This design comes from an exercise in tuning for small area on the open sky130 flow, not from production work.
Function was checked by simulation only, so behaviour that the tests miss may differ from the original.
Some runs may be left out. An edit can pass the tests and still lose a function that they never use.

[design/flow/run.sh]
#!/bin/bash
# synth_recipe.tcl (not shown) runs the flow's synth.tcl, then flattens the netlist and writes it again
# the make line also repeats each setting of config.mk as NAME=value (left out here)
make -C /OpenROAD-flow-scripts/flow DESIGN_CONFIG=/design/flow/config.mk WORK_HOME=/design/flow/orfs CLKGATE_MAP_FILE= SYNTH_SCRIPT=/design/flow/synth_recipe.tcl finish
[design/flow/config.mk]
export PLATFORM = sky130hd
export DESIGN_NAME = DS18B20
export DESIGN_NICKNAME = DS18B20
export VERILOG_FILES = /design/flow/design.v
export SDC_FILE = /design/flow/constraint.sdc
export NUM_CORES = 4
export LEC_CHECK = 0
export CAP_MARGIN = 20
export CORE_MARGIN = 2
export CORE_UTILIZATION = 40
export SLEW_MARGIN = 20
[design/flow/constraint.sdc]
create_clock -name core_clock -period 20.0 [get_ports {clk}]
set_input_delay 4.0000 -clock core_clock [delete_from_list [all_inputs] [get_ports {clk}]]
set_output_delay 4.0000 -clock core_clock [all_outputs]
set_load 0.01 [all_outputs]
[design/flow/design.v]
module Binary_to_BCD(
   input[7:0] binary,
   output reg[3:0] Hundreds,
   output reg[3:0] Tens,
   output reg[3:0] Ones
   );
integer i;
always@(binary) begin
    Hundreds = 4'd0;
    Tens = 4'd0;
    Ones = 4'd0;
    for(i=7;i>=0;i=i-1) begin
        if(Hundreds >= 5)
           Hundreds = Hundreds + 3;
        if(Tens >=5 )
            Tens = Tens + 3;
        if(Ones >= 5)
            Ones = Ones + 3;
        Hundreds = Hundreds<<1;
        Hundreds[0] = Tens[3];
        Tens = Tens<<1;
        Tens[0]=Ones[3];
        Ones = Ones<<1;
        Ones[0] = binary[i];
    end
end
endmodule
module LCD(
		sys_clk,
		sys_rst_n,
		Num1,
		Num2,
		Num3,
		Num4,
		DIO,
		SCLK,
		RCLK
		);
input sys_clk,sys_rst_n;
input[7:0] Num1;
input[7:0] Num2;
input[7:0] Num3;
input[7:0] Num4;
output reg DIO;
output reg SCLK;
output reg RCLK;
reg[31:0] count_5us;
reg clk;
always@(posedge sys_clk or negedge sys_rst_n) begin
	if(!sys_rst_n) begin
		count_5us<='b0;
		clk<='b0;
	end
	else begin
		if(count_5us<='d500_000) begin
			count_5us<=count_5us+1'b1;
			clk<=~clk;
		end
		else begin
			count_5us<='b0;
		end
	end
end
wire lcd_en = (count_5us<='d500_000) && !clk;
localparam S00     = 5'h00;
localparam S01     = 5'h01;
localparam S10     = 5'h03;
localparam S11     = 5'h02;
localparam S20     = 5'h06;
localparam S21     = 5'h07;
localparam S30     = 5'h05;
localparam S31     = 5'h04;
localparam S7      = 5'h0C;
localparam WRITE0  = 5'h0D;
localparam WRITE1  = 5'h0F;
localparam WRITE2  = 5'h0E;
localparam WRITE3  = 5'h0A;
localparam WRITE4  = 5'h0B;
localparam WRITE5  = 5'h09;
localparam WRITE6  = 5'h08;
localparam WRITE7  = 5'h18;
function [7:0] lut;
	input [7:0] n;
	case(n)
	8'd0:  lut='hc0;
	8'd1:  lut='hf9;
	8'd2:  lut='ha4;
	8'd3:  lut='hb0;
	8'd4:  lut='h99;
	8'd5:  lut='h92;
	8'd6:  lut='h82;
	8'd7:  lut='hf8;
	8'd8:  lut='h80;
	8'd9:  lut='h90;
	8'd10: lut='hc6; 
	default: lut='hff;
	endcase
endfunction
reg[7:0] state;
reg[7:0] next_state,next_state2;
reg[7:0] write_data;
reg[7:0] write_data_cycle;
reg[7:0] write_cycle;
always @(posedge sys_clk or negedge sys_rst_n) begin
	if(!sys_rst_n) begin
		state<=S00;
		DIO<='b0;
		SCLK<='b0;
		RCLK<='b0;
		write_cycle<='b0;
		write_data_cycle<='d0;
		next_state<=S00;
		next_state2<=S00;
		write_data<='b0;
	end
	else if(lcd_en) begin
		case(state)
		S00: begin
			write_data<=lut(Num1);
			state<=WRITE0;
			next_state2<=S01;
		end
		S01: begin
			write_data<=1;
			state<=WRITE0;
			next_state2<=WRITE1;	 
			next_state<=S10;
		end
		S10: begin
			write_data<=lut(Num2);
			state<=WRITE0;
			next_state2<=S11;
		end
		S11: begin
			write_data<=2;
			state<=WRITE0;
			next_state2<=WRITE1;
			next_state<=S20;
		end
		S20: begin
			write_data<=lut(Num3) & (~'h80);
			state<=WRITE0;
			next_state2<=S21;
		end
		S21: begin
			write_data<=4;
			state<=WRITE0;
			next_state2<=WRITE1;
			next_state<=S30;
		end
		S30: begin
			write_data<=lut(Num4);
			state<=WRITE0;
			next_state2<=S31;
		end
		S31: begin
			write_data<=8;
			state<=WRITE0;
			next_state2<=WRITE1;
			next_state<=S00;
		end
		WRITE0: begin
			DIO<=write_data['d7-write_data_cycle];
			case(write_cycle)
				0: begin
					write_cycle<=write_cycle+1'b1;
				end
				1: begin
					SCLK<=1'b0;
					write_cycle<=write_cycle+1'b1;
				end
				2: begin
					SCLK<=1'b1;
					write_cycle<='b0;
					if(write_data_cycle=='d7) begin
						write_data_cycle<='b0;
						state<=next_state2;
					end
					else begin
						write_data_cycle<=write_data_cycle+1'b1;
					end
				end
			endcase
		end
		WRITE1: begin
			RCLK<=1'b0;
			state<=WRITE2;
		end
		WRITE2: begin
			RCLK<=1'b1;
			state<=WRITE3;
		end
		WRITE3: begin
			state<=next_state;
		end
		endcase
	end
end
endmodule
module DS18B20(
  input             clk,                 
  input             rst_n,               
  input             one_wire_in,         
  output reg        one_wire_oe,         
  output     [15:0] temperature,         
  output reg [7:0]  LED,
  output            DIO,
  output            SCLK,
  output            RCLK
);
wire sys_rst_n = rst_n;
wire sys_clk   = clk;
reg [31:0] led_cnt;
always @(negedge sys_rst_n or posedge sys_clk) begin
	if(!sys_rst_n) begin
		led_cnt<='b0;
	end
	else begin
		if(led_cnt<'d50_000_000) begin
			led_cnt<=led_cnt+1'b1;
		end
		else led_cnt<='b0;
	end
end
always @(negedge sys_rst_n or posedge sys_clk) begin
	if(!sys_rst_n) begin
		LED<='b10101010;
	end
	else begin
		if(led_cnt=='b1) begin
			LED<=LED+1'b1;
		end
	end
end
reg [5:0] cnt;
always @ (posedge clk, negedge rst_n)
  if (!rst_n)
    cnt <= 0;
  else
    if (cnt == 49)
      cnt <= 0;
    else
      cnt <= cnt + 1'b1;
wire tick_1us = (cnt == 25);
reg [19:0] cnt_1us;
reg cnt_1us_clear;
always @ (posedge clk, negedge rst_n)
  if (!rst_n)
    cnt_1us <= 0;
  else if (tick_1us)
  begin
    if (cnt_1us_clear)
      cnt_1us <= 0;
    else
      cnt_1us <= cnt_1us + 1'b1;
  end
parameter S00     = 5'h00;
parameter S0      = 5'h01;
parameter S1      = 5'h03;
parameter S2      = 5'h02;
parameter S3      = 5'h06;
parameter S4      = 5'h07;
parameter S5      = 5'h05;
parameter S6      = 5'h04;
parameter S7      = 5'h0C;
parameter WRITE0  = 5'h0D;
parameter WRITE1  = 5'h0F;
parameter WRITE00 = 5'h0E;
parameter WRITE01 = 5'h0A;
parameter READ0   = 5'h0B;
parameter READ1   = 5'h09;
parameter READ2   = 5'h08;
parameter READ3   = 5'h18;
reg [4:0] state;
reg [15:0] temperature_buf;             
reg [5:0] step;                         
reg [3:0] bit_valid;                    
always @(posedge clk, negedge rst_n)
begin
  if (!rst_n)
  begin
    one_wire_oe     <= 1'b0;
    step            <= 0;
    bit_valid       <= 0;
    state           <= S00;
    cnt_1us_clear   <= 1'b0;
    temperature_buf <= 16'h001F;
  end
  else if (tick_1us)
  begin
    case (state)
      S00 : begin
              temperature_buf <= 16'h001F;
              state           <= S0;
            end
      S0 :  begin
              cnt_1us_clear <= 1;
              one_wire_oe  <= 1'b1;
              state         <= S1;
            end
      S1 :  begin
              cnt_1us_clear <= 0;
              if (cnt_1us == 500)
              begin
                cnt_1us_clear <= 1;
                one_wire_oe  <= 1'b0;
                state         <= S2;
              end
            end
      S2 :  begin
              cnt_1us_clear <= 0;
              if (cnt_1us == 100)
              begin
                cnt_1us_clear <= 1;
                state         <= S3;
              end
            end
      S3 :  if (~one_wire_in)
              state <= S4;
            else if (one_wire_in)
              state <= S0;
      S4 :  begin
              cnt_1us_clear <= 0;
              if (cnt_1us == 400)
              begin
                cnt_1us_clear <= 1;
                state         <= S5;
              end
            end
      S5 :  begin
              if      (step == 0)        
              begin
                step  <= step + 1'b1;
                state <= WRITE0;
              end
              else if (step == 1)
              begin
                step  <= step + 1'b1;
                state <= WRITE0;
              end
              else if (step == 2)
              begin
                one_wire_oe <= 1'b1;
                step         <= step + 1'b1;
                state        <= WRITE01;
              end
              else if (step == 3)
              begin
                one_wire_oe <= 1'b1;
                step         <= step + 1'b1;
                state        <= WRITE01;
              end
              else if (step == 4)
              begin
                step  <= step + 1'b1;
                state <= WRITE0;
              end
              else if (step == 5)
              begin
                step  <= step + 1'b1;
                state <= WRITE0;
              end
              else if (step == 6)
              begin
                one_wire_oe <= 1'b1;
                step         <= step + 1'b1;
                state        <= WRITE01;
              end
              else if (step == 7)
              begin
                one_wire_oe <= 1'b1;
                step         <= step + 1'b1;
                state        <= WRITE01;
              end
              else if (step == 8)        
              begin
                step  <= step + 1'b1;
                state <= WRITE0;
              end
              else if (step == 9)
              begin
                step  <= step + 1'b1;
                state <= WRITE0;
              end
              else if (step == 10)
              begin
                one_wire_oe <= 1'b1;
                step         <= step + 1'b1;
                state        <= WRITE01;
              end
              else if (step == 11)
              begin
                step  <= step + 1'b1;
                state <= WRITE0;
              end
              else if (step == 12)
              begin
                step  <= step + 1'b1;
                state <= WRITE0;
              end
              else if (step == 13)
              begin
                step  <= step + 1'b1;
                state <= WRITE0;
              end
              else if (step == 14)
              begin
                one_wire_oe <= 1'b1;
                step         <= step + 1'b1;
                state        <= WRITE01;
              end
              else if (step == 15)
              begin
                step  <= step + 1'b1;
                state <= WRITE0;
              end
              else if (step == 16)
              begin
                one_wire_oe <= 1'b0;
                step         <= step + 1'b1;
                state        <= S6;
              end
              else if (step == 17)       
              begin
                step  <= step + 1'b1;
                state <= WRITE0;
              end
              else if (step == 18)
              begin
                step  <= step + 1'b1;
                state <= WRITE0;
              end
              else if (step == 19)
              begin
                one_wire_oe <= 1'b1;
                step         <= step + 1'b1;
                state        <= WRITE01;
              end
              else if (step == 20)
              begin
                step  <= step + 1'b1;
                state <= WRITE01;
                one_wire_oe <= 1'b1;
              end
              else if (step == 21)
              begin
                step  <= step + 1'b1;
                state <= WRITE0;
              end
              else if (step == 22)
              begin
                step  <= step + 1'b1;
                state <= WRITE0;
              end
              else if (step == 23)
              begin
                one_wire_oe <= 1'b1;
                step         <= step + 1'b1;
                state        <= WRITE01;
              end
              else if (step == 24)
              begin
                one_wire_oe <= 1'b1;
                step         <= step + 1'b1;
                state        <= WRITE01;
              end
              else if (step == 25)       
              begin
                step  <= step + 1'b1;
                state <= WRITE0;
              end
              else if (step == 26)
              begin
                one_wire_oe <= 1'b1;
                step         <= step + 1'b1;
                state        <= WRITE01;
              end
              else if (step == 27)
              begin
                one_wire_oe <= 1'b1;
                step         <= step + 1'b1;
                state        <= WRITE01;
              end
              else if (step == 28)
              begin
                one_wire_oe <= 1'b1;
                step         <= step + 1'b1;
                state        <= WRITE01;
              end
              else if (step == 29)
              begin
                one_wire_oe <= 1'b1;
                step         <= step + 1'b1;
                state        <= WRITE01;
              end
              else if (step == 30)
              begin
                one_wire_oe <= 1'b1;
                step         <= step + 1'b1;
                state        <= WRITE01;
              end
              else if (step == 31)
              begin
                step  <= step + 1'b1;
                state <= WRITE0;
              end
              else if (step == 32)
              begin
                one_wire_oe <= 1'b1;
                step         <= step + 1'b1;
                state        <= WRITE01;
              end
              else if (step == 33)
              begin
                step  <= step + 1'b1;
                state <= S7;
              end
            end
      S6 :  begin
              cnt_1us_clear <= 0;
              if (cnt_1us == 750000 | one_wire_in)
              begin
                cnt_1us_clear <= 1;
                state         <= S0;
              end
            end
      S7 :  begin
              if      (step == 34)
              begin
                bit_valid    <= 0;
                one_wire_oe <= 1'b1;
                step         <= step + 1'b1;
                state        <= READ0;
              end
              else if (step == 35)
              begin
                bit_valid    <= bit_valid + 1'b1;
                one_wire_oe <= 1'b1;
                step         <= step + 1'b1;
                state        <= READ0;
              end
              else if (step == 36)
              begin
                bit_valid    <= bit_valid + 1'b1;
                one_wire_oe <= 1'b1;
                step         <= step + 1'b1;
                state        <= READ0;
              end
              else if (step == 37)
              begin
                bit_valid    <= bit_valid + 1'b1;
                one_wire_oe <= 1'b1;
                step         <= step + 1'b1;
                state        <= READ0;
              end
              else if (step == 38)
              begin
                bit_valid    <= bit_valid + 1'b1;
                one_wire_oe <= 1'b1;
                step         <= step + 1'b1;
                state        <= READ0;
              end
              else if (step == 39)
              begin
                bit_valid    <= bit_valid + 1'b1;
                one_wire_oe <= 1'b1;
                step         <= step + 1'b1;
                state        <= READ0;
              end
              else if (step == 40)
              begin
                bit_valid    <= bit_valid + 1'b1;
                one_wire_oe <= 1'b1;
                step         <= step + 1'b1;
                state        <= READ0;
              end
              else if (step == 41)
              begin
                bit_valid    <= bit_valid + 1'b1;
                one_wire_oe <= 1'b1;
                step         <= step + 1'b1;
                state        <= READ0;
              end
              else if (step == 42)
              begin
                bit_valid    <= bit_valid + 1'b1;
                one_wire_oe <= 1'b1;
                step         <= step + 1'b1;
                state        <= READ0;
              end
              else if (step == 43)
              begin
                bit_valid    <= bit_valid + 1'b1;
                one_wire_oe <= 1'b1;
                step         <= step + 1'b1;
                state        <= READ0;
              end
              else if (step == 44)
              begin
                bit_valid    <= bit_valid + 1'b1;
                one_wire_oe <= 1'b1;
                step         <= step + 1'b1;
                state        <= READ0;
              end
              else if (step == 45)
              begin
                bit_valid    <= bit_valid + 1'b1;
                one_wire_oe <= 1'b1;
                step         <= step + 1'b1;
                state        <= READ0;
              end
              else if (step == 46)
              begin
                bit_valid    <= bit_valid + 1'b1;
                one_wire_oe <= 1'b1;
                step         <= step + 1'b1;
                state        <= READ0;
              end
              else if (step == 47)
              begin
                bit_valid    <= bit_valid + 1'b1;
                one_wire_oe <= 1'b1;
                step         <= step + 1'b1;
                state        <= READ0;
              end
              else if (step == 48)
              begin
                bit_valid    <= bit_valid + 1'b1;
                one_wire_oe <= 1'b1;
                step         <= step + 1'b1;
                state        <= READ0;
              end
              else if (step == 49)
              begin
                bit_valid    <= bit_valid + 1'b1;
                one_wire_oe <= 1'b1;
                step         <= step + 1'b1;
                state        <= READ0;
              end
              else if (step == 50)
              begin
                step  <= 0;
                state <= S0;
              end
            end
      WRITE0 :
            begin
              cnt_1us_clear <= 0;
              one_wire_oe  <= 1'b1;
              if (cnt_1us == 80)
              begin
                cnt_1us_clear <= 1;
                one_wire_oe  <= 1'b0;
                state         <= WRITE00;
              end
            end
      WRITE00 :
              state <= S5;
      WRITE01 :
              state <= WRITE1;
      WRITE1 :
            begin
              cnt_1us_clear <= 0;
              one_wire_oe  <= 1'b0;
              if (cnt_1us == 80)
              begin
                cnt_1us_clear <= 1;
                state         <= S5;
              end
            end
      READ0 : state <= READ1;
      READ1 :
            begin
              cnt_1us_clear <= 0;
              one_wire_oe  <= 1'b0;
              if (cnt_1us == 10)
              begin
                cnt_1us_clear <= 1;
                state         <= READ2;
              end
            end
      READ2 :
            begin
              temperature_buf[bit_valid] <= one_wire_in;
              state                      <= READ3;
            end
      READ3 :
            begin
              cnt_1us_clear <= 0;
              if (cnt_1us == 55)
              begin
                cnt_1us_clear <= 1;
                state         <= S7;
              end
            end
      default : state <= S00;
    endcase
  end
end
wire [15:0] t_buf = temperature_buf & 16'h07FF;
assign temperature[3:0]   = ((t_buf[3:0]>=10)?(t_buf[3:0]-10):t_buf[3:0])>>1;
Binary_to_BCD U_Binary_to_BCD_1(.binary(t_buf[11:4]),
											.Hundreds(),
											.Tens(temperature[11:8]),
											.Ones(temperature[7:4])
											);
assign temperature[15:12] = temperature_buf[12] ? 1 : 0;    
LCD U_LCD_1(
		.sys_clk(sys_clk),
		.sys_rst_n(sys_rst_n),
		.Num1(8'd10),
		.Num2({4'd0, temperature[3:0]}),
		.Num3({4'd0, temperature[7:4]}),
		.Num4({4'd0, temperature[11:8]}),
		.DIO(DIO),
		.SCLK(SCLK),
		.RCLK(RCLK)
		);
endmodule
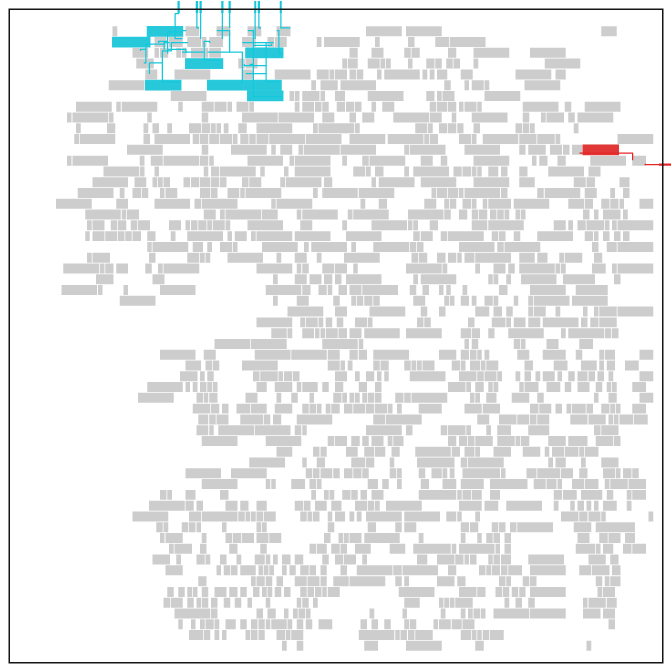
run_1/port_nets.png
red -> `SCLK`  # bits 1, direction output, end cells 1, buffers 1, wire 19.1 µm
cyan -> `LED`  # bits 8, direction output, end cells 8, buffers 8, wire 223 µm
io pins: 31
port buffer count: 27

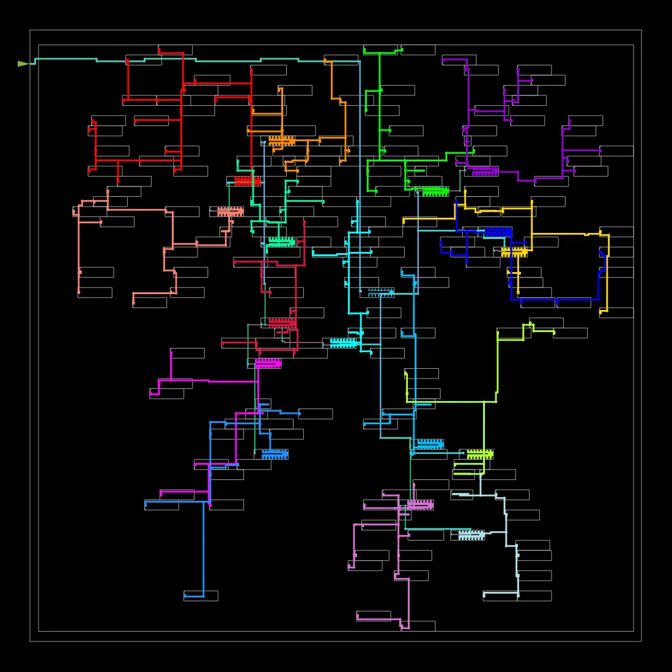
run_1/cts_layout.png
Root Buffer Master: clkbuf_16
FF+latch count: 166
clock buffer count from CTS: 17

==> impl_metrics.toml, run 1 <==
[global_routing]
antenna_found_initial = 0
grt_max_degree = 97
grt-ovfl-total = 0
grt_usage_pct = 16.4

[finish]
dominant_cells = "multi-input gates"
nClkBuffers = 17
design_area_um2 = 11400
fillers = 2421
multi_input_area_um2 = 5740
antenna_cells = 0
multi_input_cells = 923
seq_area_share_pct = 36.5
signal_buffers = 29
layout.nets = 1253
register_area_um2 = 4170
clock_area_share_pct = 5.26
syn2layout_area_growth_pct = 10.9
nonClkBufAreaFrac_pct = 2.51
stdcell_count = 1539

[logic_synthesis]
synthCells = 1186
synthDominantCellAreaShare_pct = 38.1
synth_adder_area_share_pct = 6.56
ys_seq_area_share_pct = 40.4
synth.area.mux_share_pct = 3.28
synth_area_um2 = 10300
async_flop_share_pct = 100
synth_top_family_by_area = "simple AND/OR/NAND/NOR gates"
synthTopCellsByArea = "dfrtp_1 (38%), ha_1 (6.6%), nor2_1 (5.4%)"
synth_compound_area_share_pct = 15.7
post_synth.cell_area_avg_um2 = 8.69
synth_edf_count = 0
yosysMostFrequentCell = "dfrtp_1"
yosys_most_used_dff = "dfrtp_1"
synth_seq_cells = 166
yosys_warnings = 3
synthTopCellsByCount = "dfrtp_1 (157), nor2_1 (147), nand2_1 (111)"
synth-xor-area-share_pct = 6.38

[placement]
dp_hpwl_um = 15000
place_area_um2 = 10800
place_congestion = 0.879
dp_cells = 1507

[worst_setup_path]
worstSetupPathType = "flip-flop to output pin"
cp.required_ns = 16.00
path_depth = 21
crit_chain = "inv_1 -> ha_1 -> o21ai_0 -> xnor2_1 -> ha_1 -> nand2b_1 -> a32oi_4 -> xnor2_1 -> inv_1 -> ha_1 -> nand2b_1 -> a21oi_2 -> xnor2_1 -> ha_1 -> nand2b_1 -> a221oi_1 -> o32ai_2 -> a21oi_2 -> and2_4 -> inv_1 -> clkdlybuf4s50_1"
cp_slowest_cell = "clkdlybuf4s50_1"
cp_num_buf_inv = 4
reg2reg_depth = 22
crit_start = "temperature_buf[9]$_DFFE_PN0P_"
reg2reg_slack_ns = 14.71
end_kind = "output pin"
arrival_ns = 5.48
rr_startpoint = "temperature_buf[9]$_DFFE_PN0P_"
critPathMaxStageDelay_ns = 0.49
critical_path.endpoint = "temperature[6]"
cp_top_family = "compound AO/OA/AOI/OAI gates"

[die]
dieArea_um2 = 27100
die_w_um = 164
n_tap_cell = 330

[clock_network]
htreeDepth = 4
cts_resized = 0
cts_setup_buffers = 0
clockBufferDepth = 2
cts_hold_buf = 0
cts_sinks = 166
clk_pin_slew_ns = 0.07
clk_latency_ns = 0.44

[timing]
fmax_mhz = 105
worst_pin_slew_ns = 1.00
setup_slack_ns = 10.52
hold_viol_final = 0
fin_setup_tns_ns = 0
report.final.slew_viol_count = 0
setup_viol = 0
fin_crit_ns = 9.48
period_share_pct = 47.4

[job]
max-cap-violations = 0

[routing]
ant_nets = 0
wl_per_cell_um = 13.9
dr.pass1.iters = 7
drt_iter0_drc = 617

[hold_path]
hold_path.class = "flip-flop to flip-flop"

[run_status]
status = "finished clean"
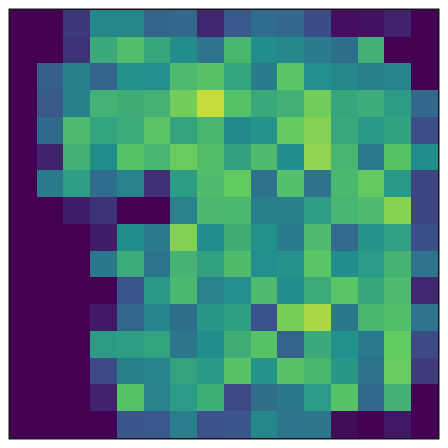
run_1/density.png
16 x 16 tiles, from dark purple (low) to yellow (high), 0 to 100% covered.
emptiest ninth of the die = lower left
tiles over 75% full = 5.9%
nearly empty tiles = 18%
fullest tile = 91%
mean over tiles = 41%
Initial Util: 40.8%
core area: 25,300 µm²

## run 1: how the worst min path moves through the flow
| stage | from | to | slack (ns) | depth (start not counted) |
|---|---|---|---|---|
| after floorplan | U_LCD_1.write_cycle[7]$_DFFE_PN0P_ | U_LCD_1.write_cycle[7]$_DFFE_PN0P_ | 0.42 | 1 |
| after global placement | U_LCD_1.write_cycle[7]$_DFFE_PN0P_ | U_LCD_1.write_cycle[7]$_DFFE_PN0P_ | 0.36 | 0 |
| after detailed placement | U_LCD_1.write_cycle[7]$_DFFE_PN0P_ | U_LCD_1.write_cycle[7]$_DFFE_PN0P_ | 0.36 | 0 |
| after CTS | U_LCD_1.write_cycle[7]$_DFFE_PN0P_ | U_LCD_1.write_cycle[7]$_DFFE_PN0P_ | 0.38 | 0 |
| after global routing | U_LCD_1.write_cycle[7]$_DFFE_PN0P_ | U_LCD_1.write_cycle[7]$_DFFE_PN0P_ | 0.38 | 0 |
| final | U_LCD_1.write_cycle[7]$_DFFE_PN0P_ | U_LCD_1.write_cycle[7]$_DFFE_PN0P_ | 0.37 | 0 |
## run 1: per-stage QoR
stage               hold slack [ns]
floorplan                     0.421
CTS                           0.377
global route                  0.385
global placement              0.357
finish                        0.370
detailed placement            0.359
## run 1: cell usage in the layout, fill, tap and decap left out, types with 20 or more instances in the layout
cell | netlist | routed
inv_1 | 56 | 56
ha_1 | 54 | 54
nor3_1 | 35 | 35
clkdlybuf4s50_1 | 0 | 26
xnor2_1 | 38 | 38
xor2_1 | 37 | 37
a21oi_1 | 58 | 58
nand2_1 | 111 | 111
nor4_1 | 20 | 20
dfrtp_1 | 157 | 157
nand3_1 | 56 | 56
conb_1 | 1 | 22
o21ai_0 | 88 | 88
nor2_1 | 147 | 147
## run 1: registers in the layout (all words and copies together) (netlist names), 5 cells and up
signal                    cells
U_LCD_1.write_data            8
step                          6
U_LCD_1.write_cycle           8
U_LCD_1.count_5us            32
cnt                           6
state                         5
temperature_buf              12
led_cnt                      32
LED                           8
cnt_1us                      20
U_LCD_1.write_data_cycle      8
## run 1: routing by layer
| metal | global-route usage [%] | vias to the layer above | routed length (µm) |
|---|---|---|---|
| li1 | - | 4183 | - |
| met1 | 23.1 | 3906 | 10700 |
| met2 | 26.2 | 127 | 9860 |
| met3 | 2.91 | 18 | 616 |
| met4 | 4.07 | 0 | 227 |
| met5 | 0 | - | 0 |
--- run 2 (changed files replaced; the others as in run 1) ---
==> design/flow/design.v <==
module Binary_to_BCD(
   input[7:0] binary,
   output reg[3:0] Hundreds,
   output reg[3:0] Tens,
   output reg[3:0] Ones
   );
integer i;
always@(binary) begin
    Hundreds = 4'd0;
    Tens = 4'd0;
    Ones = 4'd0;
    for(i=7;i>=0;i=i-1) begin
        if(Hundreds >= 5)
           Hundreds = Hundreds + 3;
        if(Tens >=5 )
            Tens = Tens + 3;
        if(Ones >= 5)
            Ones = Ones + 3;
        Hundreds = Hundreds<<1;
        Hundreds[0] = Tens[3];
        Tens = Tens<<1;
        Tens[0]=Ones[3];
        Ones = Ones<<1;
        Ones[0] = binary[i];
    end
end
endmodule
module LCD(
		sys_clk,
		sys_rst_n,
		Num2,
		Num3,
		Num4,
		DIO,
		SCLK,
		RCLK
		);
input sys_clk,sys_rst_n;
input[3:0] Num2;
input[3:0] Num3;
input[3:0] Num4;
output reg DIO;
output reg SCLK;
output reg RCLK;
localparam [18:0] LFSR_RST   = 19'h56192;   
localparam [18:0] LFSR_PAUSE = 19'h2b0c9;   
reg [18:0] lfsr;
reg clk;
wire pause = (lfsr == LFSR_PAUSE);
always @(posedge sys_clk or negedge sys_rst_n) begin
	if(!sys_rst_n) begin
		lfsr <= LFSR_RST;
		clk  <= 1'b0;
	end
	else begin
		lfsr <= {lfsr[17:0], lfsr[18] ^ lfsr[6] ^ pause};
		if (!pause)
			clk <= ~clk;
	end
end
wire lcd_en = !pause && !clk;
function [7:0] lut;
	input [3:0] n;
	case(n)
	4'd0:  lut=8'hc0;
	4'd1:  lut=8'hf9;
	4'd2:  lut=8'ha4;
	4'd3:  lut=8'hb0;
	4'd4:  lut=8'h99;
	4'd5:  lut=8'h92;
	4'd6:  lut=8'h82;
	4'd7:  lut=8'hf8;
	4'd8:  lut=8'h80;
	4'd9:  lut=8'h90;
	4'd10: lut=8'hc6; 
	default: lut=8'hff;
	endcase
endfunction
reg [1:0] d;
reg       b;
reg [2:0] k;
reg [1:0] wc;
reg [3:0] dv;      
wire [7:0] seg = lut(dv);
wire dbit = b ? (k == ~{1'b0, d}) : (seg[~k] & !(d == 2'd2 && k == 3'd0));
always @(posedge sys_clk or negedge sys_rst_n) begin
	if(!sys_rst_n) begin
		d  <= 2'd0;
		b  <= 1'b1;
		k  <= 3'd3;
		wc <= 2'd3;
		DIO  <= 1'b0;
		SCLK <= 1'b0;
		RCLK <= 1'b0;
	end
	else if(lcd_en) begin
		if (wc != 2'd3) begin
			DIO <= dbit;
			if (wc == 2'd1) SCLK <= 1'b0;
			if (wc == 2'd2) SCLK <= 1'b1;
			if (wc == 2'd2) begin
				wc <= (k == 3'd7) ? 2'd3 : 2'd0;
				k  <= k + 1'b1;
			end
			else
				wc <= wc + 1'b1;
		end
		else begin
			if (!b || k == 3'd3) begin
				b  <= ~b;
				k  <= 3'd0;
				wc <= 2'd0;
			end
			else
				k <= k + 1'b1;
			if (b && k == 3'd0) RCLK <= 1'b0;
			if (b && k == 3'd1) RCLK <= 1'b1;
			if (b && k == 3'd2) d <= d + 1'b1;
		end
	end
end
always @(posedge sys_clk)
	if (lcd_en && wc == 2'd3 && b && k == 3'd3)
		case (d)
		2'd0: dv <= 4'd10;
		2'd1: dv <= Num2;
		2'd2: dv <= Num3;
		default: dv <= Num4;
		endcase
endmodule
module DS18B20(
  input             clk,                 
  input             rst_n,               
  input             one_wire_in,         
  output reg        one_wire_oe,         
  output     [15:0] temperature,         
  output reg [7:0]  LED,
  output            DIO,
  output            SCLK,
  output            RCLK
);
reg [25:0] led_lfsr;
wire led_step = (led_lfsr == 26'ha97ac3);
always @(posedge clk, negedge rst_n)
  if (!rst_n) begin
    led_lfsr <= 26'h254bd61;
    LED      <= 8'b10101010;
  end
  else begin
    led_lfsr <= {led_lfsr[24:0], led_lfsr[25] ^ led_lfsr[4] ^ led_step};
    if (led_step)
      LED <= LED + 1'b1;
  end
reg [5:0] div;
wire tick_1us = (div == 6'h0e);
always @(posedge clk, negedge rst_n)
  if (!rst_n)
    div <= 6'h04;
  else
    div <= {div[4:0], div[5] ^ div[4] ^ tick_1us};
localparam KP = 2'd0, KW = 2'd1, K6 = 2'd2, KR = 2'd3;
reg [1:0]  kind;
reg [1:0]  sub;
reg [3:0]  idx;         
reg        ph;          
reg [19:0] cnt;
reg [12:0] tbuf;        
function hit;
  input [19:0] c;
  input [19:0] k;
  hit = ((c & k) == k);
endfunction
wire [15:0] wword = ph ? 16'hBECC : 16'h44CC;
wire        wb    = wword[idx];
wire        last  = (idx == 4'd15);
wire        slow0 = (kind == KW) && !wb;      
always @(posedge clk, negedge rst_n)
begin
  if (!rst_n)
  begin
    kind        <= KR;           
    sub         <= 2'd3;
    idx         <= 4'd15;
    ph          <= 1'b0;
    cnt         <= 20'd72;
    one_wire_oe <= 1'b0;
    tbuf        <= 13'h001F;
  end
  else if (tick_1us)
  begin
    cnt <= cnt + 1'b1;
    case (kind)
      KP: case (sub)
            2'd0: begin one_wire_oe <= 1'b1; sub <= 2'd1; end
            2'd1: if (hit(cnt, 502)) begin one_wire_oe <= 1'b0; sub <= 2'd2; end
            2'd2: if (hit(cnt, 605)) begin
                    if (one_wire_in) begin cnt <= 0; sub <= 2'd0; end
                    else sub <= 2'd3;
                  end
            2'd3: if (hit(cnt, 1007)) begin kind <= KW; cnt <= 0; sub <= 2'd0; end
          endcase
      K6: if (one_wire_in || hit(cnt, 750001)) begin kind <= KP; cnt <= 0; end
      default:   
          case (sub)
            2'd0: if (!slow0 || cnt[0]) begin one_wire_oe <= 1'b1; sub <= 2'd1; end
            2'd1: if (slow0 ? hit(cnt, 82) : cnt[1]) begin
                    one_wire_oe <= 1'b0;
                    sub <= (kind == KR) ? 2'd2 : 2'd3;
                  end
            2'd2: if (hit(cnt, 14)) begin
                    case (idx)
                      4'd0:  tbuf[0]  <= one_wire_in;
                      4'd1:  tbuf[1]  <= one_wire_in;
                      4'd2:  tbuf[2]  <= one_wire_in;
                      4'd3:  tbuf[3]  <= one_wire_in;
                      4'd4:  tbuf[4]  <= one_wire_in;
                      4'd5:  tbuf[5]  <= one_wire_in;
                      4'd6:  tbuf[6]  <= one_wire_in;
                      4'd7:  tbuf[7]  <= one_wire_in;
                      4'd8:  tbuf[8]  <= one_wire_in;
                      4'd9:  tbuf[9]  <= one_wire_in;
                      4'd10: tbuf[10] <= one_wire_in;
                      4'd12: tbuf[12] <= one_wire_in;
                      default: ;
                    endcase
                    sub <= 2'd3;
                  end
            2'd3: if (kind == KR ? (last ? hit(cnt, 72) : hit(cnt, 71))
                                 : (last ? hit(cnt, 84) : hit(cnt, 83))) begin
                    idx <= idx + 1'b1;
                    cnt <= 0;
                    sub <= 2'd0;
                    if (last) begin
                      if (kind == KR) kind <= KP;
                      else begin
                        kind <= ph ? KR : K6;
                        ph   <= ~ph;
                      end
                    end
                  end
          endcase
    endcase
  end
end
wire [3:0] lo = tbuf[3:0];
assign temperature[3:0]   = ((lo>=10)?(lo-4'd10):lo)>>1;
Binary_to_BCD U_Binary_to_BCD_1(.binary({1'b0, tbuf[10:4]}),
                                .Hundreds(),
                                .Tens(temperature[11:8]),
                                .Ones(temperature[7:4])
                                );
assign temperature[15:12] = {3'b000, tbuf[12]};    
LCD U_LCD_1(
    .sys_clk(clk),
    .sys_rst_n(rst_n),
    .Num2(temperature[3:0]),
    .Num3(temperature[7:4]),
    .Num4(temperature[11:8]),
    .DIO(DIO),
    .SCLK(SCLK),
    .RCLK(RCLK)
    );
endmodule
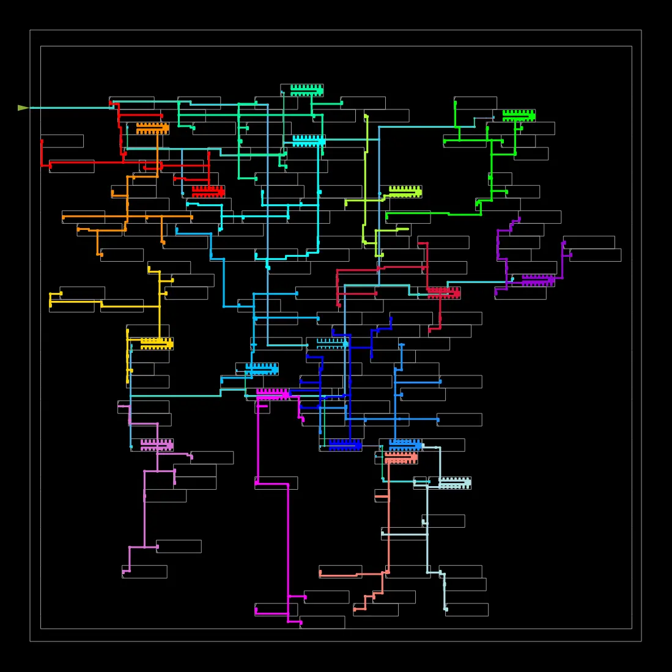
run_2/cts_layout.png
FF+latch count: 123
# clock sinks: 123
htree depth: 4

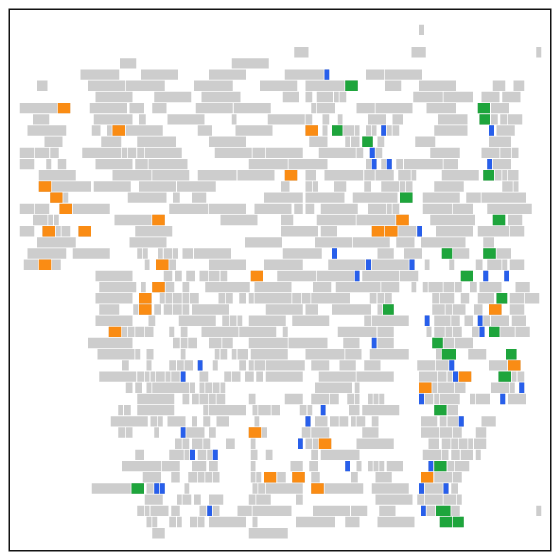
run_2/gate_families.png
blue -> inverters  # cells 40, most used inv_1
green -> AND-OR and OR-AND gates  # cells 24, most used a21o_1
orange -> XOR/XNOR gates  # cells 30, most used xnor2_1

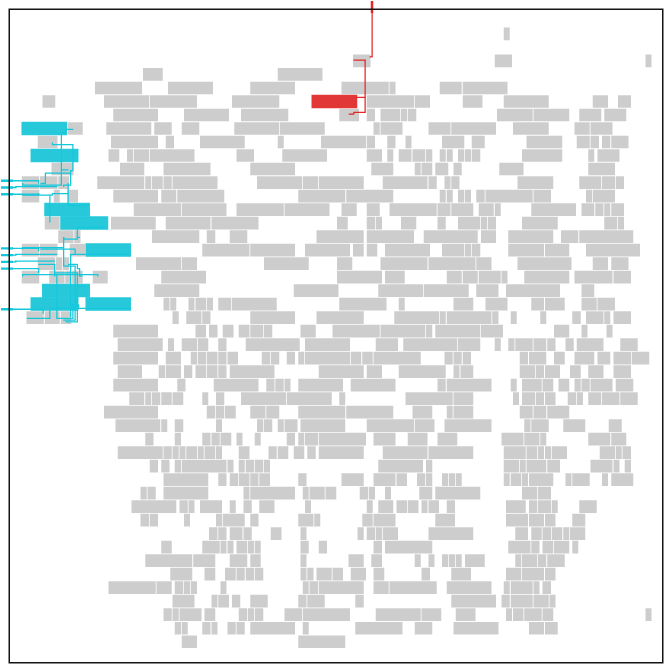
run_2/port_nets.png
cyan -> `LED`  # bits 8, direction output, end cells 8, buffers 8, wire 285 µm
red -> `SCLK`  # bits 1, direction output, end cells 1, buffers 1, wire 27.7 µm
port buffer count: 26

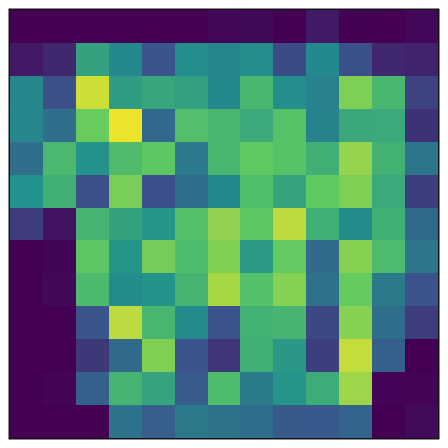
run_2/density.png
13 x 13 tiles, from dark purple (low) to yellow (high), 0 to 100% covered.
tiles over 75% full = 14%
nearly empty tiles = 16%
fullest tile = 97%
core area: 15,900 µm²
final core occ: 47.9%

==> run 2 against run 1 <==
Effect of this change: design area is 33% lower; register-to-register slack worse by 1.5 ns; largest cell class unchanged; fmax is 7.1% lower; sequential share of layout area is 4.6 points higher; critical endpoint is now temperature[5]; highest routed layer unchanged; final cell count is 42% lower; global-route usage is 1.1 points lower; still clean; non-clock buffer count is 2 lower.
==> impl_metrics.toml, run 2 <==
[run_status]
status = "finished clean"

[timing]
period_share_pct = 51.0
setup_viol = 0
hold_viol_final = 0
worst_pin_slew_ns = 1.02
fin_setup_tns_ns = 0
fmax_mhz = 98.0
skew_ns = 0.00770
fin_crit_ns = 10.20
report.final.slew_viol_count = 0

[routing]
ant_nets = 0
vias_per_cell = 5.22
drt_iter0_drc = 283
dr.pass1.iters = 4
wl_per_cell_um = 14.2
finalWirelength_um = 12600

[placement]
place_area_um2 = 6940
place_congestion = 0.874
dp_hpwl_um = 8810

[worst_setup_path]
cp.required_ns = 16.00
cp_num_buf_inv = 4
cp_slowest_cell = "clkdlybuf4s50_1"
critPathMaxStageDelay_ns = 0.55
worstSetupPathType = "flip-flop to output pin"
startpoint_type = "flip-flop"
crit_chain = "inv_1 -> ha_1 -> inv_1 -> ha_1 -> a21oi_1 -> xnor2_1 -> inv_1 -> ha_1 -> and2b_1 -> nor3_1 -> nor3_1 -> xnor2_1 -> ha_1 -> nor2b_1 -> nor2_1 -> o31a_1 -> a211oi_1 -> xnor2_1 -> ha_1 -> nand2b_1 -> and4_1 -> nand2b_1 -> xnor2_1 -> clkdlybuf4s50_1"
cp_top_family = "simple AND/OR/NAND/NOR gates"
cpMostUsedCell = "ha_1"
crit_fanout = 6
end_kind = "output pin"
arrival_ns = 6.20

[clock_network]
clockBufferDepth = 2
cts_hold_buf = 0
cts_setup_buffers = 0
cts-buffers-inserted = 17
clk_pin_slew_ns = 0.05
clk_latency_ns = 0.41
cts_resized = 0
cts-root-buf = "clkbuf_16"
cts_tree = "built"

[global_routing]
grt_usage_pct = 15.3
grt-ovfl-total = 0
grt_pass1_vias = 4658
grt_max_degree = 86
antenna_found_initial = 0

[finish]
design_area_um2 = 7600
fillers = 1437
syn2layout_area_growth_pct = 17.3
layout.nets = 706
biggestRegsByFlops = "led_lfsr: 26 flops, cnt: 20 flops, U_LCD_1.lfsr: 19 flops"
largest_register_ffs = 26
top_register = "led_lfsr"
layout_commonest_cell = "dfrtp_1"
drive_gt1_share_pct = 16.6
antenna_cells = 0
layout_common_cells = "dfrtp_1 (67), nand2_1 (57), dfstp_2 (45)"

[logic_synthesis]
synthDominantCellAreaShare_pct = 25.9
synth_area_um2 = 6480
synthDistinctLibCells = 69
synthCells = 629
synth_edf_count = 4
post_synth.cell_area_avg_um2 = 10.3
ys_seq_area_share_pct = 48.1
async_flop_share_pct = 91.1
synth_seq_cells = 123
synthTopCellsByCount = "dfrtp_1 (67), nand2_1 (57), dfstp_2 (45)"
yosys_warnings = 3
yosysMostFrequentCell = "dfrtp_1"
yosys_most_used_dff = "dfrtp_1"
synthTopCellsByArea = "dfrtp_1 (26%), dfstp_2 (18%), ha_1 (8.1%)"

[die]
die_w_um = 131
initial_utilization_pct = 40.8
dieArea_um2 = 17200
die_y_um = 131
io_pins = 31
rows = 46

[hold_path]
hold_path.class = "flip-flop to flip-flop"

[job]
max-cap-violations = 0
==> run 2: cell families after synthesis <==
kind of cell    Yosys count  synth area share, %
simple gates            221                 17.7
flops                   123                 48.1
compound gates          122                 12.6
buf+inv                  57                 3.71
fa+ha+maj                42                 8.11
mux                      33                 5.73
xor+xnor                 30                 4.05
other cells               1               0.0578
==> run 2: through the flow <==
step | hold WS (ns) | setup WS [ns] | std cells | utilization [%]
2_1_floorplan | 0.347 | 11.37 | 632 | -
4_1_cts | 0.368 | 9.85 | 890 | 47.8
5_1_grt | 0.369 | 9.23 | 890 | 47.9
3_5_place_dp | 0.352 | 10.29 | 858 | 43.7
6_report | 0.366 | 9.80 | 890 | 47.9
3_3_place_gp | 0.352 | 10.56 | 858 | 43.7
==> run 2: worst paths after layout <==
kind                                  startpoint                     end  slack, ns  cells past startpoint
hold / removal             led_lfsr[5]$_DFF_PN1_   led_lfsr[6]$_DFF_PN1_       0.37                      0
hold reg to reg            led_lfsr[5]$_DFF_PN1_   led_lfsr[6]$_DFF_PN1_       0.37                      0
setup reg to reg             tbuf[9]$_DFFE_PN0P_  U_LCD_1.seg[0]$_DFF_P_      13.25                     28
setup / recovery             tbuf[9]$_DFFE_PN0P_          temperature[5]       9.80                     24
min in group asynchronous                  rst_n      LED[0]$_DFFE_PN0N_       3.49                      1
max in group asynchronous                  rst_n          ph$_DFFE_PN0P_      15.46                      2
==> run 2: layout make-up <==
type | instances | area, µm² | share of cell area [%]
well taps | 216 | 270 | 3.55
inverters | 40 | 150 | 1.97
flip-flops and latches | 123 | 3120 | 41.0
clock buffers | 24 | 503 | 6.61
clock inverters | 8 | 154 | 2.02
repair buffers | 27 | 269 | 3.54
multi-input cells | 452 | 3140 | 41.3
==> run 2: per-layer routing <==
layer	track usage, %	wire, µm	vias up	part of all wire, %
met5	0	0	-	0
met2	25.6	5990	86	47
li1	-	-	2288	-
met4	5.92	229	0	1.8
met1	18.7	5930	2252	47
met3	4.13	469	23	3.7
run_2/pins.png
Pins as bars across the die edge, other pins in grey.
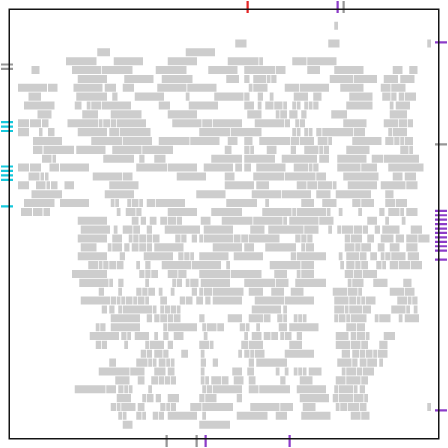

--- run 3 (changed files replaced; the others as in run 2) ---
removed: design/flow/run.sh
==> design/flow/design.v <==
module Binary_to_BCD(
   input  [6:0] binary,
   output [3:0] Tens,
   output [3:0] Ones
   );
wire [5:0] y = binary[6:1];
wire [2:0] r;
wire [3:0] q;
assign r[0] = (y==6'd1) | (y==6'd3) | (y==6'd6) | (y==6'd8) | (y==6'd11) | (y==6'd13) |
    (y==6'd16) | (y==6'd18) | (y==6'd21) | (y==6'd23) | (y==6'd26) | (y==6'd28) |
    (y==6'd31) | (y==6'd33) | (y==6'd36) | (y==6'd38) | (y==6'd41) | (y==6'd43) |
    (y==6'd46) | (y==6'd48) | (y==6'd51) | (y==6'd53) | (y==6'd56) | (y==6'd58) |
    (y==6'd61) | (y==6'd63);
assign r[1] = (y==6'd2) | (y==6'd3) | (y==6'd7) | (y==6'd8) | (y==6'd12) | (y==6'd13) |
    (y==6'd17) | (y==6'd18) | (y==6'd22) | (y==6'd23) | (y==6'd27) | (y==6'd28) |
    (y==6'd32) | (y==6'd33) | (y==6'd37) | (y==6'd38) | (y==6'd42) | (y==6'd43) |
    (y==6'd47) | (y==6'd48) | (y==6'd52) | (y==6'd53) | (y==6'd57) | (y==6'd58) |
    (y==6'd62) | (y==6'd63);
assign r[2] = (y==6'd4) | (y==6'd9) | (y==6'd14) | (y==6'd19) | (y==6'd24) | (y==6'd29) |
    (y==6'd34) | (y==6'd39) | (y==6'd44) | (y==6'd49) | (y==6'd54) | (y==6'd59);
assign q[0] = (y==6'd5) | (y==6'd6) | (y==6'd7) | (y==6'd8) | (y==6'd9) | (y==6'd15) |
    (y==6'd16) | (y==6'd17) | (y==6'd18) | (y==6'd19) | (y==6'd25) | (y==6'd26) |
    (y==6'd27) | (y==6'd28) | (y==6'd29) | (y==6'd35) | (y==6'd36) | (y==6'd37) |
    (y==6'd38) | (y==6'd39) | (y==6'd45) | (y==6'd46) | (y==6'd47) | (y==6'd48) |
    (y==6'd49) | (y==6'd55) | (y==6'd56) | (y==6'd57) | (y==6'd58) | (y==6'd59);
assign q[1] = (y==6'd10) | (y==6'd11) | (y==6'd12) | (y==6'd13) | (y==6'd14) | (y==6'd15) |
    (y==6'd16) | (y==6'd17) | (y==6'd18) | (y==6'd19) | (y==6'd30) | (y==6'd31) |
    (y==6'd32) | (y==6'd33) | (y==6'd34) | (y==6'd35) | (y==6'd36) | (y==6'd37) |
    (y==6'd38) | (y==6'd39) | (y==6'd60) | (y==6'd61) | (y==6'd62) | (y==6'd63);
assign q[2] = (y==6'd20) | (y==6'd21) | (y==6'd22) | (y==6'd23) | (y==6'd24) | (y==6'd25) |
    (y==6'd26) | (y==6'd27) | (y==6'd28) | (y==6'd29) | (y==6'd30) | (y==6'd31) |
    (y==6'd32) | (y==6'd33) | (y==6'd34) | (y==6'd35) | (y==6'd36) | (y==6'd37) |
    (y==6'd38) | (y==6'd39);
assign q[3] = (y==6'd40) | (y==6'd41) | (y==6'd42) | (y==6'd43) | (y==6'd44) | (y==6'd45) |
    (y==6'd46) | (y==6'd47) | (y==6'd48) | (y==6'd49);
assign Ones = {r, binary[0]};
assign Tens = q;
endmodule
module LCD(
		sys_clk,
		sys_rst_n,
		Num2,
		Num3,
		Num4,
		DIO,
		SCLK,
		RCLK
		);
input sys_clk,sys_rst_n;
input[3:0] Num2;
input[3:0] Num3;
input[3:0] Num4;
output reg DIO;
output reg SCLK;
output reg RCLK;
localparam [18:0] LFSR_RST   = 19'h56192;   
localparam [18:0] LFSR_PAUSE = 19'h2b0c9;   
reg [18:0] lfsr;
reg clk;
wire pause = (lfsr == LFSR_PAUSE);
always @(posedge sys_clk or negedge sys_rst_n) begin
	if(!sys_rst_n) begin
		lfsr <= LFSR_RST;
		clk  <= 1'b0;
	end
	else begin
		lfsr <= {lfsr[17:0], lfsr[18] ^ lfsr[6] ^ pause};
		if (!pause)
			clk <= ~clk;
	end
end
wire lcd_en = !pause && !clk;
function [7:0] lut;
	input [3:0] n;
	lut = n[3] ? (n[1] ? 8'hc6 : n[0] ? 8'h90 : 8'h80) :     
	      n[2] ? (n[1] ? (n[0] ? 8'hf8 : 8'h82) : (n[0] ? 8'h92 : 8'h99)) :
	             (n[1] ? (n[0] ? 8'hb0 : 8'ha4) : (n[0] ? 8'hf9 : 8'hc0));
endfunction
reg [1:0] d;
reg       b;
reg [2:0] k;
reg [1:0] wc;
reg [3:0] dv;      
wire [7:0] seg = lut(dv);
wire dbit = b ? (k == ~{1'b0, d}) : (seg[~k] & !(d == 2'd2 && k == 3'd0));
always @(posedge sys_clk or negedge sys_rst_n) begin
	if(!sys_rst_n) begin
		d  <= 2'd0;
		b  <= 1'b1;
		k  <= 3'd3;
		wc <= 2'd3;
		DIO  <= 1'b0;
		SCLK <= 1'b0;
		RCLK <= 1'b0;
	end
	else if(lcd_en) begin
		if (wc != 2'd3) begin
			DIO <= dbit;
			if (wc == 2'd1) SCLK <= 1'b0;
			if (wc == 2'd2) SCLK <= 1'b1;
			if (wc == 2'd2) begin
				wc <= (k == 3'd7) ? 2'd3 : 2'd0;
				k  <= k + 1'b1;
			end
			else
				wc <= wc + 1'b1;
		end
		else begin
			if (!b || k == 3'd3) begin
				b  <= ~b;
				k  <= 3'd0;
				wc <= 2'd0;
			end
			else
				k <= k + 1'b1;
			if (b && k == 3'd0) RCLK <= 1'b0;
			if (b && k == 3'd1) RCLK <= 1'b1;
			if (b && k == 3'd2) d <= d + 1'b1;
		end
	end
end
always @(posedge sys_clk)
	if (lcd_en && wc == 2'd3 && b && k == 3'd3)
		case (d)
		2'd0: dv <= 4'd10;
		2'd1: dv <= Num2;
		2'd2: dv <= Num3;
		default: dv <= Num4;
		endcase
endmodule
module DS18B20(
  input             clk,                 
  input             rst_n,               
  input             one_wire_in,         
  output            one_wire_oe,         
  output     [15:0] temperature,         
  output reg [7:0]  LED,
  output            DIO,
  output            SCLK,
  output            RCLK
);
reg [25:0] led_lfsr;
wire led_step = (led_lfsr == 26'ha97ac3);
always @(posedge clk, negedge rst_n)
  if (!rst_n) begin
    led_lfsr <= 26'h254bd61;
    LED      <= 8'b10101010;
  end
  else begin
    led_lfsr <= {led_lfsr[24:0], led_lfsr[25] ^ led_lfsr[4] ^ led_step};
    if (led_step)
      LED <= LED + 1'b1;
  end
reg [5:0] div;
wire tick_1us = (div == 6'h0e);
always @(posedge clk, negedge rst_n)
  if (!rst_n)
    div <= 6'h04;
  else
    div <= {div[4:0], div[5] ^ div[4] ^ tick_1us};
localparam KP = 2'd0, KW = 2'd1, K6 = 2'd2, KR = 2'd3;
reg [1:0]  kind;
reg [1:0]  sub;
reg [3:0]  idx;         
reg        ph;          
reg [19:0] cnt;
reg [12:0] tbuf;        
function hit;
  input [19:0] c;
  input [19:0] k;
  hit = ((c & k) == k);
endfunction
wire [15:0] wword = ph ? 16'hBECC : 16'h44CC;
wire        wb    = wword[idx];
wire        last  = (idx == 4'd15);
wire        slow0 = (kind == KW) && !wb;      
always @(posedge clk, negedge rst_n)
begin
  if (!rst_n)
  begin
    kind        <= KR;           
    sub         <= 2'd3;
    idx         <= 4'd15;
    ph          <= 1'b0;
    cnt         <= 20'd72;
    tbuf        <= 13'h001F;
  end
  else if (tick_1us)
  begin
    cnt <= cnt + 1'b1;
    case (kind)
      KP: case (sub)
            2'd0: sub <= 2'd1;
            2'd1: if (hit(cnt, 502)) sub <= 2'd2;
            2'd2: if (hit(cnt, 605)) begin
                    if (one_wire_in) begin cnt <= 0; sub <= 2'd0; end
                    else sub <= 2'd3;
                  end
            2'd3: if (hit(cnt, 1007)) begin kind <= KW; cnt <= 0; sub <= 2'd0; end
          endcase
      K6: if (one_wire_in || hit(cnt, 750001)) begin kind <= KP; cnt <= 0; end
      default:   
          case (sub)
            2'd0: if (!slow0 || cnt[0]) sub <= 2'd1;
            2'd1: if (slow0 ? hit(cnt, 82) : cnt[1])
                    sub <= (kind == KR) ? 2'd2 : 2'd3;
            2'd2: if (hit(cnt, 14)) begin
                    case (idx)
                      4'd0:  tbuf[0]  <= one_wire_in;
                      4'd1:  tbuf[1]  <= one_wire_in;
                      4'd2:  tbuf[2]  <= one_wire_in;
                      4'd3:  tbuf[3]  <= one_wire_in;
                      4'd4:  tbuf[4]  <= one_wire_in;
                      4'd5:  tbuf[5]  <= one_wire_in;
                      4'd6:  tbuf[6]  <= one_wire_in;
                      4'd7:  tbuf[7]  <= one_wire_in;
                      4'd8:  tbuf[8]  <= one_wire_in;
                      4'd9:  tbuf[9]  <= one_wire_in;
                      4'd10: tbuf[10] <= one_wire_in;
                      4'd12: tbuf[12] <= one_wire_in;
                      default: ;
                    endcase
                    sub <= 2'd3;
                  end
            2'd3: if (kind == KR ? (last ? hit(cnt, 72) : hit(cnt, 71))
                                 : (last ? hit(cnt, 84) : hit(cnt, 83))) begin
                    idx <= idx + 1'b1;
                    cnt <= 0;
                    sub <= 2'd0;
                    if (last) begin
                      if (kind == KR) kind <= KP;
                      else begin
                        kind <= ph ? KR : K6;
                        ph   <= ~ph;
                      end
                    end
                  end
          endcase
    endcase
  end
end
assign one_wire_oe = (sub == 2'd1);
wire [3:0] lo = tbuf[3:0];
assign temperature[3:0]   = ((lo>=10)?(lo-4'd10):lo)>>1;
Binary_to_BCD U_Binary_to_BCD_1(.binary(tbuf[10:4]),
                                .Tens(temperature[11:8]),
                                .Ones(temperature[7:4])
                                );
assign temperature[15:12] = {3'b000, tbuf[12]};    
LCD U_LCD_1(
    .sys_clk(clk),
    .sys_rst_n(rst_n),
    .Num2(temperature[3:0]),
    .Num3(temperature[7:4]),
    .Num4(temperature[11:8]),
    .DIO(DIO),
    .SCLK(SCLK),
    .RCLK(RCLK)
    );
endmodule
==> design/flow/flow/run.sh <==
#!/bin/bash
# Layout flow: the standard layout (standard.sh) with two changes.
# 1. Synthesis skips ORFS's adder extraction (extract_fa, which also turns
#    the XOR/AND pairs of decoders into half-adder cells that ABC cannot
#    optimise) and ABC maps with the area-oriented script flow/area.abc
#    (deep AIG resynthesis, then area-only mapping) instead of the speed
#    script. The registers are the same as in the standard synthesis.
# 2. Ports are buffered with buf_1 cells (buffer_ports -buffer_cell).
# Logs: flow_synth.log (script generation), standard_flow.log (make), and
# ORFS's per-step logs under orfs/logs/.
set -euo pipefail
W=$(cd "$(dirname "${BASH_SOURCE[0]}")/.." && pwd)
cd "$W"
mkdir -p "$W/flow_synth"
python3 - "$W" > "$W/flow_synth.log" 2>&1 <<'P'
import os, sys
w = sys.argv[1]
src = open(os.path.join(os.environ["FLOW_HOME"], "scripts", "synth.tcl")).read()
old = '[dont_use_adder_kinds] ne "none"\n}'
assert src.count(old) == 1, "adder step not found"
src = src.replace(old, '[dont_use_adder_kinds] ne "none" && 0\n}')
pre = "source $::env(SCRIPTS_DIR)/synth_preamble.tcl"
assert src.count(pre) == 1, "preamble not found"
src = src.replace(pre, pre + "\nlset abc_args 1 %s/flow/area.abc" % w)
open(os.path.join(w, "flow_synth", "synth.tcl"), "w").write(src)
b = open(os.path.join(w, "synth_recipe.tcl")).read()
line = "source $::env(SCRIPTS_DIR)/synth.tcl"
assert b.count(line) == 1, "synth_recipe.tcl changed"
b = b.replace(line, "source %s/flow_synth/synth.tcl" % w)
open(os.path.join(w, "flow_synth", "synth_recipe.tcl"), "w").write(b)
print("synthesis scripts written")
P
bash standard.sh SYNTH_SCRIPT="$W/flow_synth/synth_recipe.tcl" \
  BUFFER_PORTS_ARGS="-buffer_cell sky130_fd_sc_hd__buf_1" \
  finish > "$W/standard_flow.log" 2>&1
==> design/flow/flow/area.abc <==
&get -n
&st
&deepsyn -J 150 -T 240
&nf -a -R 1000
&put
==> design/flow/standard.sh <==
#!/bin/bash
# synth_recipe.tcl (not shown) runs the flow's synth.tcl, then flattens the netlist and writes it again
# the make line also repeats each setting of config.mk as NAME=value (left out here)
make -C /OpenROAD-flow-scripts/flow DESIGN_CONFIG=/design/flow/config.mk WORK_HOME=/design/flow/orfs CLKGATE_MAP_FILE= SYNTH_SCRIPT=/design/flow/synth_recipe.tcl "${@:-finish}"
==> design/flow/config.mk <==
export PLATFORM = sky130hd
export DESIGN_NAME = DS18B20
export DESIGN_NICKNAME = DS18B20
export VERILOG_FILES = /design/flow/design.v
export SDC_FILE = /design/flow/constraint.sdc
export NUM_CORES = 4
export LEC_CHECK = 0
export CAP_MARGIN = 20
export CORE_MARGIN = 2
export CORE_UTILIZATION = 40
export CTS_BUF_LIST = sky130_fd_sc_hd__clkbuf_4
export SLEW_MARGIN = 20
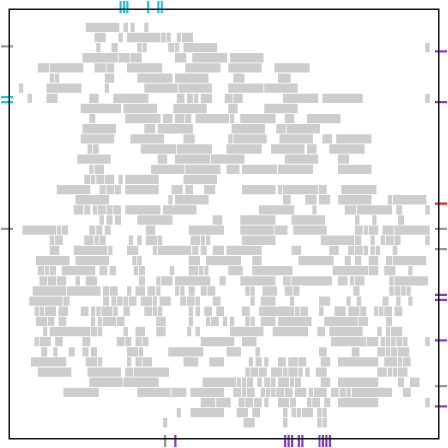
run_3/pins.png
Pins as bars across the die edge, other pins in grey.
cyan -> `LED`  # pins 8, direction output, edge 6 top, 2 left
red -> `SCLK`  # pins 1, direction output, edge right
purple -> `temperature`  # pins 16, direction output, edge 10 bottom, 6 right
all pins by edge = 11 bottom, 10 right, 6 top, 4 left

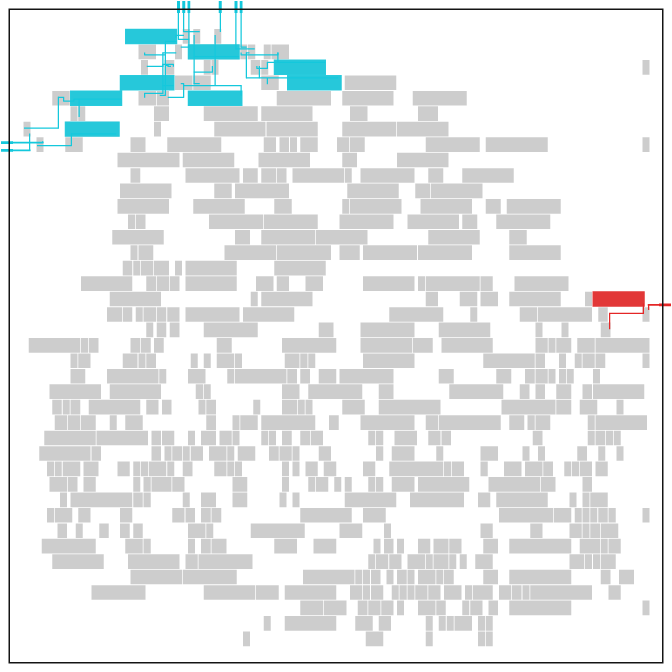
run_3/port_nets.png
red -> `SCLK`  # bits 1, direction output, end cells 1, buffers 1, wire 13.3 µm
cyan -> `LED`  # bits 8, direction output, end cells 8, buffers 8, wire 229 µm

==> run 3 against run 2 <==
Effect of this change: still clean on timing, DRC and antenna; worst setup slack improved by 2.8 ns; critical path type unchanged; critical endpoint unchanged; highest routed layer unchanged.
==> impl_metrics.toml, run 3 <==
[run_status]
status = "finished clean"

[timing]
hold_viol_final = 0
relSlewSlack_pct = 33.1
hold_ws_ns = 0.370
setup_slack_ns = 12.61
report.final.slew_viol_count = 0
skew_ns = 0.0134
period_share_pct = 36.9
fin_setup_tns_ns = 0
rsz0062_at_grt = "no"
fin_crit_ns = 7.39
fmax_mhz = 135
worst_pin_slew_ns = 1.00
setup_viol = 0

[clock_network]
cts_setup_buffers = 0
cts_sinks = 115
cts-buffers-inserted = 17
cts_tree = "built"
cts_hold_buf = 0
cts-root-buf = "clkbuf_4"
clk_latency_ns = 0.50
cts_resized = 0
htreeDepth = 4
clockBufferDepth = 2
clk_pin_slew_ns = 0.10

[logic_synthesis]
synthTopCellsByArea = "dfrtp_1 (34%), dfstp_2 (24%), nor2_1 (4.6%)"
synth_area_um2 = 4910
synth_adder_area_share_pct = 0
synthSimpleGateAreaFrac_pct = 20.9
synth.area.mux_share_pct = 2.52
synthDistinctLibCells = 50
synthDominantCellAreaShare_pct = 33.6
synth_seq_cells = 115
synthCells = 455
yosysTopAreaCell = "dfrtp_1"
post_synth.cell_area_avg_um2 = 10.8
synthTopCellsByCount = "dfrtp_1 (66), nor2_1 (60), nand2_1 (48)"
synth-xor-area-share_pct = 4.28
yosysMostFrequentCell = "dfrtp_1"
synth_top_family_by_area = "simple AND/OR/NAND/NOR gates"
synth_edf_count = 4
ys_seq_area_share_pct = 60.1
synth_compound_area_share_pct = 10.1
async_flop_share_pct = 96.5
yosys_most_used_dff = "dfrtp_1"
yosys_warnings = 2

[worst_setup_path]
rr_startpoint = "div[2]$_DFF_PN1_"
cp_top_family = "simple AND/OR/NAND/NOR gates"
critical_path.endpoint = "temperature[5]"
crit_fanout = 8
startpoint_type = "flip-flop"
cp_slowest_cell = "dfrtp_1"
crit_start = "tbuf[9]$_DFFE_PN0P_"
critPathMaxStageDelay_ns = 0.45
cp.required_ns = 16.00
crit_chain = "nor2b_1 -> nor2_1 -> nand3_1 -> nand2_1 -> a21oi_1 -> a311oi_1 -> clkinv_1 -> nor4b_1 -> o311ai_0 -> a31oi_1 -> xnor2_1 -> buf_1"
reg2reg_slack_ns = 15.88
end_kind = "output pin"
worstReg2RegEnd = "cnt[19]$_DFFE_PN0N_"
reg2reg_depth = 15
arrival_ns = 3.39
worstSetupPathType = "flip-flop to output pin"
path_depth = 12
cp_num_buf_inv = 2

[die]
die_y_um = 115
dieArea_um2 = 13200
die_w_um = 115
rows = 40
io_pins = 31

[global_routing]
grt-ovfl-total = 0
grt_pass1_vias = 3347
antenna_found_initial = 0
grt_max_degree = 67
grt_usage_pct = 14.6
grt_pass1_wl_um = 15300

[job]
max-cap-violations = 0

[hold_path]
holdPathStages = 0
hold_path.class = "flip-flop to flip-flop"

[routing]
dr.pass1.iters = 4
drc = 0
drt_iter0_drc = 198
ant_nets = 0
wl_per_cell_um = 13.1
finalWirelength_um = 8660
routed-via-count = 3440
vias_per_cell = 5.22

[placement]
place_congestion = 0.825
dp_slack_ns = 13.15
place_area_um2 = 5180
port_buffers = 26
dp_hpwl_um = 5920

[finish]
layout_common_cells = "dfrtp_1 (66), nor2_1 (60), nand2_1 (48)"
syn2layout_area_growth_pct = 12.3
drive_gt1_share_pct = 14.8
design_area_um2 = 5520
biggestRegsByFlops = "led_lfsr: 26 flops, cnt: 20 flops, U_LCD_1.lfsr: 19 flops"
largest_register_ffs = 26
layout.nets = 502
top_register = "led_lfsr"
antenna_cells = 0

[pwr]
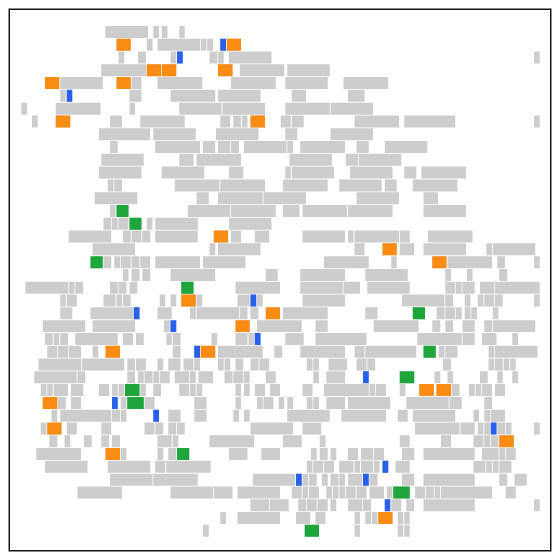
run_3/gate_families.png
blue -> inverters  # cells 16, most used clkinv_1
green -> AND-OR and OR-AND gates  # cells 12, most used o21a_1
orange -> XOR/XNOR gates  # cells 24, most used xnor2_1, where widely spread
fin cells: 659
multi-input gate share of total cell area: 33.9%
commonest non-fill, non-tap cell in the layout: dfrtp_1

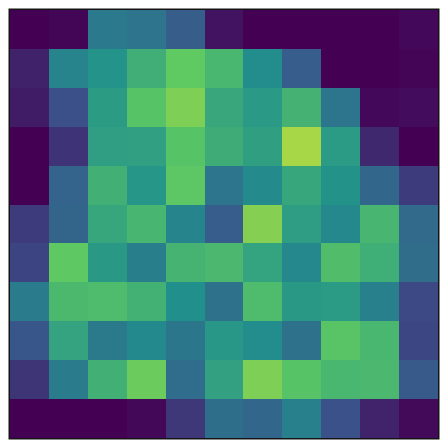
run_3/density.png
11 x 11 tiles, from dark purple (low) to yellow (high), 0 to 100% covered.
nearly empty tiles = 12%
mean over tiles = 40%
densest ninth of the die = centre
fullest tile = 87%
emptiest ninth of the die = upper right
tiles over 75% full = 5.0%
core area: 12,000 µm²
final core occ: 45.9%
Initial Util: 40.9%

## run 3: changes by cell type in the layout (fill, tap and decap cells not counted), sizes merged, moves of 16 or more
| cell | before | now |
|---|---|---|
| buf | 2 | 26 |
| clkinv | 1 | 21 |
| inv | 42 | 0 |
| nor2 | 44 | 60 |
| o21ai | 39 | 16 |
| clkdlybuf4s50 | 25 | 0 |
| ha | 42 | 0 |
## run 3: final cells by class
type | count | area, µm²
clock inverters | 12 | 186
well taps | 147 | 184
clock buffers | 20 | 150
flip-flops and latches | 115 | 2950
inverters | 16 | 60.1
repair buffers | 27 | 109
fillers | 1137 | 6500
multi-input cells | 322 | 1870
## run 3: per-stage QoR
step / cells
after floorplan: 458
after global placement: 627
after detailed placement: 627
after CTS: 659
after global routing: 659
final: 659
## run 3: worst min-delay path by stage
stage                                 startpoint                endpoint
after detailed placement  led_lfsr[10]$_DFF_PN1_  led_lfsr[11]$_DFF_PN1_
after global placement          div[0]$_DFF_PN0_        div[1]$_DFF_PN0_
after global routing      led_lfsr[10]$_DFF_PN1_  led_lfsr[11]$_DFF_PN1_
after CTS                 led_lfsr[10]$_DFF_PN1_  led_lfsr[11]$_DFF_PN1_
after floorplan                 div[0]$_DFF_PN0_        div[1]$_DFF_PN0_
final                     led_lfsr[11]$_DFF_PN1_  led_lfsr[12]$_DFF_PN1_
## run 3: layer usage
metal	vias up	global-route usage [%]	wire, µm
met4	0	5.86	129
met1	1682	18.9	4060
met5	-	0	0
li1	1698	-	-
met3	15	4.85	335
met2	45	23.0	4140
## run 3: logic make-up after synthesis
kind of cell,Yosys count
mux,11
xor+xnor,24
buf+inv,21
other cells,1
compound gates,76
simple gates,207
flops,115
## run 3: worst register-to-register path: cells and delay by family (launching register included)
kind               cells  cell delay [ns]
and+or+nand+nor       13             3.24
AOI/OAI and AO/OA      2             0.23
DFF                    1             0.54
==> run 4, diff against run 3 <==
--- a/design/flow/design.v
+++ b/design/flow/design.v
@@ -163,11 +163,11 @@
 reg [1:0]  sub;
 reg [3:0]  idx;         
 reg        ph;          
-reg [19:0] cnt;
+reg [12:0] cnt;         
 reg [12:0] tbuf;        
 function hit;
-  input [19:0] c;
-  input [19:0] k;
+  input [12:0] c;
+  input [12:0] k;
   hit = ((c & k) == k);
 endfunction
 wire [15:0] wword = ph ? 16'hBECC : 16'h44CC;
@@ -182,7 +182,7 @@
     sub         <= 2'd3;
     idx         <= 4'd15;
     ph          <= 1'b0;
-    cnt         <= 20'd72;
+    cnt         <= 13'd72;
     tbuf        <= 13'h001F;
   end
   else if (tick_1us)
@@ -198,7 +198,17 @@
                   end
             2'd3: if (hit(cnt, 1007)) begin kind <= KW; cnt <= 0; sub <= 2'd0; end
           endcase
-      K6: if (one_wire_in || hit(cnt, 750001)) begin kind <= KP; cnt <= 0; end
+      K6: if (one_wire_in || ((idx & 4'hB) == 4'hB && sub[0] && ph && hit(cnt, 13'h11B1))) begin    
+            kind <= KP; cnt <= 0; sub <= 2'd0; idx <= 4'd0; ph <= 1'b1;
+          end
+          else if (cnt == 13'h1FFF) begin
+            ph <= ~ph;
+            if (ph) begin
+              sub <= sub + 1'b1;
+              if (sub == 2'd3)
+                idx <= idx + 1'b1;
+            end
+          end
       default:   
           case (sub)
             2'd0: if (!slow0 || cnt[0]) sub <= 2'd1;
@@ -231,7 +241,7 @@
                       if (kind == KR) kind <= KP;
                       else begin
                         kind <= ph ? KR : K6;
-                        ph   <= ~ph;
+                        ph   <= 1'b0;      
                       end
                     end
                   end
@@ -239,7 +249,7 @@
     endcase
   end
 end
-assign one_wire_oe = (sub == 2'd1);
+assign one_wire_oe = (sub == 2'd1) && (kind != K6);
 wire [3:0] lo = tbuf[3:0];
 assign temperature[3:0]   = ((lo>=10)?(lo-4'd10):lo)>>1;
 Binary_to_BCD U_Binary_to_BCD_1(.binary(tbuf[10:4]),
--- a/design/flow/flow/run.sh
+++ b/design/flow/flow/run.sh
@@ -6,6 +6,8 @@
 #    (deep AIG resynthesis, then area-only mapping) instead of the speed
 #    script. The registers are the same as in the standard synthesis.
 # 2. Ports are buffered with buf_1 cells (buffer_ports -buffer_cell).
+# 3. Clock tree synthesis uses clkbuf_8 buffers and inserts no dummy loads
+#    (CTS's skew-balancing load cells); its other options are ORFS's.
 # Logs: flow_synth.log (script generation), standard_flow.log (make), and
 # ORFS's per-step logs under orfs/logs/.
 set -euo pipefail
@@ -32,4 +34,5 @@
 P
 bash standard.sh SYNTH_SCRIPT="$W/flow_synth/synth_recipe.tcl" \
   BUFFER_PORTS_ARGS="-buffer_cell sky130_fd_sc_hd__buf_1" \
+  CTS_ARGS="-sink_clustering_enable -repair_clock_nets -buf_list sky130_fd_sc_hd__clkbuf_8 -dont_use_dummy_load" \
   finish > "$W/standard_flow.log" 2>&1
==> design/flow/flow/area.abc (replaced) <==
&get -n
&st
&deepsyn -J 300 -T 400
&nf -a -R 1000
&put
--- a/design/flow/config.mk
+++ b/design/flow/config.mk
@@ -8,5 +8,4 @@
 export CAP_MARGIN = 20
 export CORE_MARGIN = 2
 export CORE_UTILIZATION = 40
-export CTS_BUF_LIST = sky130_fd_sc_hd__clkbuf_4
 export SLEW_MARGIN = 20
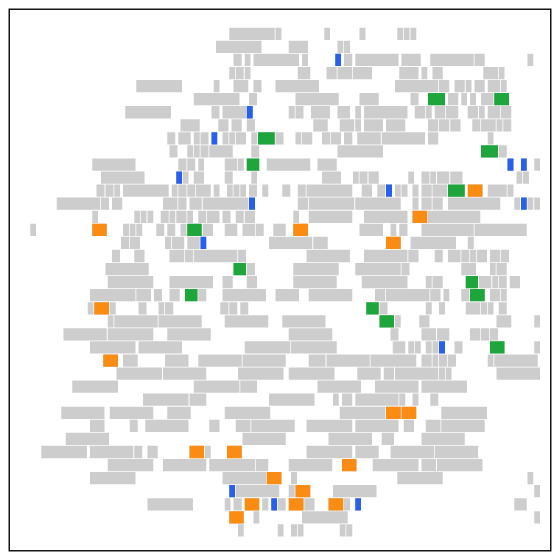
run_4/gate_families.png
blue -> inverters  # cells 14, most used clkinv_1
green -> AND-OR and OR-AND gates  # cells 14, most used o21a_1
orange -> XOR/XNOR gates  # cells 18, most used xnor2_1
multi-input gate share of total cell area: 36.2%
fin cells: 612

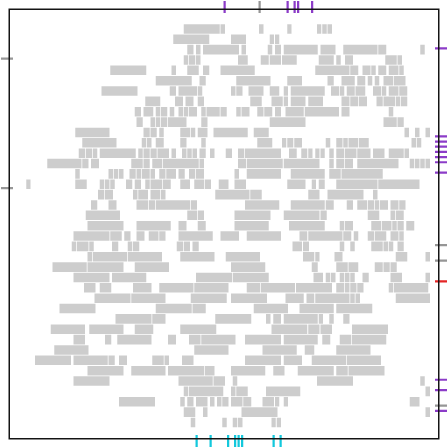
run_4/pins.png
Pins as bars across the die edge, other pins in grey.
red -> `SCLK`  # pins 1, direction output, edge right
cyan -> `LED`  # pins 8, direction output, edge bottom
purple -> `temperature`  # pins 16, direction output, edge 11 right, 5 top
Die W: 112 µm
die height: 112 µm

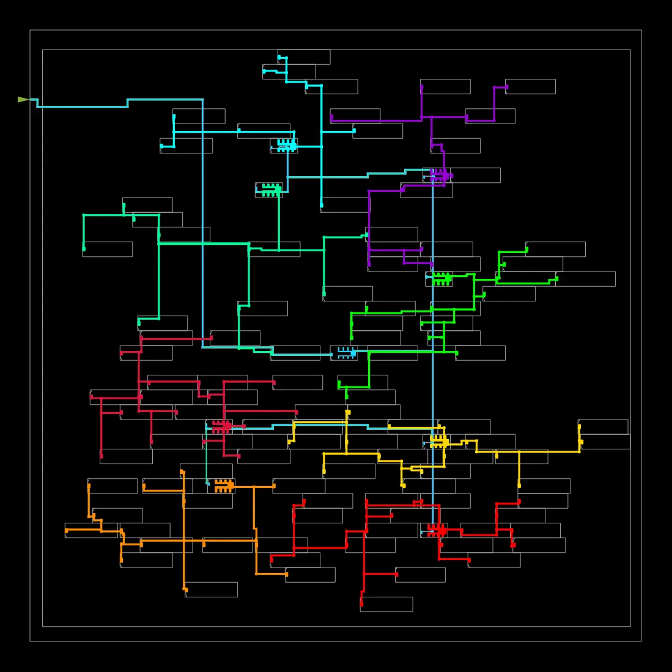
run_4/cts_layout.png
htree depth: 3
# clock sinks: 108
Root Buffer Master: clkbuf_8
clock buffer count from CTS: 9

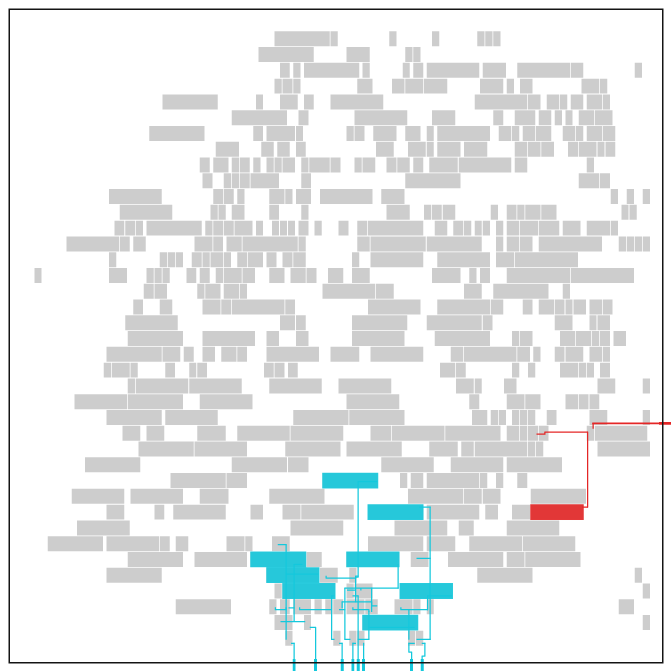
run_4/port_nets.png
red -> `SCLK`  # bits 1, direction output, end cells 1, buffers 1, wire 35.0 µm
cyan -> `LED`  # bits 8, direction output, end cells 8, buffers 8, wire 228 µm

==> run 4 against run 3 <==
Effect of this change: still clean; flip-flop and latch count down 7; design area down 7.6%; routed wire length up 1.8%; first-iteration DRC count up 37%; area after synthesis down 4.3%; clock skew up 0.015 ns; fmax up 6.8%; critical endpoint is now temperature[6]; largest cell class unchanged; highest routed layer unchanged.
==> impl_metrics.toml, run 4 <==
[finish]
register_area_um2 = 2780
multi_input_area_um2 = 1840
fillers = 1069
layout_commonest_cell = "dfrtp_1"
largest_register_ffs = 26
syn2layout_area_growth_pct = 8.36
top_register = "led_lfsr"
antenna_cells = 0
layout_common_cells = "dfrtp_1 (59), dfstp_2 (45), nand2_1 (45)"
layout.nets = 474
drive_gt1_share_pct = 12.2
biggestRegsByFlops = "led_lfsr: 26 flops, U_LCD_1.lfsr: 19 flops, cnt: 13 flops"

[die]
core_um2 = 11500
rows = 39
io_pins = 31
dieArea_um2 = 12600
initial_utilization_pct = 41.0

[logic_synthesis]
yosysMostFrequentCell = "dfrtp_1"
synth_edf_count = 4
synthDominantCellAreaShare_pct = 31.4
async_flop_share_pct = 96.3
synth_area_um2 = 4700
synthDistinctLibCells = 51
synthTopCellsByCount = "dfrtp_1 (59), dfstp_2 (45), nand2_1 (45)"
post_synth.cell_area_avg_um2 = 10.8
yosys_warnings = 2
ys_seq_area_share_pct = 59.1
synthCells = 434
synthTopCellsByArea = "dfrtp_1 (31%), dfstp_2 (25%), nand2_1 (3.6%)"
yosysTopAreaCell = "dfrtp_1"
yosys_most_used_dff = "dfrtp_1"
synth_seq_cells = 108

[clock_network]
clk_pin_slew_ns = 0.09
clockBufferDepth = 2
cts_setup_buffers = 0
clk_latency_ns = 0.36
cts_resized = 0
cts_tree = "built"
cts_hold_buf = 0

[routing]
routed-via-count = 3328
vias_per_cell = 5.44
wl_per_cell_um = 14.4
drc = 0
ant_nets = 0
dr.pass1.iters = 5
drt_iter0_drc = 272
finalWirelength_um = 8820

[placement]
port_buffers = 26
dp_hpwl_um = 6180
dp_cells = 603
place_congestion = 0.862
dp_slack_ns = 13.51

[timing]
setup_slack_ns = 13.08
period_share_pct = 34.6
fmax_mhz = 145
hold_ws_ns = 0.367
setup_viol = 0
skew_ns = 0.0288
hold_viol_final = 0
fin_crit_ns = 6.92
fin_setup_tns_ns = 0
rsz0062_at_grt = "no"
report.final.slew_viol_count = 0
worst_pin_slew_ns = 0.746
relSlewSlack_pct = 50.3

[global_routing]
grt_pass1_vias = 3301
antenna_found_initial = 0
met1_usage_pct = 19.8
use_met2_pct = 22.5
grt-ovfl-total = 0
grt_pass1_wl_um = 15100
top_usage_layer = "met2"
grt_max_degree = 63
use_met3_pct = 3.35
grt_usage_pct = 14.6

[worst_setup_path]
crit_chain = "nor2b_1 -> o211ai_1 -> o311a_1 -> a21boi_0 -> o221ai_1 -> xnor2_1 -> o311a_1 -> a21oi_1 -> mux2_1 -> buf_1"
critPathMaxStageDelay_ns = 0.45
cp_num_buf_inv = 1
rr_startpoint = "div[2]$_DFF_PN1_"
worstSetupPathType = "flip-flop to output pin"
arrival_ns = 2.92
cpMostUsedCell = "o311a_1"
cp_top_family = "compound AO/OA/AOI/OAI gates"
crit_fanout = 8
cp.required_ns = 16.00
startpoint_type = "flip-flop"
end_kind = "output pin"
cp_slowest_cell = "dfrtp_1"
crit_start = "tbuf[8]$_DFFE_PN0P_"

[hold_path]
min-delay-start = "div[0]$_DFF_PN0_"
hold_path.class = "flip-flop to flip-flop"

[run_status]
status = "finished clean"

[job]
max-cap-violations = 0
==> run 4: logic make-up after synthesis <==
group	count (synthesis)	share of synthesized area, %
other cells	1	0.0798
buf+inv	19	1.92
compound gates	84	11.6
xor+xnor	18	3.35
simple gates	192	21.0
flops	108	59.1
mux	12	2.87
==> run 4: cell type report <==
cell class	instances	area share (%)
sequential	108	54.6
multi-input combinational	310	36.2
clock buffer	9	2.43
tap	143	3.51
inverter	14	1.03
timing repair buffer	28	2.28
==> run 4: metal layers <==
layer,share of wire [%],wire (µm),vias up
li1,-,-,1618
met3,4.2,373,18
met1,49,4300,1609
met5,0,0,-
met2,45,3960,83
met4,2.1,187,0
==> run 4: final timing paths <==
check / end / slack (ns) / depth (start not counted)
min reg2reg: div[1]$_DFF_PN0_ / 0.37 / 0
min in group asynchronous: U_LCD_1.lfsr[17]$_DFF_PN0_ / 3.64 / 1
min: div[1]$_DFF_PN0_ / 0.37 / 0
max in group asynchronous: cnt[1]$_DFFE_PN0N_ / 15.19 / 2
max: temperature[6] / 13.08 / 10
max reg2reg: idx[3]$_DFFE_PN1P_ / 16.30 / 15
==> run 4: metrics by stage <==
| stage | area (µm²) | util [%] |
|---|---|---|
| floorplan | 4710 | - |
| global placement | 4970 | 43.3 |
| detailed placement | 4970 | 43.3 |
| CTS | 5090 | 44.4 |
| global route | 5090 | 44.4 |
| finish | 5090 | 44.4 |
==> run 5, diff against run 4 <==
--- a/design/flow/config.mk
+++ b/design/flow/config.mk
@@ -5,7 +5,7 @@
 export SDC_FILE = /design/flow/constraint.sdc
 export NUM_CORES = 4
 export LEC_CHECK = 0
-export CAP_MARGIN = 20
+export CAP_MARGIN = 0
 export CORE_MARGIN = 2
 export CORE_UTILIZATION = 40
-export SLEW_MARGIN = 20
+export SLEW_MARGIN = 0
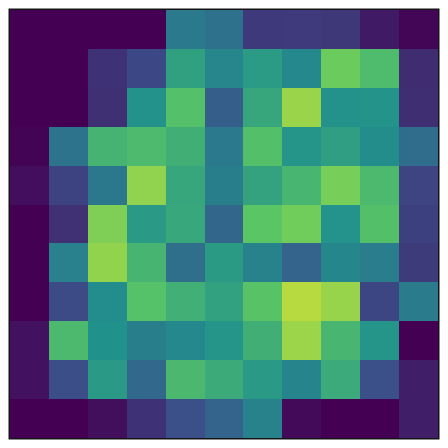
run_5/density.png
11 x 11 tiles, from dark purple (low) to yellow (high), 0 to 100% covered.
fullest tile = 89%
emptiest ninth of the die = upper left
densest ninth of the die = centre
mean over tiles = 39%
nearly empty tiles = 15%
tiles over 75% full = 8.3%

==> run 5 against run 4 <==
Effect of this change: non-clock buffer count stayed put; sequential share of layout area is the same; critical endpoint unchanged; design area stayed put; fmax unchanged; critical path depth unchanged; register-to-register slack barely moved; flip-flop and latch count did not move.
==> impl_metrics.toml, run 5 <==
[worst_setup_path]
crit_fanout = 8
crit_start = "tbuf[8]$_DFFE_PN0P_"
reg2reg_depth = 15
cpMostUsedCell = "o311a_1"
cp_slowest_cell = "dfrtp_1"
cp.required_ns = 16.00
arrival_ns = 2.92
startpoint_type = "flip-flop"

[finish]
drive_gt1_share_pct = 12.2
fin_util_pct = 44.4
layout_common_cells = "dfrtp_1 (59), dfstp_2 (45), nand2_1 (45)"
design_area_um2 = 5090
antenna_cells = 0
top_register = "led_lfsr"
layout.nets = 474
biggestRegsByFlops = "led_lfsr: 26 flops, U_LCD_1.lfsr: 19 flops, cnt: 13 flops"

[logic_synthesis]
synthCells = 434
yosysTopAreaCell = "dfrtp_1"
yosysMostFrequentCell = "dfrtp_1"
synthDominantCellAreaShare_pct = 31.4
yosys_most_used_dff = "dfrtp_1"
async_flop_share_pct = 96.3
ys_seq_area_share_pct = 59.1
synthDistinctLibCells = 51
synthTopCellsByArea = "dfrtp_1 (31%), dfstp_2 (25%), nand2_1 (3.6%)"

[die]
initial_utilization_pct = 41.0
io_pins = 31
rows = 39
die_y_um = 112
core_um2 = 11500

[global_routing]
use_met2_pct = 22.5
grt_pass1_vias = 3301
met1_usage_pct = 19.8
grt-ovfl-total = 0
grt_pass1_wl_um = 15100
use_met3_pct = 3.35
grt_usage_pct = 14.6

[hold_path]
holdPathStages = 0

[placement]
place_area_um2 = 4970
port_buffers = 26
dp_cells = 603

[timing]
skew_ns = 0.0288
fmax_mhz = 145
worst_pin_slew_ns = 0.746
setup_viol = 0
report.final.slew_viol_count = 0
relSlewSlack_pct = 50.3
hold_viol_final = 0
fin_crit_ns = 6.92
fin_setup_tns_ns = 0

[clock_network]
cts_tree = "built"
cts_sinks = 108
htreeDepth = 3
cts_hold_buf = 0
cts_setup_buffers = 0
clk_latency_ns = 0.36
clockBufferDepth = 2

[routing]
drc = 0
routed-via-count = 3328
finalWirelength_um = 8820
ant_nets = 0
dr.pass1.iters = 5

[run_status]
status = "finished clean"

[job]
max-cap-violations = 0
==> run 5: worst paths after layout <==
path	slack (ns)	end
min	0.37	div[1]$_DFF_PN0_
min reg2reg	0.37	div[1]$_DFF_PN0_
max in group asynchronous	15.19	cnt[1]$_DFFE_PN0N_
min in group asynchronous	3.64	U_LCD_1.lfsr[17]$_DFF_PN0_
max reg2reg	16.30	idx[3]$_DFFE_PN1P_
max	13.08	temperature[6]
==> run 5: layout make-up <==
cell class                 instances  area (µm²)
timing repair buffer              28         116
fill                            1069        6370
clock buffer                       9         124
tap                              143         179
multi-input combinational        310        1840
inverter                          14        52.6
sequential                       108        2780
==> run 5: critical path: cells and delay by family (launching register included) <==
| family | cells | cell delay (ns) |
|---|---|---|
| xor gates and xnor gates | 1 | 0.34 |
| muxes | 1 | 0.31 |
| and+or+nand+nor | 1 | 0.32 |
| AOI/OAI and AO/OA | 6 | 1.01 |
| DFF | 1 | 0.45 |
| buffers and inverters | 1 | 0.14 |
==> run 5: metal layers <==
metal,wire [µm],vias to the layer above
met5,0,-
met4,187,0
met3,373,18
met2,3960,83
met1,4300,1609
li1,-,1618
==> run 5: metrics by stage <==
step	worst slack [ns]
after floorplan	13.84
after global placement	13.67
after detailed placement	13.51
after CTS	13.11
after global routing	12.90
final	13.08
==> run 5: logic make-up after synthesis <==
family	count (synthesis)	share of synthesized area, %
other cells	1	0.0798
flops	108	59.1
buf+inv	19	1.92
mux	12	2.87
compound gates	84	11.6
simple gates	192	21.0
xor+xnor	18	3.35
==> run 6, diff against run 5 <==
==> design/flow/flow/area.abc (replaced) <==
&get -n
&st
&deepsyn -J 300 -T 3000
&nf -a -R 1000
&put
==> run 6 against run 5 <==
Effect of this change: sequential share of layout area stayed put; critical path type unchanged; critical path depth is the same; fmax did not move; worst hold slack unchanged; design area unchanged; still clean; area after synthesis did not move; utilization did not move.
==> impl_metrics.toml, run 6 <==
[logic_synthesis]
synth_area_um2 = 4700
ys_seq_area_share_pct = 59.1
yosysTopAreaCell = "dfrtp_1"
post_synth.cell_area_avg_um2 = 10.8
synthDistinctLibCells = 51
synth_seq_cells = 108
synth_edf_count = 4
yosys_warnings = 2
yosys_most_used_dff = "dfrtp_1"
synthCells = 434
yosysMostFrequentCell = "dfrtp_1"
synthTopCellsByArea = "dfrtp_1 (31%), dfstp_2 (25%), nand2_1 (3.6%)"
synthTopCellsByCount = "dfrtp_1 (59), dfstp_2 (45), nand2_1 (45)"
async_flop_share_pct = 96.3
synthDominantCellAreaShare_pct = 31.4

[worst_setup_path]
arrival_ns = 2.92
cp_slowest_cell = "dfrtp_1"
critPathMaxStageDelay_ns = 0.45
worstSetupPathType = "flip-flop to output pin"
cp.required_ns = 16.00
end_kind = "output pin"
crit_chain = "nor2b_1 -> o211ai_1 -> o311a_1 -> a21boi_0 -> o221ai_1 -> xnor2_1 -> o311a_1 -> a21oi_1 -> mux2_1 -> buf_1"
reg2reg_depth = 15
crit_fanout = 8
cpMostUsedCell = "o311a_1"
startpoint_type = "flip-flop"

[die]
die_y_um = 112
rows = 39
dieArea_um2 = 12600
core_um2 = 11500
die_w_um = 112
initial_utilization_pct = 41.0
io_pins = 31

[finish]
largest_register_ffs = 26
syn2layout_area_growth_pct = 8.36
antenna_cells = 0
layout_commonest_cell = "dfrtp_1"
layout.nets = 474
top_register = "led_lfsr"
biggestRegsByFlops = "led_lfsr: 26 flops, U_LCD_1.lfsr: 19 flops, cnt: 13 flops"
drive_gt1_share_pct = 12.2
design_area_um2 = 5090
layout_common_cells = "dfrtp_1 (59), dfstp_2 (45), nand2_1 (45)"
fillers = 1069
stdcell_count = 612

[placement]
place_area_um2 = 4970
port_buffers = 26
dp_hpwl_um = 6180
dp_slack_ns = 13.51
dp_cells = 603
place_congestion = 0.862

[clock_network]
clk_pin_slew_ns = 0.09
cts_hold_buf = 0
cts-buffers-inserted = 9
cts-root-buf = "clkbuf_8"
htreeDepth = 3
clk_latency_ns = 0.36
clockBufferDepth = 2
cts_tree = "built"
cts_sinks = 108
cts_setup_buffers = 0
cts_resized = 0

[timing]
period_share_pct = 34.6
setup_slack_ns = 13.08
fmax_mhz = 145
relSlewSlack_pct = 50.3
setup_viol = 0
report.final.slew_viol_count = 0
worst_pin_slew_ns = 0.746
rsz0062_at_grt = "no"
fin_crit_ns = 6.92
fin_setup_tns_ns = 0
skew_ns = 0.0288
hold_viol_final = 0

[run_status]
status = "finished clean"

[global_routing]
grt-ovfl-total = 0
antenna_found_initial = 0
use_met3_pct = 3.35
met1_usage_pct = 19.8
grt_usage_pct = 14.6
grt_max_degree = 63
grt_pass1_vias = 3301
grt_pass1_wl_um = 15100
top_usage_layer = "met2"
use_met2_pct = 22.5

[routing]
vias_per_cell = 5.44
routed-via-count = 3328
dr.pass1.iters = 5
ant_nets = 0
met1_length_um = 4300
wl_met3_um = 373
drc = 0
highest-signal-layer = "met4"
drt_iter0_drc = 272
wl_per_cell_um = 14.4
finalWirelength_um = 8820
wl_met2_um = 3960

[job]
max-cap-violations = 0

[hold_path]
holdPathStages = 0
hold_path.class = "flip-flop to flip-flop"
## run 6: cell counts in the layout (fill, tap and decap cells not counted)
No cell type changed its count.
## run 6: worst max-delay path: cells and delay by family, from the launching register on
| family | cells | cell delay [ns] |
|---|---|---|
| buf+inv | 1 | 0.14 |
| flops | 1 | 0.45 |
| mux | 1 | 0.31 |
| compound gates | 6 | 1.01 |
| simple gates | 1 | 0.32 |
| xor+xnor | 1 | 0.34 |
## run 6: layout make-up
class | instances | area, µm² | area share [%]
inverters | 14 | 52.6 | 1.03
repair buffers | 28 | 116 | 2.28
multi-input cells | 310 | 1840 | 36.2
clock buffers | 9 | 124 | 2.43
well taps | 143 | 179 | 3.51
flip-flops and latches | 108 | 2780 | 54.6
## run 6: kinds of logic (layout without fill, tap and decap cells)
| logic type | after synthesis | after routing | synth area share, % |
|---|---|---|---|
| multiplexers | 12 | 12 | 2.87 |
| AND/OR/NAND/NOR | 192 | 192 | 21.0 |
| other | 1 | 4 | 0.0798 |
| AO/OA/AOI/OAI | 84 | 84 | 11.6 |
| buffers and inverters | 19 | 51 | 1.92 |
| flip-flops | 108 | 108 | 59.1 |
| XOR/XNOR | 18 | 18 | 3.35 |
## run 6: path summary, 6_finish.rpt
check                                          from                    endpoint  slack [ns]
min in group asynchronous                     rst_n  U_LCD_1.lfsr[17]$_DFF_PN0_        3.64
worst min-delay path               div[0]$_DFF_PN0_            div[1]$_DFF_PN0_        0.37
max in group asynchronous                     rst_n          cnt[1]$_DFFE_PN0N_       15.19
worst min register to register     div[0]$_DFF_PN0_            div[1]$_DFF_PN0_        0.37
worst max register to register     div[2]$_DFF_PN1_          idx[3]$_DFFE_PN1P_       16.30
worst max-delay path            tbuf[8]$_DFFE_PN0P_              temperature[6]       13.08
## run 6: stage by stage
step	utilization, %	hold slack (ns)
floorplan	-	0.345
global placement	43.3	0.352
detailed placement	43.3	0.358
CTS	44.4	0.372
global route	44.4	0.377
finish	44.4	0.367
==> run 7, diff against run 6 <==
--- a/design/flow/flow/run.sh
+++ b/design/flow/flow/run.sh
@@ -1,15 +1,18 @@
 #!/bin/bash
-# Layout flow: the standard layout (standard.sh) with two changes.
+# Layout flow: the standard layout (standard.sh) with three changes.
 # 1. Synthesis skips ORFS's adder extraction (extract_fa, which also turns
 #    the XOR/AND pairs of decoders into half-adder cells that ABC cannot
-#    optimise) and ABC maps with the area-oriented script flow/area.abc
-#    (deep AIG resynthesis, then area-only mapping) instead of the speed
-#    script. The registers are the same as in the standard synthesis.
+#    optimise). ABC maps with area-oriented scripts instead of the speed
+#    script: deep AIG resynthesis (&deepsyn) then area-only mapping (&nf -a).
+#    It is run from the same netlist with the four scripts flow/area_N.abc
+#    (deepsyn seeds 0..3) and the mapping with the smallest cell area is
+#    kept. The registers are the same as in the standard synthesis.
 # 2. Ports are buffered with buf_1 cells (buffer_ports -buffer_cell).
 # 3. Clock tree synthesis uses clkbuf_8 buffers and inserts no dummy loads
 #    (CTS's skew-balancing load cells); its other options are ORFS's.
 # Logs: flow_synth.log (script generation), standard_flow.log (make), and
-# ORFS's per-step logs under orfs/logs/.
+# ORFS's per-step logs under orfs/logs/ (1_2_yosys.log lists each ABC run's
+# area).
 set -euo pipefail
 W=$(cd "$(dirname "${BASH_SOURCE[0]}")/.." && pwd)
 cd "$W"
@@ -21,9 +24,29 @@
 old = '[dont_use_adder_kinds] ne "none"\n}'
 assert src.count(old) == 1, "adder step not found"
 src = src.replace(old, '[dont_use_adder_kinds] ne "none" && 0\n}')
-pre = "source $::env(SCRIPTS_DIR)/synth_preamble.tcl"
-assert src.count(pre) == 1, "preamble not found"
-src = src.replace(pre, pre + "\nlset abc_args 1 %s/flow/area.abc" % w)
+abc = "  log_cmd abc {*}$abc_args\n"
+assert src.count(abc) == 1, "abc call not found"
+multi = """  design -save my_pre_abc
+  set my_best 1e30
+  foreach my_s {0 1 2 3} {
+    design -load my_pre_abc
+    set my_args $abc_args
+    lset my_args 1 %s/flow/area_$my_s.abc
+    log_cmd abc {*}$my_args
+    set my_out [tee -q -s result.string stat {*}$lib_args]
+    if { ![regexp {Chip area for module [^:]*: ([0-9.]+)} $my_out -> my_a] } {
+      error "no area from stat"
+    }
+    puts "ABC run $my_s: area $my_a"
+    if { $my_a < $my_best } {
+      set my_best $my_a
+      design -save my_best
+    }
+  }
+  design -load my_best
+  puts "kept ABC mapping with area $my_best"
+""" % w
+src = src.replace(abc, multi)
 open(os.path.join(w, "flow_synth", "synth.tcl"), "w").write(src)
 b = open(os.path.join(w, "synth_recipe.tcl")).read()
 line = "source $::env(SCRIPTS_DIR)/synth.tcl"
==> design/flow/flow/area_0.abc (new file) <==
&get -n
&st
&deepsyn -J 300 -T 3000 -S 0
&nf -a -R 1000
&put
==> design/flow/flow/area_1.abc (new file) <==
&get -n
&st
&deepsyn -J 300 -T 3000 -S 1
&nf -a -R 1000
&put
==> design/flow/flow/area_2.abc (new file) <==
&get -n
&st
&deepsyn -J 300 -T 3000 -S 2
&nf -a -R 1000
&put
==> design/flow/flow/area_3.abc (new file) <==
&get -n
&st
&deepsyn -J 300 -T 3000 -S 3
&nf -a -R 1000
&put
removed: design/flow/flow/area.abc
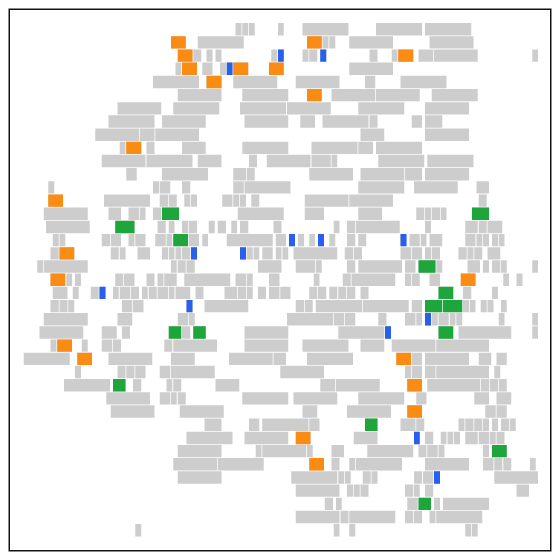
run_7/gate_families.png
blue -> inverters  # cells 14, most used clkinv_1
green -> AND-OR and OR-AND gates  # cells 15, most used o21a_1
orange -> XOR/XNOR gates  # cells 21, most used xnor2_1, where widely spread
multi-input gate share of total cell area: 35.1%

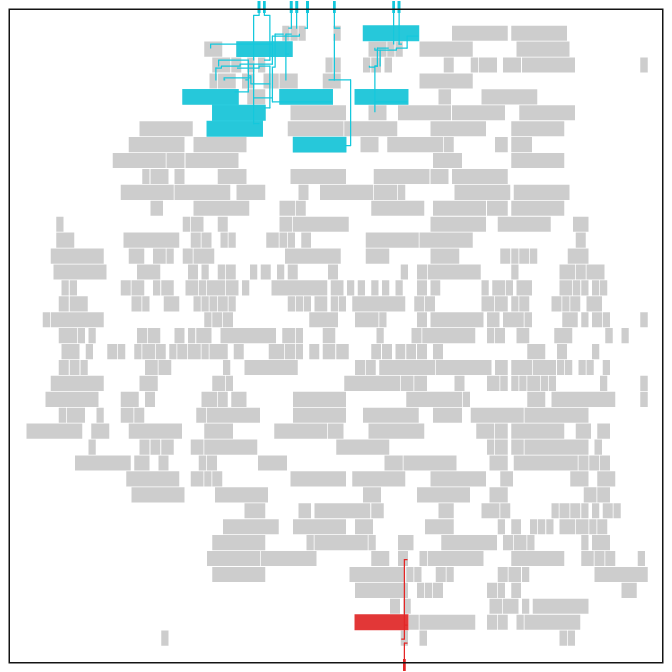
run_7/port_nets.png
cyan -> `LED`  # bits 8, direction output, end cells 8, buffers 8, wire 220 µm
red -> `SCLK`  # bits 1, direction output, end cells 1, buffers 1, wire 18.3 µm

==> run 7 against run 6 <==
Effect of this change: clock skew rose by 0.0067 ns; worst hold slack lost 0.022 ns; first-iteration DRC count fell by 11%; largest cell class unchanged; synthesized cell count is 0.23% higher; critical path type unchanged; worst setup slack better by 0.49 ns.
==> impl_metrics.toml, run 7 <==
[logic_synthesis]
yosysMostFrequentCell = "dfrtp_1"
async_flop_share_pct = 96.3
synth_edf_count = 4
synthTopCellsByArea = "dfrtp_1 (32%), dfstp_2 (26%), nor2_1 (4.2%)"
yosysTopAreaCell = "dfrtp_1"
synthCells = 435
synthDominantCellAreaShare_pct = 32.0
yosys_most_used_dff = "dfrtp_1"
ys_seq_area_share_pct = 60.2
synthDistinctLibCells = 52
post_synth.cell_area_avg_um2 = 10.6
synthTopCellsByCount = "dfrtp_1 (59), nor2_1 (52), dfstp_2 (45)"
synth_area_um2 = 4610
synth_seq_cells = 108
yosys_warnings = 2

[timing]
setup_slack_ns = 13.57
report.final.slew_viol_count = 0
skew_ns = 0.0354
period_share_pct = 32.2
rsz0062_at_grt = "no"
fmax_mhz = 155
setup_viol = 0
fin_setup_tns_ns = 0
fin_crit_ns = 6.43
worst_pin_slew_ns = 0.958
hold_viol_final = 0
relSlewSlack_pct = 36.0

[die]
dieArea_um2 = 12400
core_um2 = 11300
initial_utilization_pct = 40.8
io_pins = 31
die_w_um = 111
rows = 39
die_y_um = 111

[finish]
antenna_cells = 0
largest_register_ffs = 26
layout_common_cells = "dfrtp_1 (59), nor2_1 (52), dfstp_2 (45)"
top_register = "led_lfsr"
layout.nets = 474
syn2layout_area_growth_pct = 8.35
drive_gt1_share_pct = 11.9
fillers = 1079
layout_commonest_cell = "dfrtp_1"
biggestRegsByFlops = "led_lfsr: 26 flops, U_LCD_1.lfsr: 19 flops, cnt: 13 flops"

[clock_network]
cts_tree = "built"
clk_latency_ns = 0.36
cts_setup_buffers = 0
clockBufferDepth = 2
htreeDepth = 3
clk_pin_slew_ns = 0.11
cts_sinks = 108
cts-buffers-inserted = 9
cts_hold_buf = 0
cts_resized = 0
cts-root-buf = "clkbuf_8"

[worst_setup_path]
arrival_ns = 2.43
critPathMaxStageDelay_ns = 0.43
startpoint_type = "flip-flop"
cp_slowest_cell = "dfrtp_1"
crit_chain = "nand2_1 -> a21oi_1 -> nor3b_1 -> nor3b_1 -> a221o_1 -> xor2_1 -> buf_1"
cp.required_ns = 16.00
cpMostUsedCell = "nor3b_1"
worstSetupPathType = "flip-flop to output pin"
crit_fanout = 6
end_kind = "output pin"

[hold_path]
hold_path.class = "flip-flop to flip-flop"

[global_routing]
grt_pass1_wl_um = 14800
grt_usage_pct = 14.6
antenna_found_initial = 0
grt-ovfl-total = 0
top_usage_layer = "met2"
grt_pass1_vias = 3148
met1_usage_pct = 20.8
use_met2_pct = 21.7
grt_max_degree = 76
use_met3_pct = 3.92

[routing]
drt_iter0_drc = 243
met1_length_um = 4320
highest-signal-layer = "met4"
wl_met2_um = 3800
wl_met3_um = 352
finalWirelength_um = 8590
vias_per_cell = 5.34
drc = 0
dr.pass1.iters = 4
routed-via-count = 3270
wl_per_cell_um = 14.0
ant_nets = 0

[run_status]
status = "finished clean"

[job]
max-cap-violations = 0

[placement]
place_congestion = 0.898
dp_hpwl_um = 6040
dp_slack_ns = 13.69
port_buffers = 26
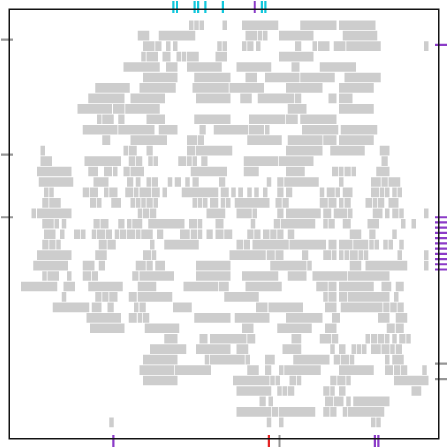
run_7/pins.png
Pins as bars across the die edge, other pins in grey.
red -> `SCLK`  # pins 1, direction output, edge bottom
cyan -> `LED`  # pins 8, direction output, edge top
purple -> `temperature`  # pins 16, direction output, edge 12 right, 3 bottom, 1 top
all pins by edge = 14 right, 9 top, 5 bottom, 3 left

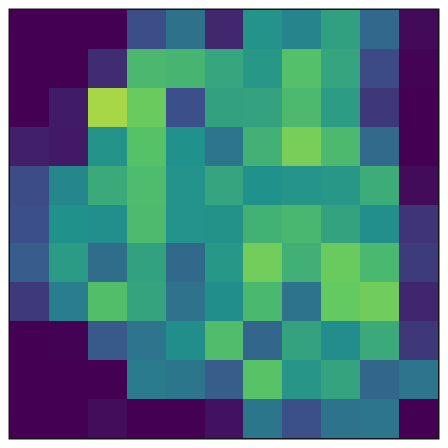
run_7/density.png
11 x 11 tiles, from dark purple (low) to yellow (high), 0 to 100% covered.
emptiest ninth of the die = lower left
nearly empty tiles = 16%
densest ninth of the die = centre

-- run 7: cell count changes after synthesis, sizes merged, moves of 3 or more --
cell,previous run,this run
nor2b,14,6
o211ai,6,1
o21ai,20,27
or3,2,6
nor4b,4,1
xor2,4,7
a22oi,5,1
mux2,12,3
nor2,44,52
a21oi,21,26
a31oi,3,7
-- run 7: cell families after synthesis --
kind of cell	Yosys count	synth area share, %
other cells	1	0.0813
xor+xnor	21	3.99
buf+inv	19	1.95
simple gates	193	20.9
mux	3	0.732
compound gates	90	12.2
flops	108	60.2
-- run 7: worst max-delay path, delay by kind of cell (launching register included) --
| kind | cells | cell delay [ns] |
|---|---|---|
| XOR/XNOR | 1 | 0.22 |
| flip-flops | 1 | 0.43 |
| AO/OA/AOI/OAI | 2 | 0.71 |
| AND/OR/NAND/NOR | 3 | 0.53 |
| buffers and inverters | 1 | 0.18 |
-- run 7: cell type report --
type	count	area (µm²)	share of cell area [%]
Inverter	14	52.6	1.05
Clock buffer	9	124	2.48
Multi-Input combinational cell	311	1760	35.1
Timing Repair Buffer	27	109	2.18
Sequential cell	108	2780	55.6
Tap cell	143	179	3.58
-- run 7: final timing paths --
path | slack [ns] | end | startpoint | depth (start not counted)
worst max-delay path | 13.57 | temperature[8] | tbuf[10]$_DFFE_PN0P_ | 7
worst min-delay path | 0.34 | led_lfsr[13]$_DFF_PN1_ | led_lfsr[12]$_DFF_PN1_ | 0
worst max register to register | 15.78 | idx[3]$_DFFE_PN1P_ | div[2]$_DFF_PN1_ | 14
worst min register to register | 0.34 | led_lfsr[13]$_DFF_PN1_ | led_lfsr[12]$_DFF_PN1_ | 0
max in group asynchronous | 15.16 | div[5]$_DFF_PN0_ | rst_n | 2
min in group asynchronous | 3.58 | U_LCD_1.RCLK$_DFFE_PN0P_ | rst_n | 1
-- run 7: metrics by stage --
| step | utilization, % | cells | hold slack, ns | cell area, µm² |
|---|---|---|---|---|
| floorplan | - | 438 | 0.345 | 4630 |
| global placement | 43.1 | 603 | 0.353 | 4880 |
| detailed placement | 43.1 | 603 | 0.355 | 4880 |
| CTS | 44.2 | 612 | 0.347 | 5000 |
| global route | 44.2 | 612 | 0.354 | 5000 |
| finish | 44.2 | 612 | 0.344 | 5000 |
==> run 8, diff against run 7 <==
--- a/design/flow/flow/run.sh
+++ b/design/flow/flow/run.sh
@@ -4,8 +4,8 @@
 #    the XOR/AND pairs of decoders into half-adder cells that ABC cannot
 #    optimise). ABC maps with area-oriented scripts instead of the speed
 #    script: deep AIG resynthesis (&deepsyn) then area-only mapping (&nf -a).
-#    It is run from the same netlist with the four scripts flow/area_N.abc
-#    (deepsyn seeds 0..3) and the mapping with the smallest cell area is
+#    It is run from the same netlist with the eight scripts flow/area_N.abc
+#    (deepsyn seeds 0..7) and the mapping with the smallest cell area is
 #    kept. The registers are the same as in the standard synthesis.
 # 2. Ports are buffered with buf_1 cells (buffer_ports -buffer_cell).
 # 3. Clock tree synthesis uses clkbuf_8 buffers and inserts no dummy loads
@@ -28,7 +28,7 @@
 assert src.count(abc) == 1, "abc call not found"
 multi = """  design -save my_pre_abc
   set my_best 1e30
-  foreach my_s {0 1 2 3} {
+  foreach my_s {0 1 2 3 4 5 6 7} {
     design -load my_pre_abc
     set my_args $abc_args
     lset my_args 1 %s/flow/area_$my_s.abc
==> design/flow/flow/area_4.abc (new file) <==
&get -n
&st
&deepsyn -J 300 -T 3000 -S 4
&nf -a -R 1000
&put
==> design/flow/flow/area_5.abc (new file) <==
&get -n
&st
&deepsyn -J 300 -T 3000 -S 5
&nf -a -R 1000
&put
==> design/flow/flow/area_6.abc (new file) <==
&get -n
&st
&deepsyn -J 300 -T 3000 -S 6
&nf -a -R 1000
&put
==> design/flow/flow/area_7.abc (new file) <==
&get -n
&st
&deepsyn -J 300 -T 3000 -S 7
&nf -a -R 1000
&put
==> run 8 against run 7 <==
Effect of this change: clock skew unchanged; non-clock buffer count unchanged; first-iteration DRC count unchanged; worst hold slack unchanged; area after synthesis unchanged; largest cell class unchanged.
==> impl_metrics.toml, run 8 <==
[run_status]
status = "finished clean"

[worst_setup_path]
crit_start = "tbuf[10]$_DFFE_PN0P_"
crit_chain = "nand2_1 -> a21oi_1 -> nor3b_1 -> nor3b_1 -> a221o_1 -> xor2_1 -> buf_1"
cp_top_family = "compound AO/OA/AOI/OAI gates"
critPathMaxStageDelay_ns = 0.43
end_kind = "output pin"
cp_slowest_cell = "dfrtp_1"
worstSetupPathType = "flip-flop to output pin"
cp.required_ns = 16.00
cp_num_buf_inv = 1
rr_startpoint = "div[2]$_DFF_PN1_"
crit_fanout = 6
cpMostUsedCell = "nor3b_1"
startpoint_type = "flip-flop"
arrival_ns = 2.43

[routing]
wl_per_cell_um = 14.0
vias_per_cell = 5.34
ant_nets = 0
dr.pass1.iters = 4
routed-via-count = 3270
drt_iter0_drc = 243
finalWirelength_um = 8590
drc = 0

[die]
rows = 39
io_pins = 31
core_um2 = 11300
die_y_um = 111
initial_utilization_pct = 40.8
dieArea_um2 = 12400
die_w_um = 111

[finish]
layout_commonest_cell = "dfrtp_1"
register_area_um2 = 2780
fillers = 1079
syn2layout_area_growth_pct = 8.35
drive_gt1_share_pct = 11.9
largest_register_ffs = 26
top_register = "led_lfsr"
multi_input_area_um2 = 1760
layout.nets = 474
antenna_cells = 0
layout_common_cells = "dfrtp_1 (59), nor2_1 (52), dfstp_2 (45)"
biggestRegsByFlops = "led_lfsr: 26 flops, U_LCD_1.lfsr: 19 flops, cnt: 13 flops"
fin_util_pct = 44.2
design_area_um2 = 5000

[logic_synthesis]
yosysMostFrequentCell = "dfrtp_1"
post_synth.cell_area_avg_um2 = 10.6
synthCells = 435
yosys_most_used_dff = "dfrtp_1"
yosysTopAreaCell = "dfrtp_1"
synthTopCellsByArea = "dfrtp_1 (32%), dfstp_2 (26%), nor2_1 (4.2%)"
yosys_warnings = 2
synth_area_um2 = 4610
synthDistinctLibCells = 52
ys_seq_area_share_pct = 60.2
synth_edf_count = 4
async_flop_share_pct = 96.3
synth_seq_cells = 108
synthDominantCellAreaShare_pct = 32.0
synthTopCellsByCount = "dfrtp_1 (59), nor2_1 (52), dfstp_2 (45)"

[timing]
skew_ns = 0.0354
worst_pin_slew_ns = 0.958
rsz0062_at_grt = "no"
setup_slack_ns = 13.57
fmax_mhz = 155
fin_setup_tns_ns = 0
setup_viol = 0
report.final.slew_viol_count = 0
fin_crit_ns = 6.43
relSlewSlack_pct = 36.0
period_share_pct = 32.2
hold_viol_final = 0
hold_ws_ns = 0.344

[global_routing]
use_met3_pct = 3.92
grt_pass1_wl_um = 14800
grt-ovfl-total = 0
grt_pass1_vias = 3148
met1_usage_pct = 20.8
use_met2_pct = 21.7
grt_max_degree = 76
top_usage_layer = "met2"
grt_usage_pct = 14.6
antenna_found_initial = 0

[clock_network]
cts_hold_buf = 0
clockBufferDepth = 2
clk_latency_ns = 0.36
htreeDepth = 3
cts_setup_buffers = 0
cts_tree = "built"
cts_resized = 0
cts_sinks = 108
clk_pin_slew_ns = 0.11
cts-buffers-inserted = 9
cts-root-buf = "clkbuf_8"

[placement]
place_congestion = 0.898
port_buffers = 26
dp_hpwl_um = 6040
place_area_um2 = 4880
dp_slack_ns = 13.69

[hold_path]
hold_path.class = "flip-flop to flip-flop"
min-delay-start = "led_lfsr[12]$_DFF_PN1_"

[job]
max-cap-violations = 0

[pwr]
run 8: cell counts in the layout (fill, tap and decap cells not counted):
No cell type changed its count.
run 8: worst paths after layout:
| kind | depth (start not counted) | slack [ns] | endpoint |
|---|---|---|---|
| max | 7 | 13.57 | temperature[8] |
| min | 0 | 0.34 | led_lfsr[13]$_DFF_PN1_ |
| max in group asynchronous | 2 | 15.16 | div[5]$_DFF_PN0_ |
| max reg2reg | 14 | 15.78 | idx[3]$_DFFE_PN1P_ |
| min reg2reg | 0 | 0.34 | led_lfsr[13]$_DFF_PN1_ |
| min in group asynchronous | 1 | 3.58 | U_LCD_1.RCLK$_DFFE_PN0P_ |
run 8: through the flow:
step	std cells
finish	612
global route	612
CTS	612
detailed placement	603
global placement	603
floorplan	438
run 8: logic make-up (layout without fill, tap and decap cells):
kind of cell / after synthesis / after routing / share of synthesized area (%)
buf+inv: 19 / 50 / 1.95
xor+xnor: 21 / 21 / 3.99
other cells: 1 / 4 / 0.0813
mux: 3 / 3 / 0.732
simple gates: 193 / 193 / 20.9
compound gates: 90 / 90 / 12.2
flops: 108 / 108 / 60.2
run 8: cell type report:
type,count,share of cell area [%]
Clock buffer,9,2.48
Inverter,14,1.05
Multi-Input combinational cell,311,35.1
Sequential cell,108,55.6
Tap cell,143,3.58
Timing Repair Buffer,27,2.18
run 8: metal layers:
layer	wire (µm)	share of wire [%]
met1	4320	50
met2	3800	44
met3	352	4.1
met4	107	1.2
met5	0	0
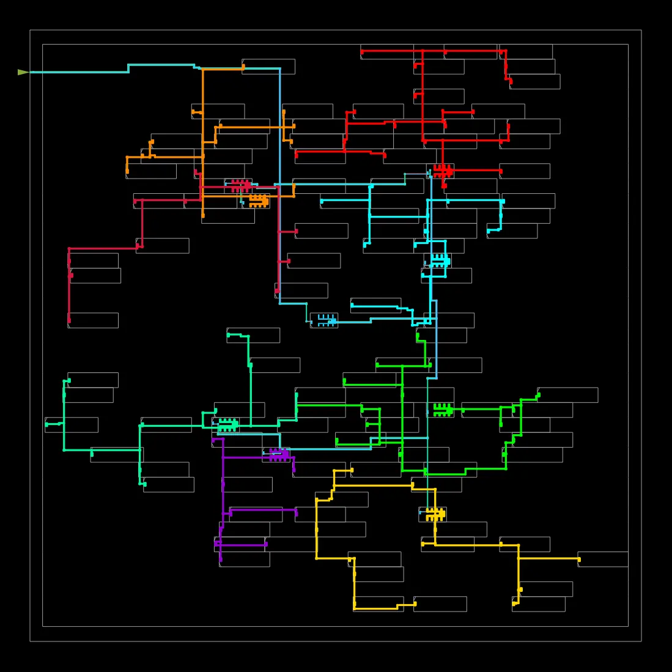
run_8/cts_layout.png
FF+latch count: 108

separate check: timing with driven ports:
The flow's constraints put no driver on any port. The routed layouts listed below were extracted and timed again, unchanged, in two steps. Step 1 sets driving cells, clkbuf_16 on the clock port and buf_2 on the other inputs (assumed; they add their load-dependent delay and slew). Step 2 times the ports against the registers' clock, not the clock port: input delays grow and output delays shrink by t, the midpoint of the rising clock arrivals with the driver on. Three values: ideal, step 1, step 2; two values: the first two.
| run | t (ns) | slack for setup (ns) | hold WS [ns] | latest minus earliest clock arrival (ns) | slew at the worst register clock pin (ns) |
|---|---|---|---|---|---|
| run 1 | 0.475 | 10.518 / 10.471 / 10.946 | 0.370 / 0.370 / 0.370 | 0.020 / 0.020 | 0.08 / 0.08 |
| run 2 | 0.447 | 9.798 / 9.759 / 10.206 | 0.366 / 0.366 / 0.366 | 0.008 / 0.008 | 0.06 / 0.06 |
| run 3 | 0.530 | 12.614 / 12.582 / 13.113 | 0.370 / 0.370 / 0.370 | 0.014 / 0.013 | 0.10 / 0.10 |
| run 4 | 0.386 | 13.081 / 13.046 / 13.432 | 0.367 / 0.367 / 0.367 | 0.031 / 0.031 | 0.10 / 0.10 |
| run 5 | 0.386 | 13.081 / 13.046 / 13.432 | 0.367 / 0.367 / 0.367 | 0.031 / 0.031 | 0.10 / 0.10 |
| run 6 | 0.386 | 13.081 / 13.046 / 13.432 | 0.367 / 0.367 / 0.367 | 0.031 / 0.031 | 0.10 / 0.10 |
| run 7 | 0.381 | 13.569 / 13.536 / 13.622 | 0.344 / 0.344 / 0.344 | 0.039 / 0.039 | 0.11 / 0.11 |
| run 8 | 0.381 | 13.569 / 13.536 / 13.622 | 0.344 / 0.344 / 0.344 | 0.039 / 0.039 | 0.11 / 0.11 |
After both steps every run listed still meets setup and hold.
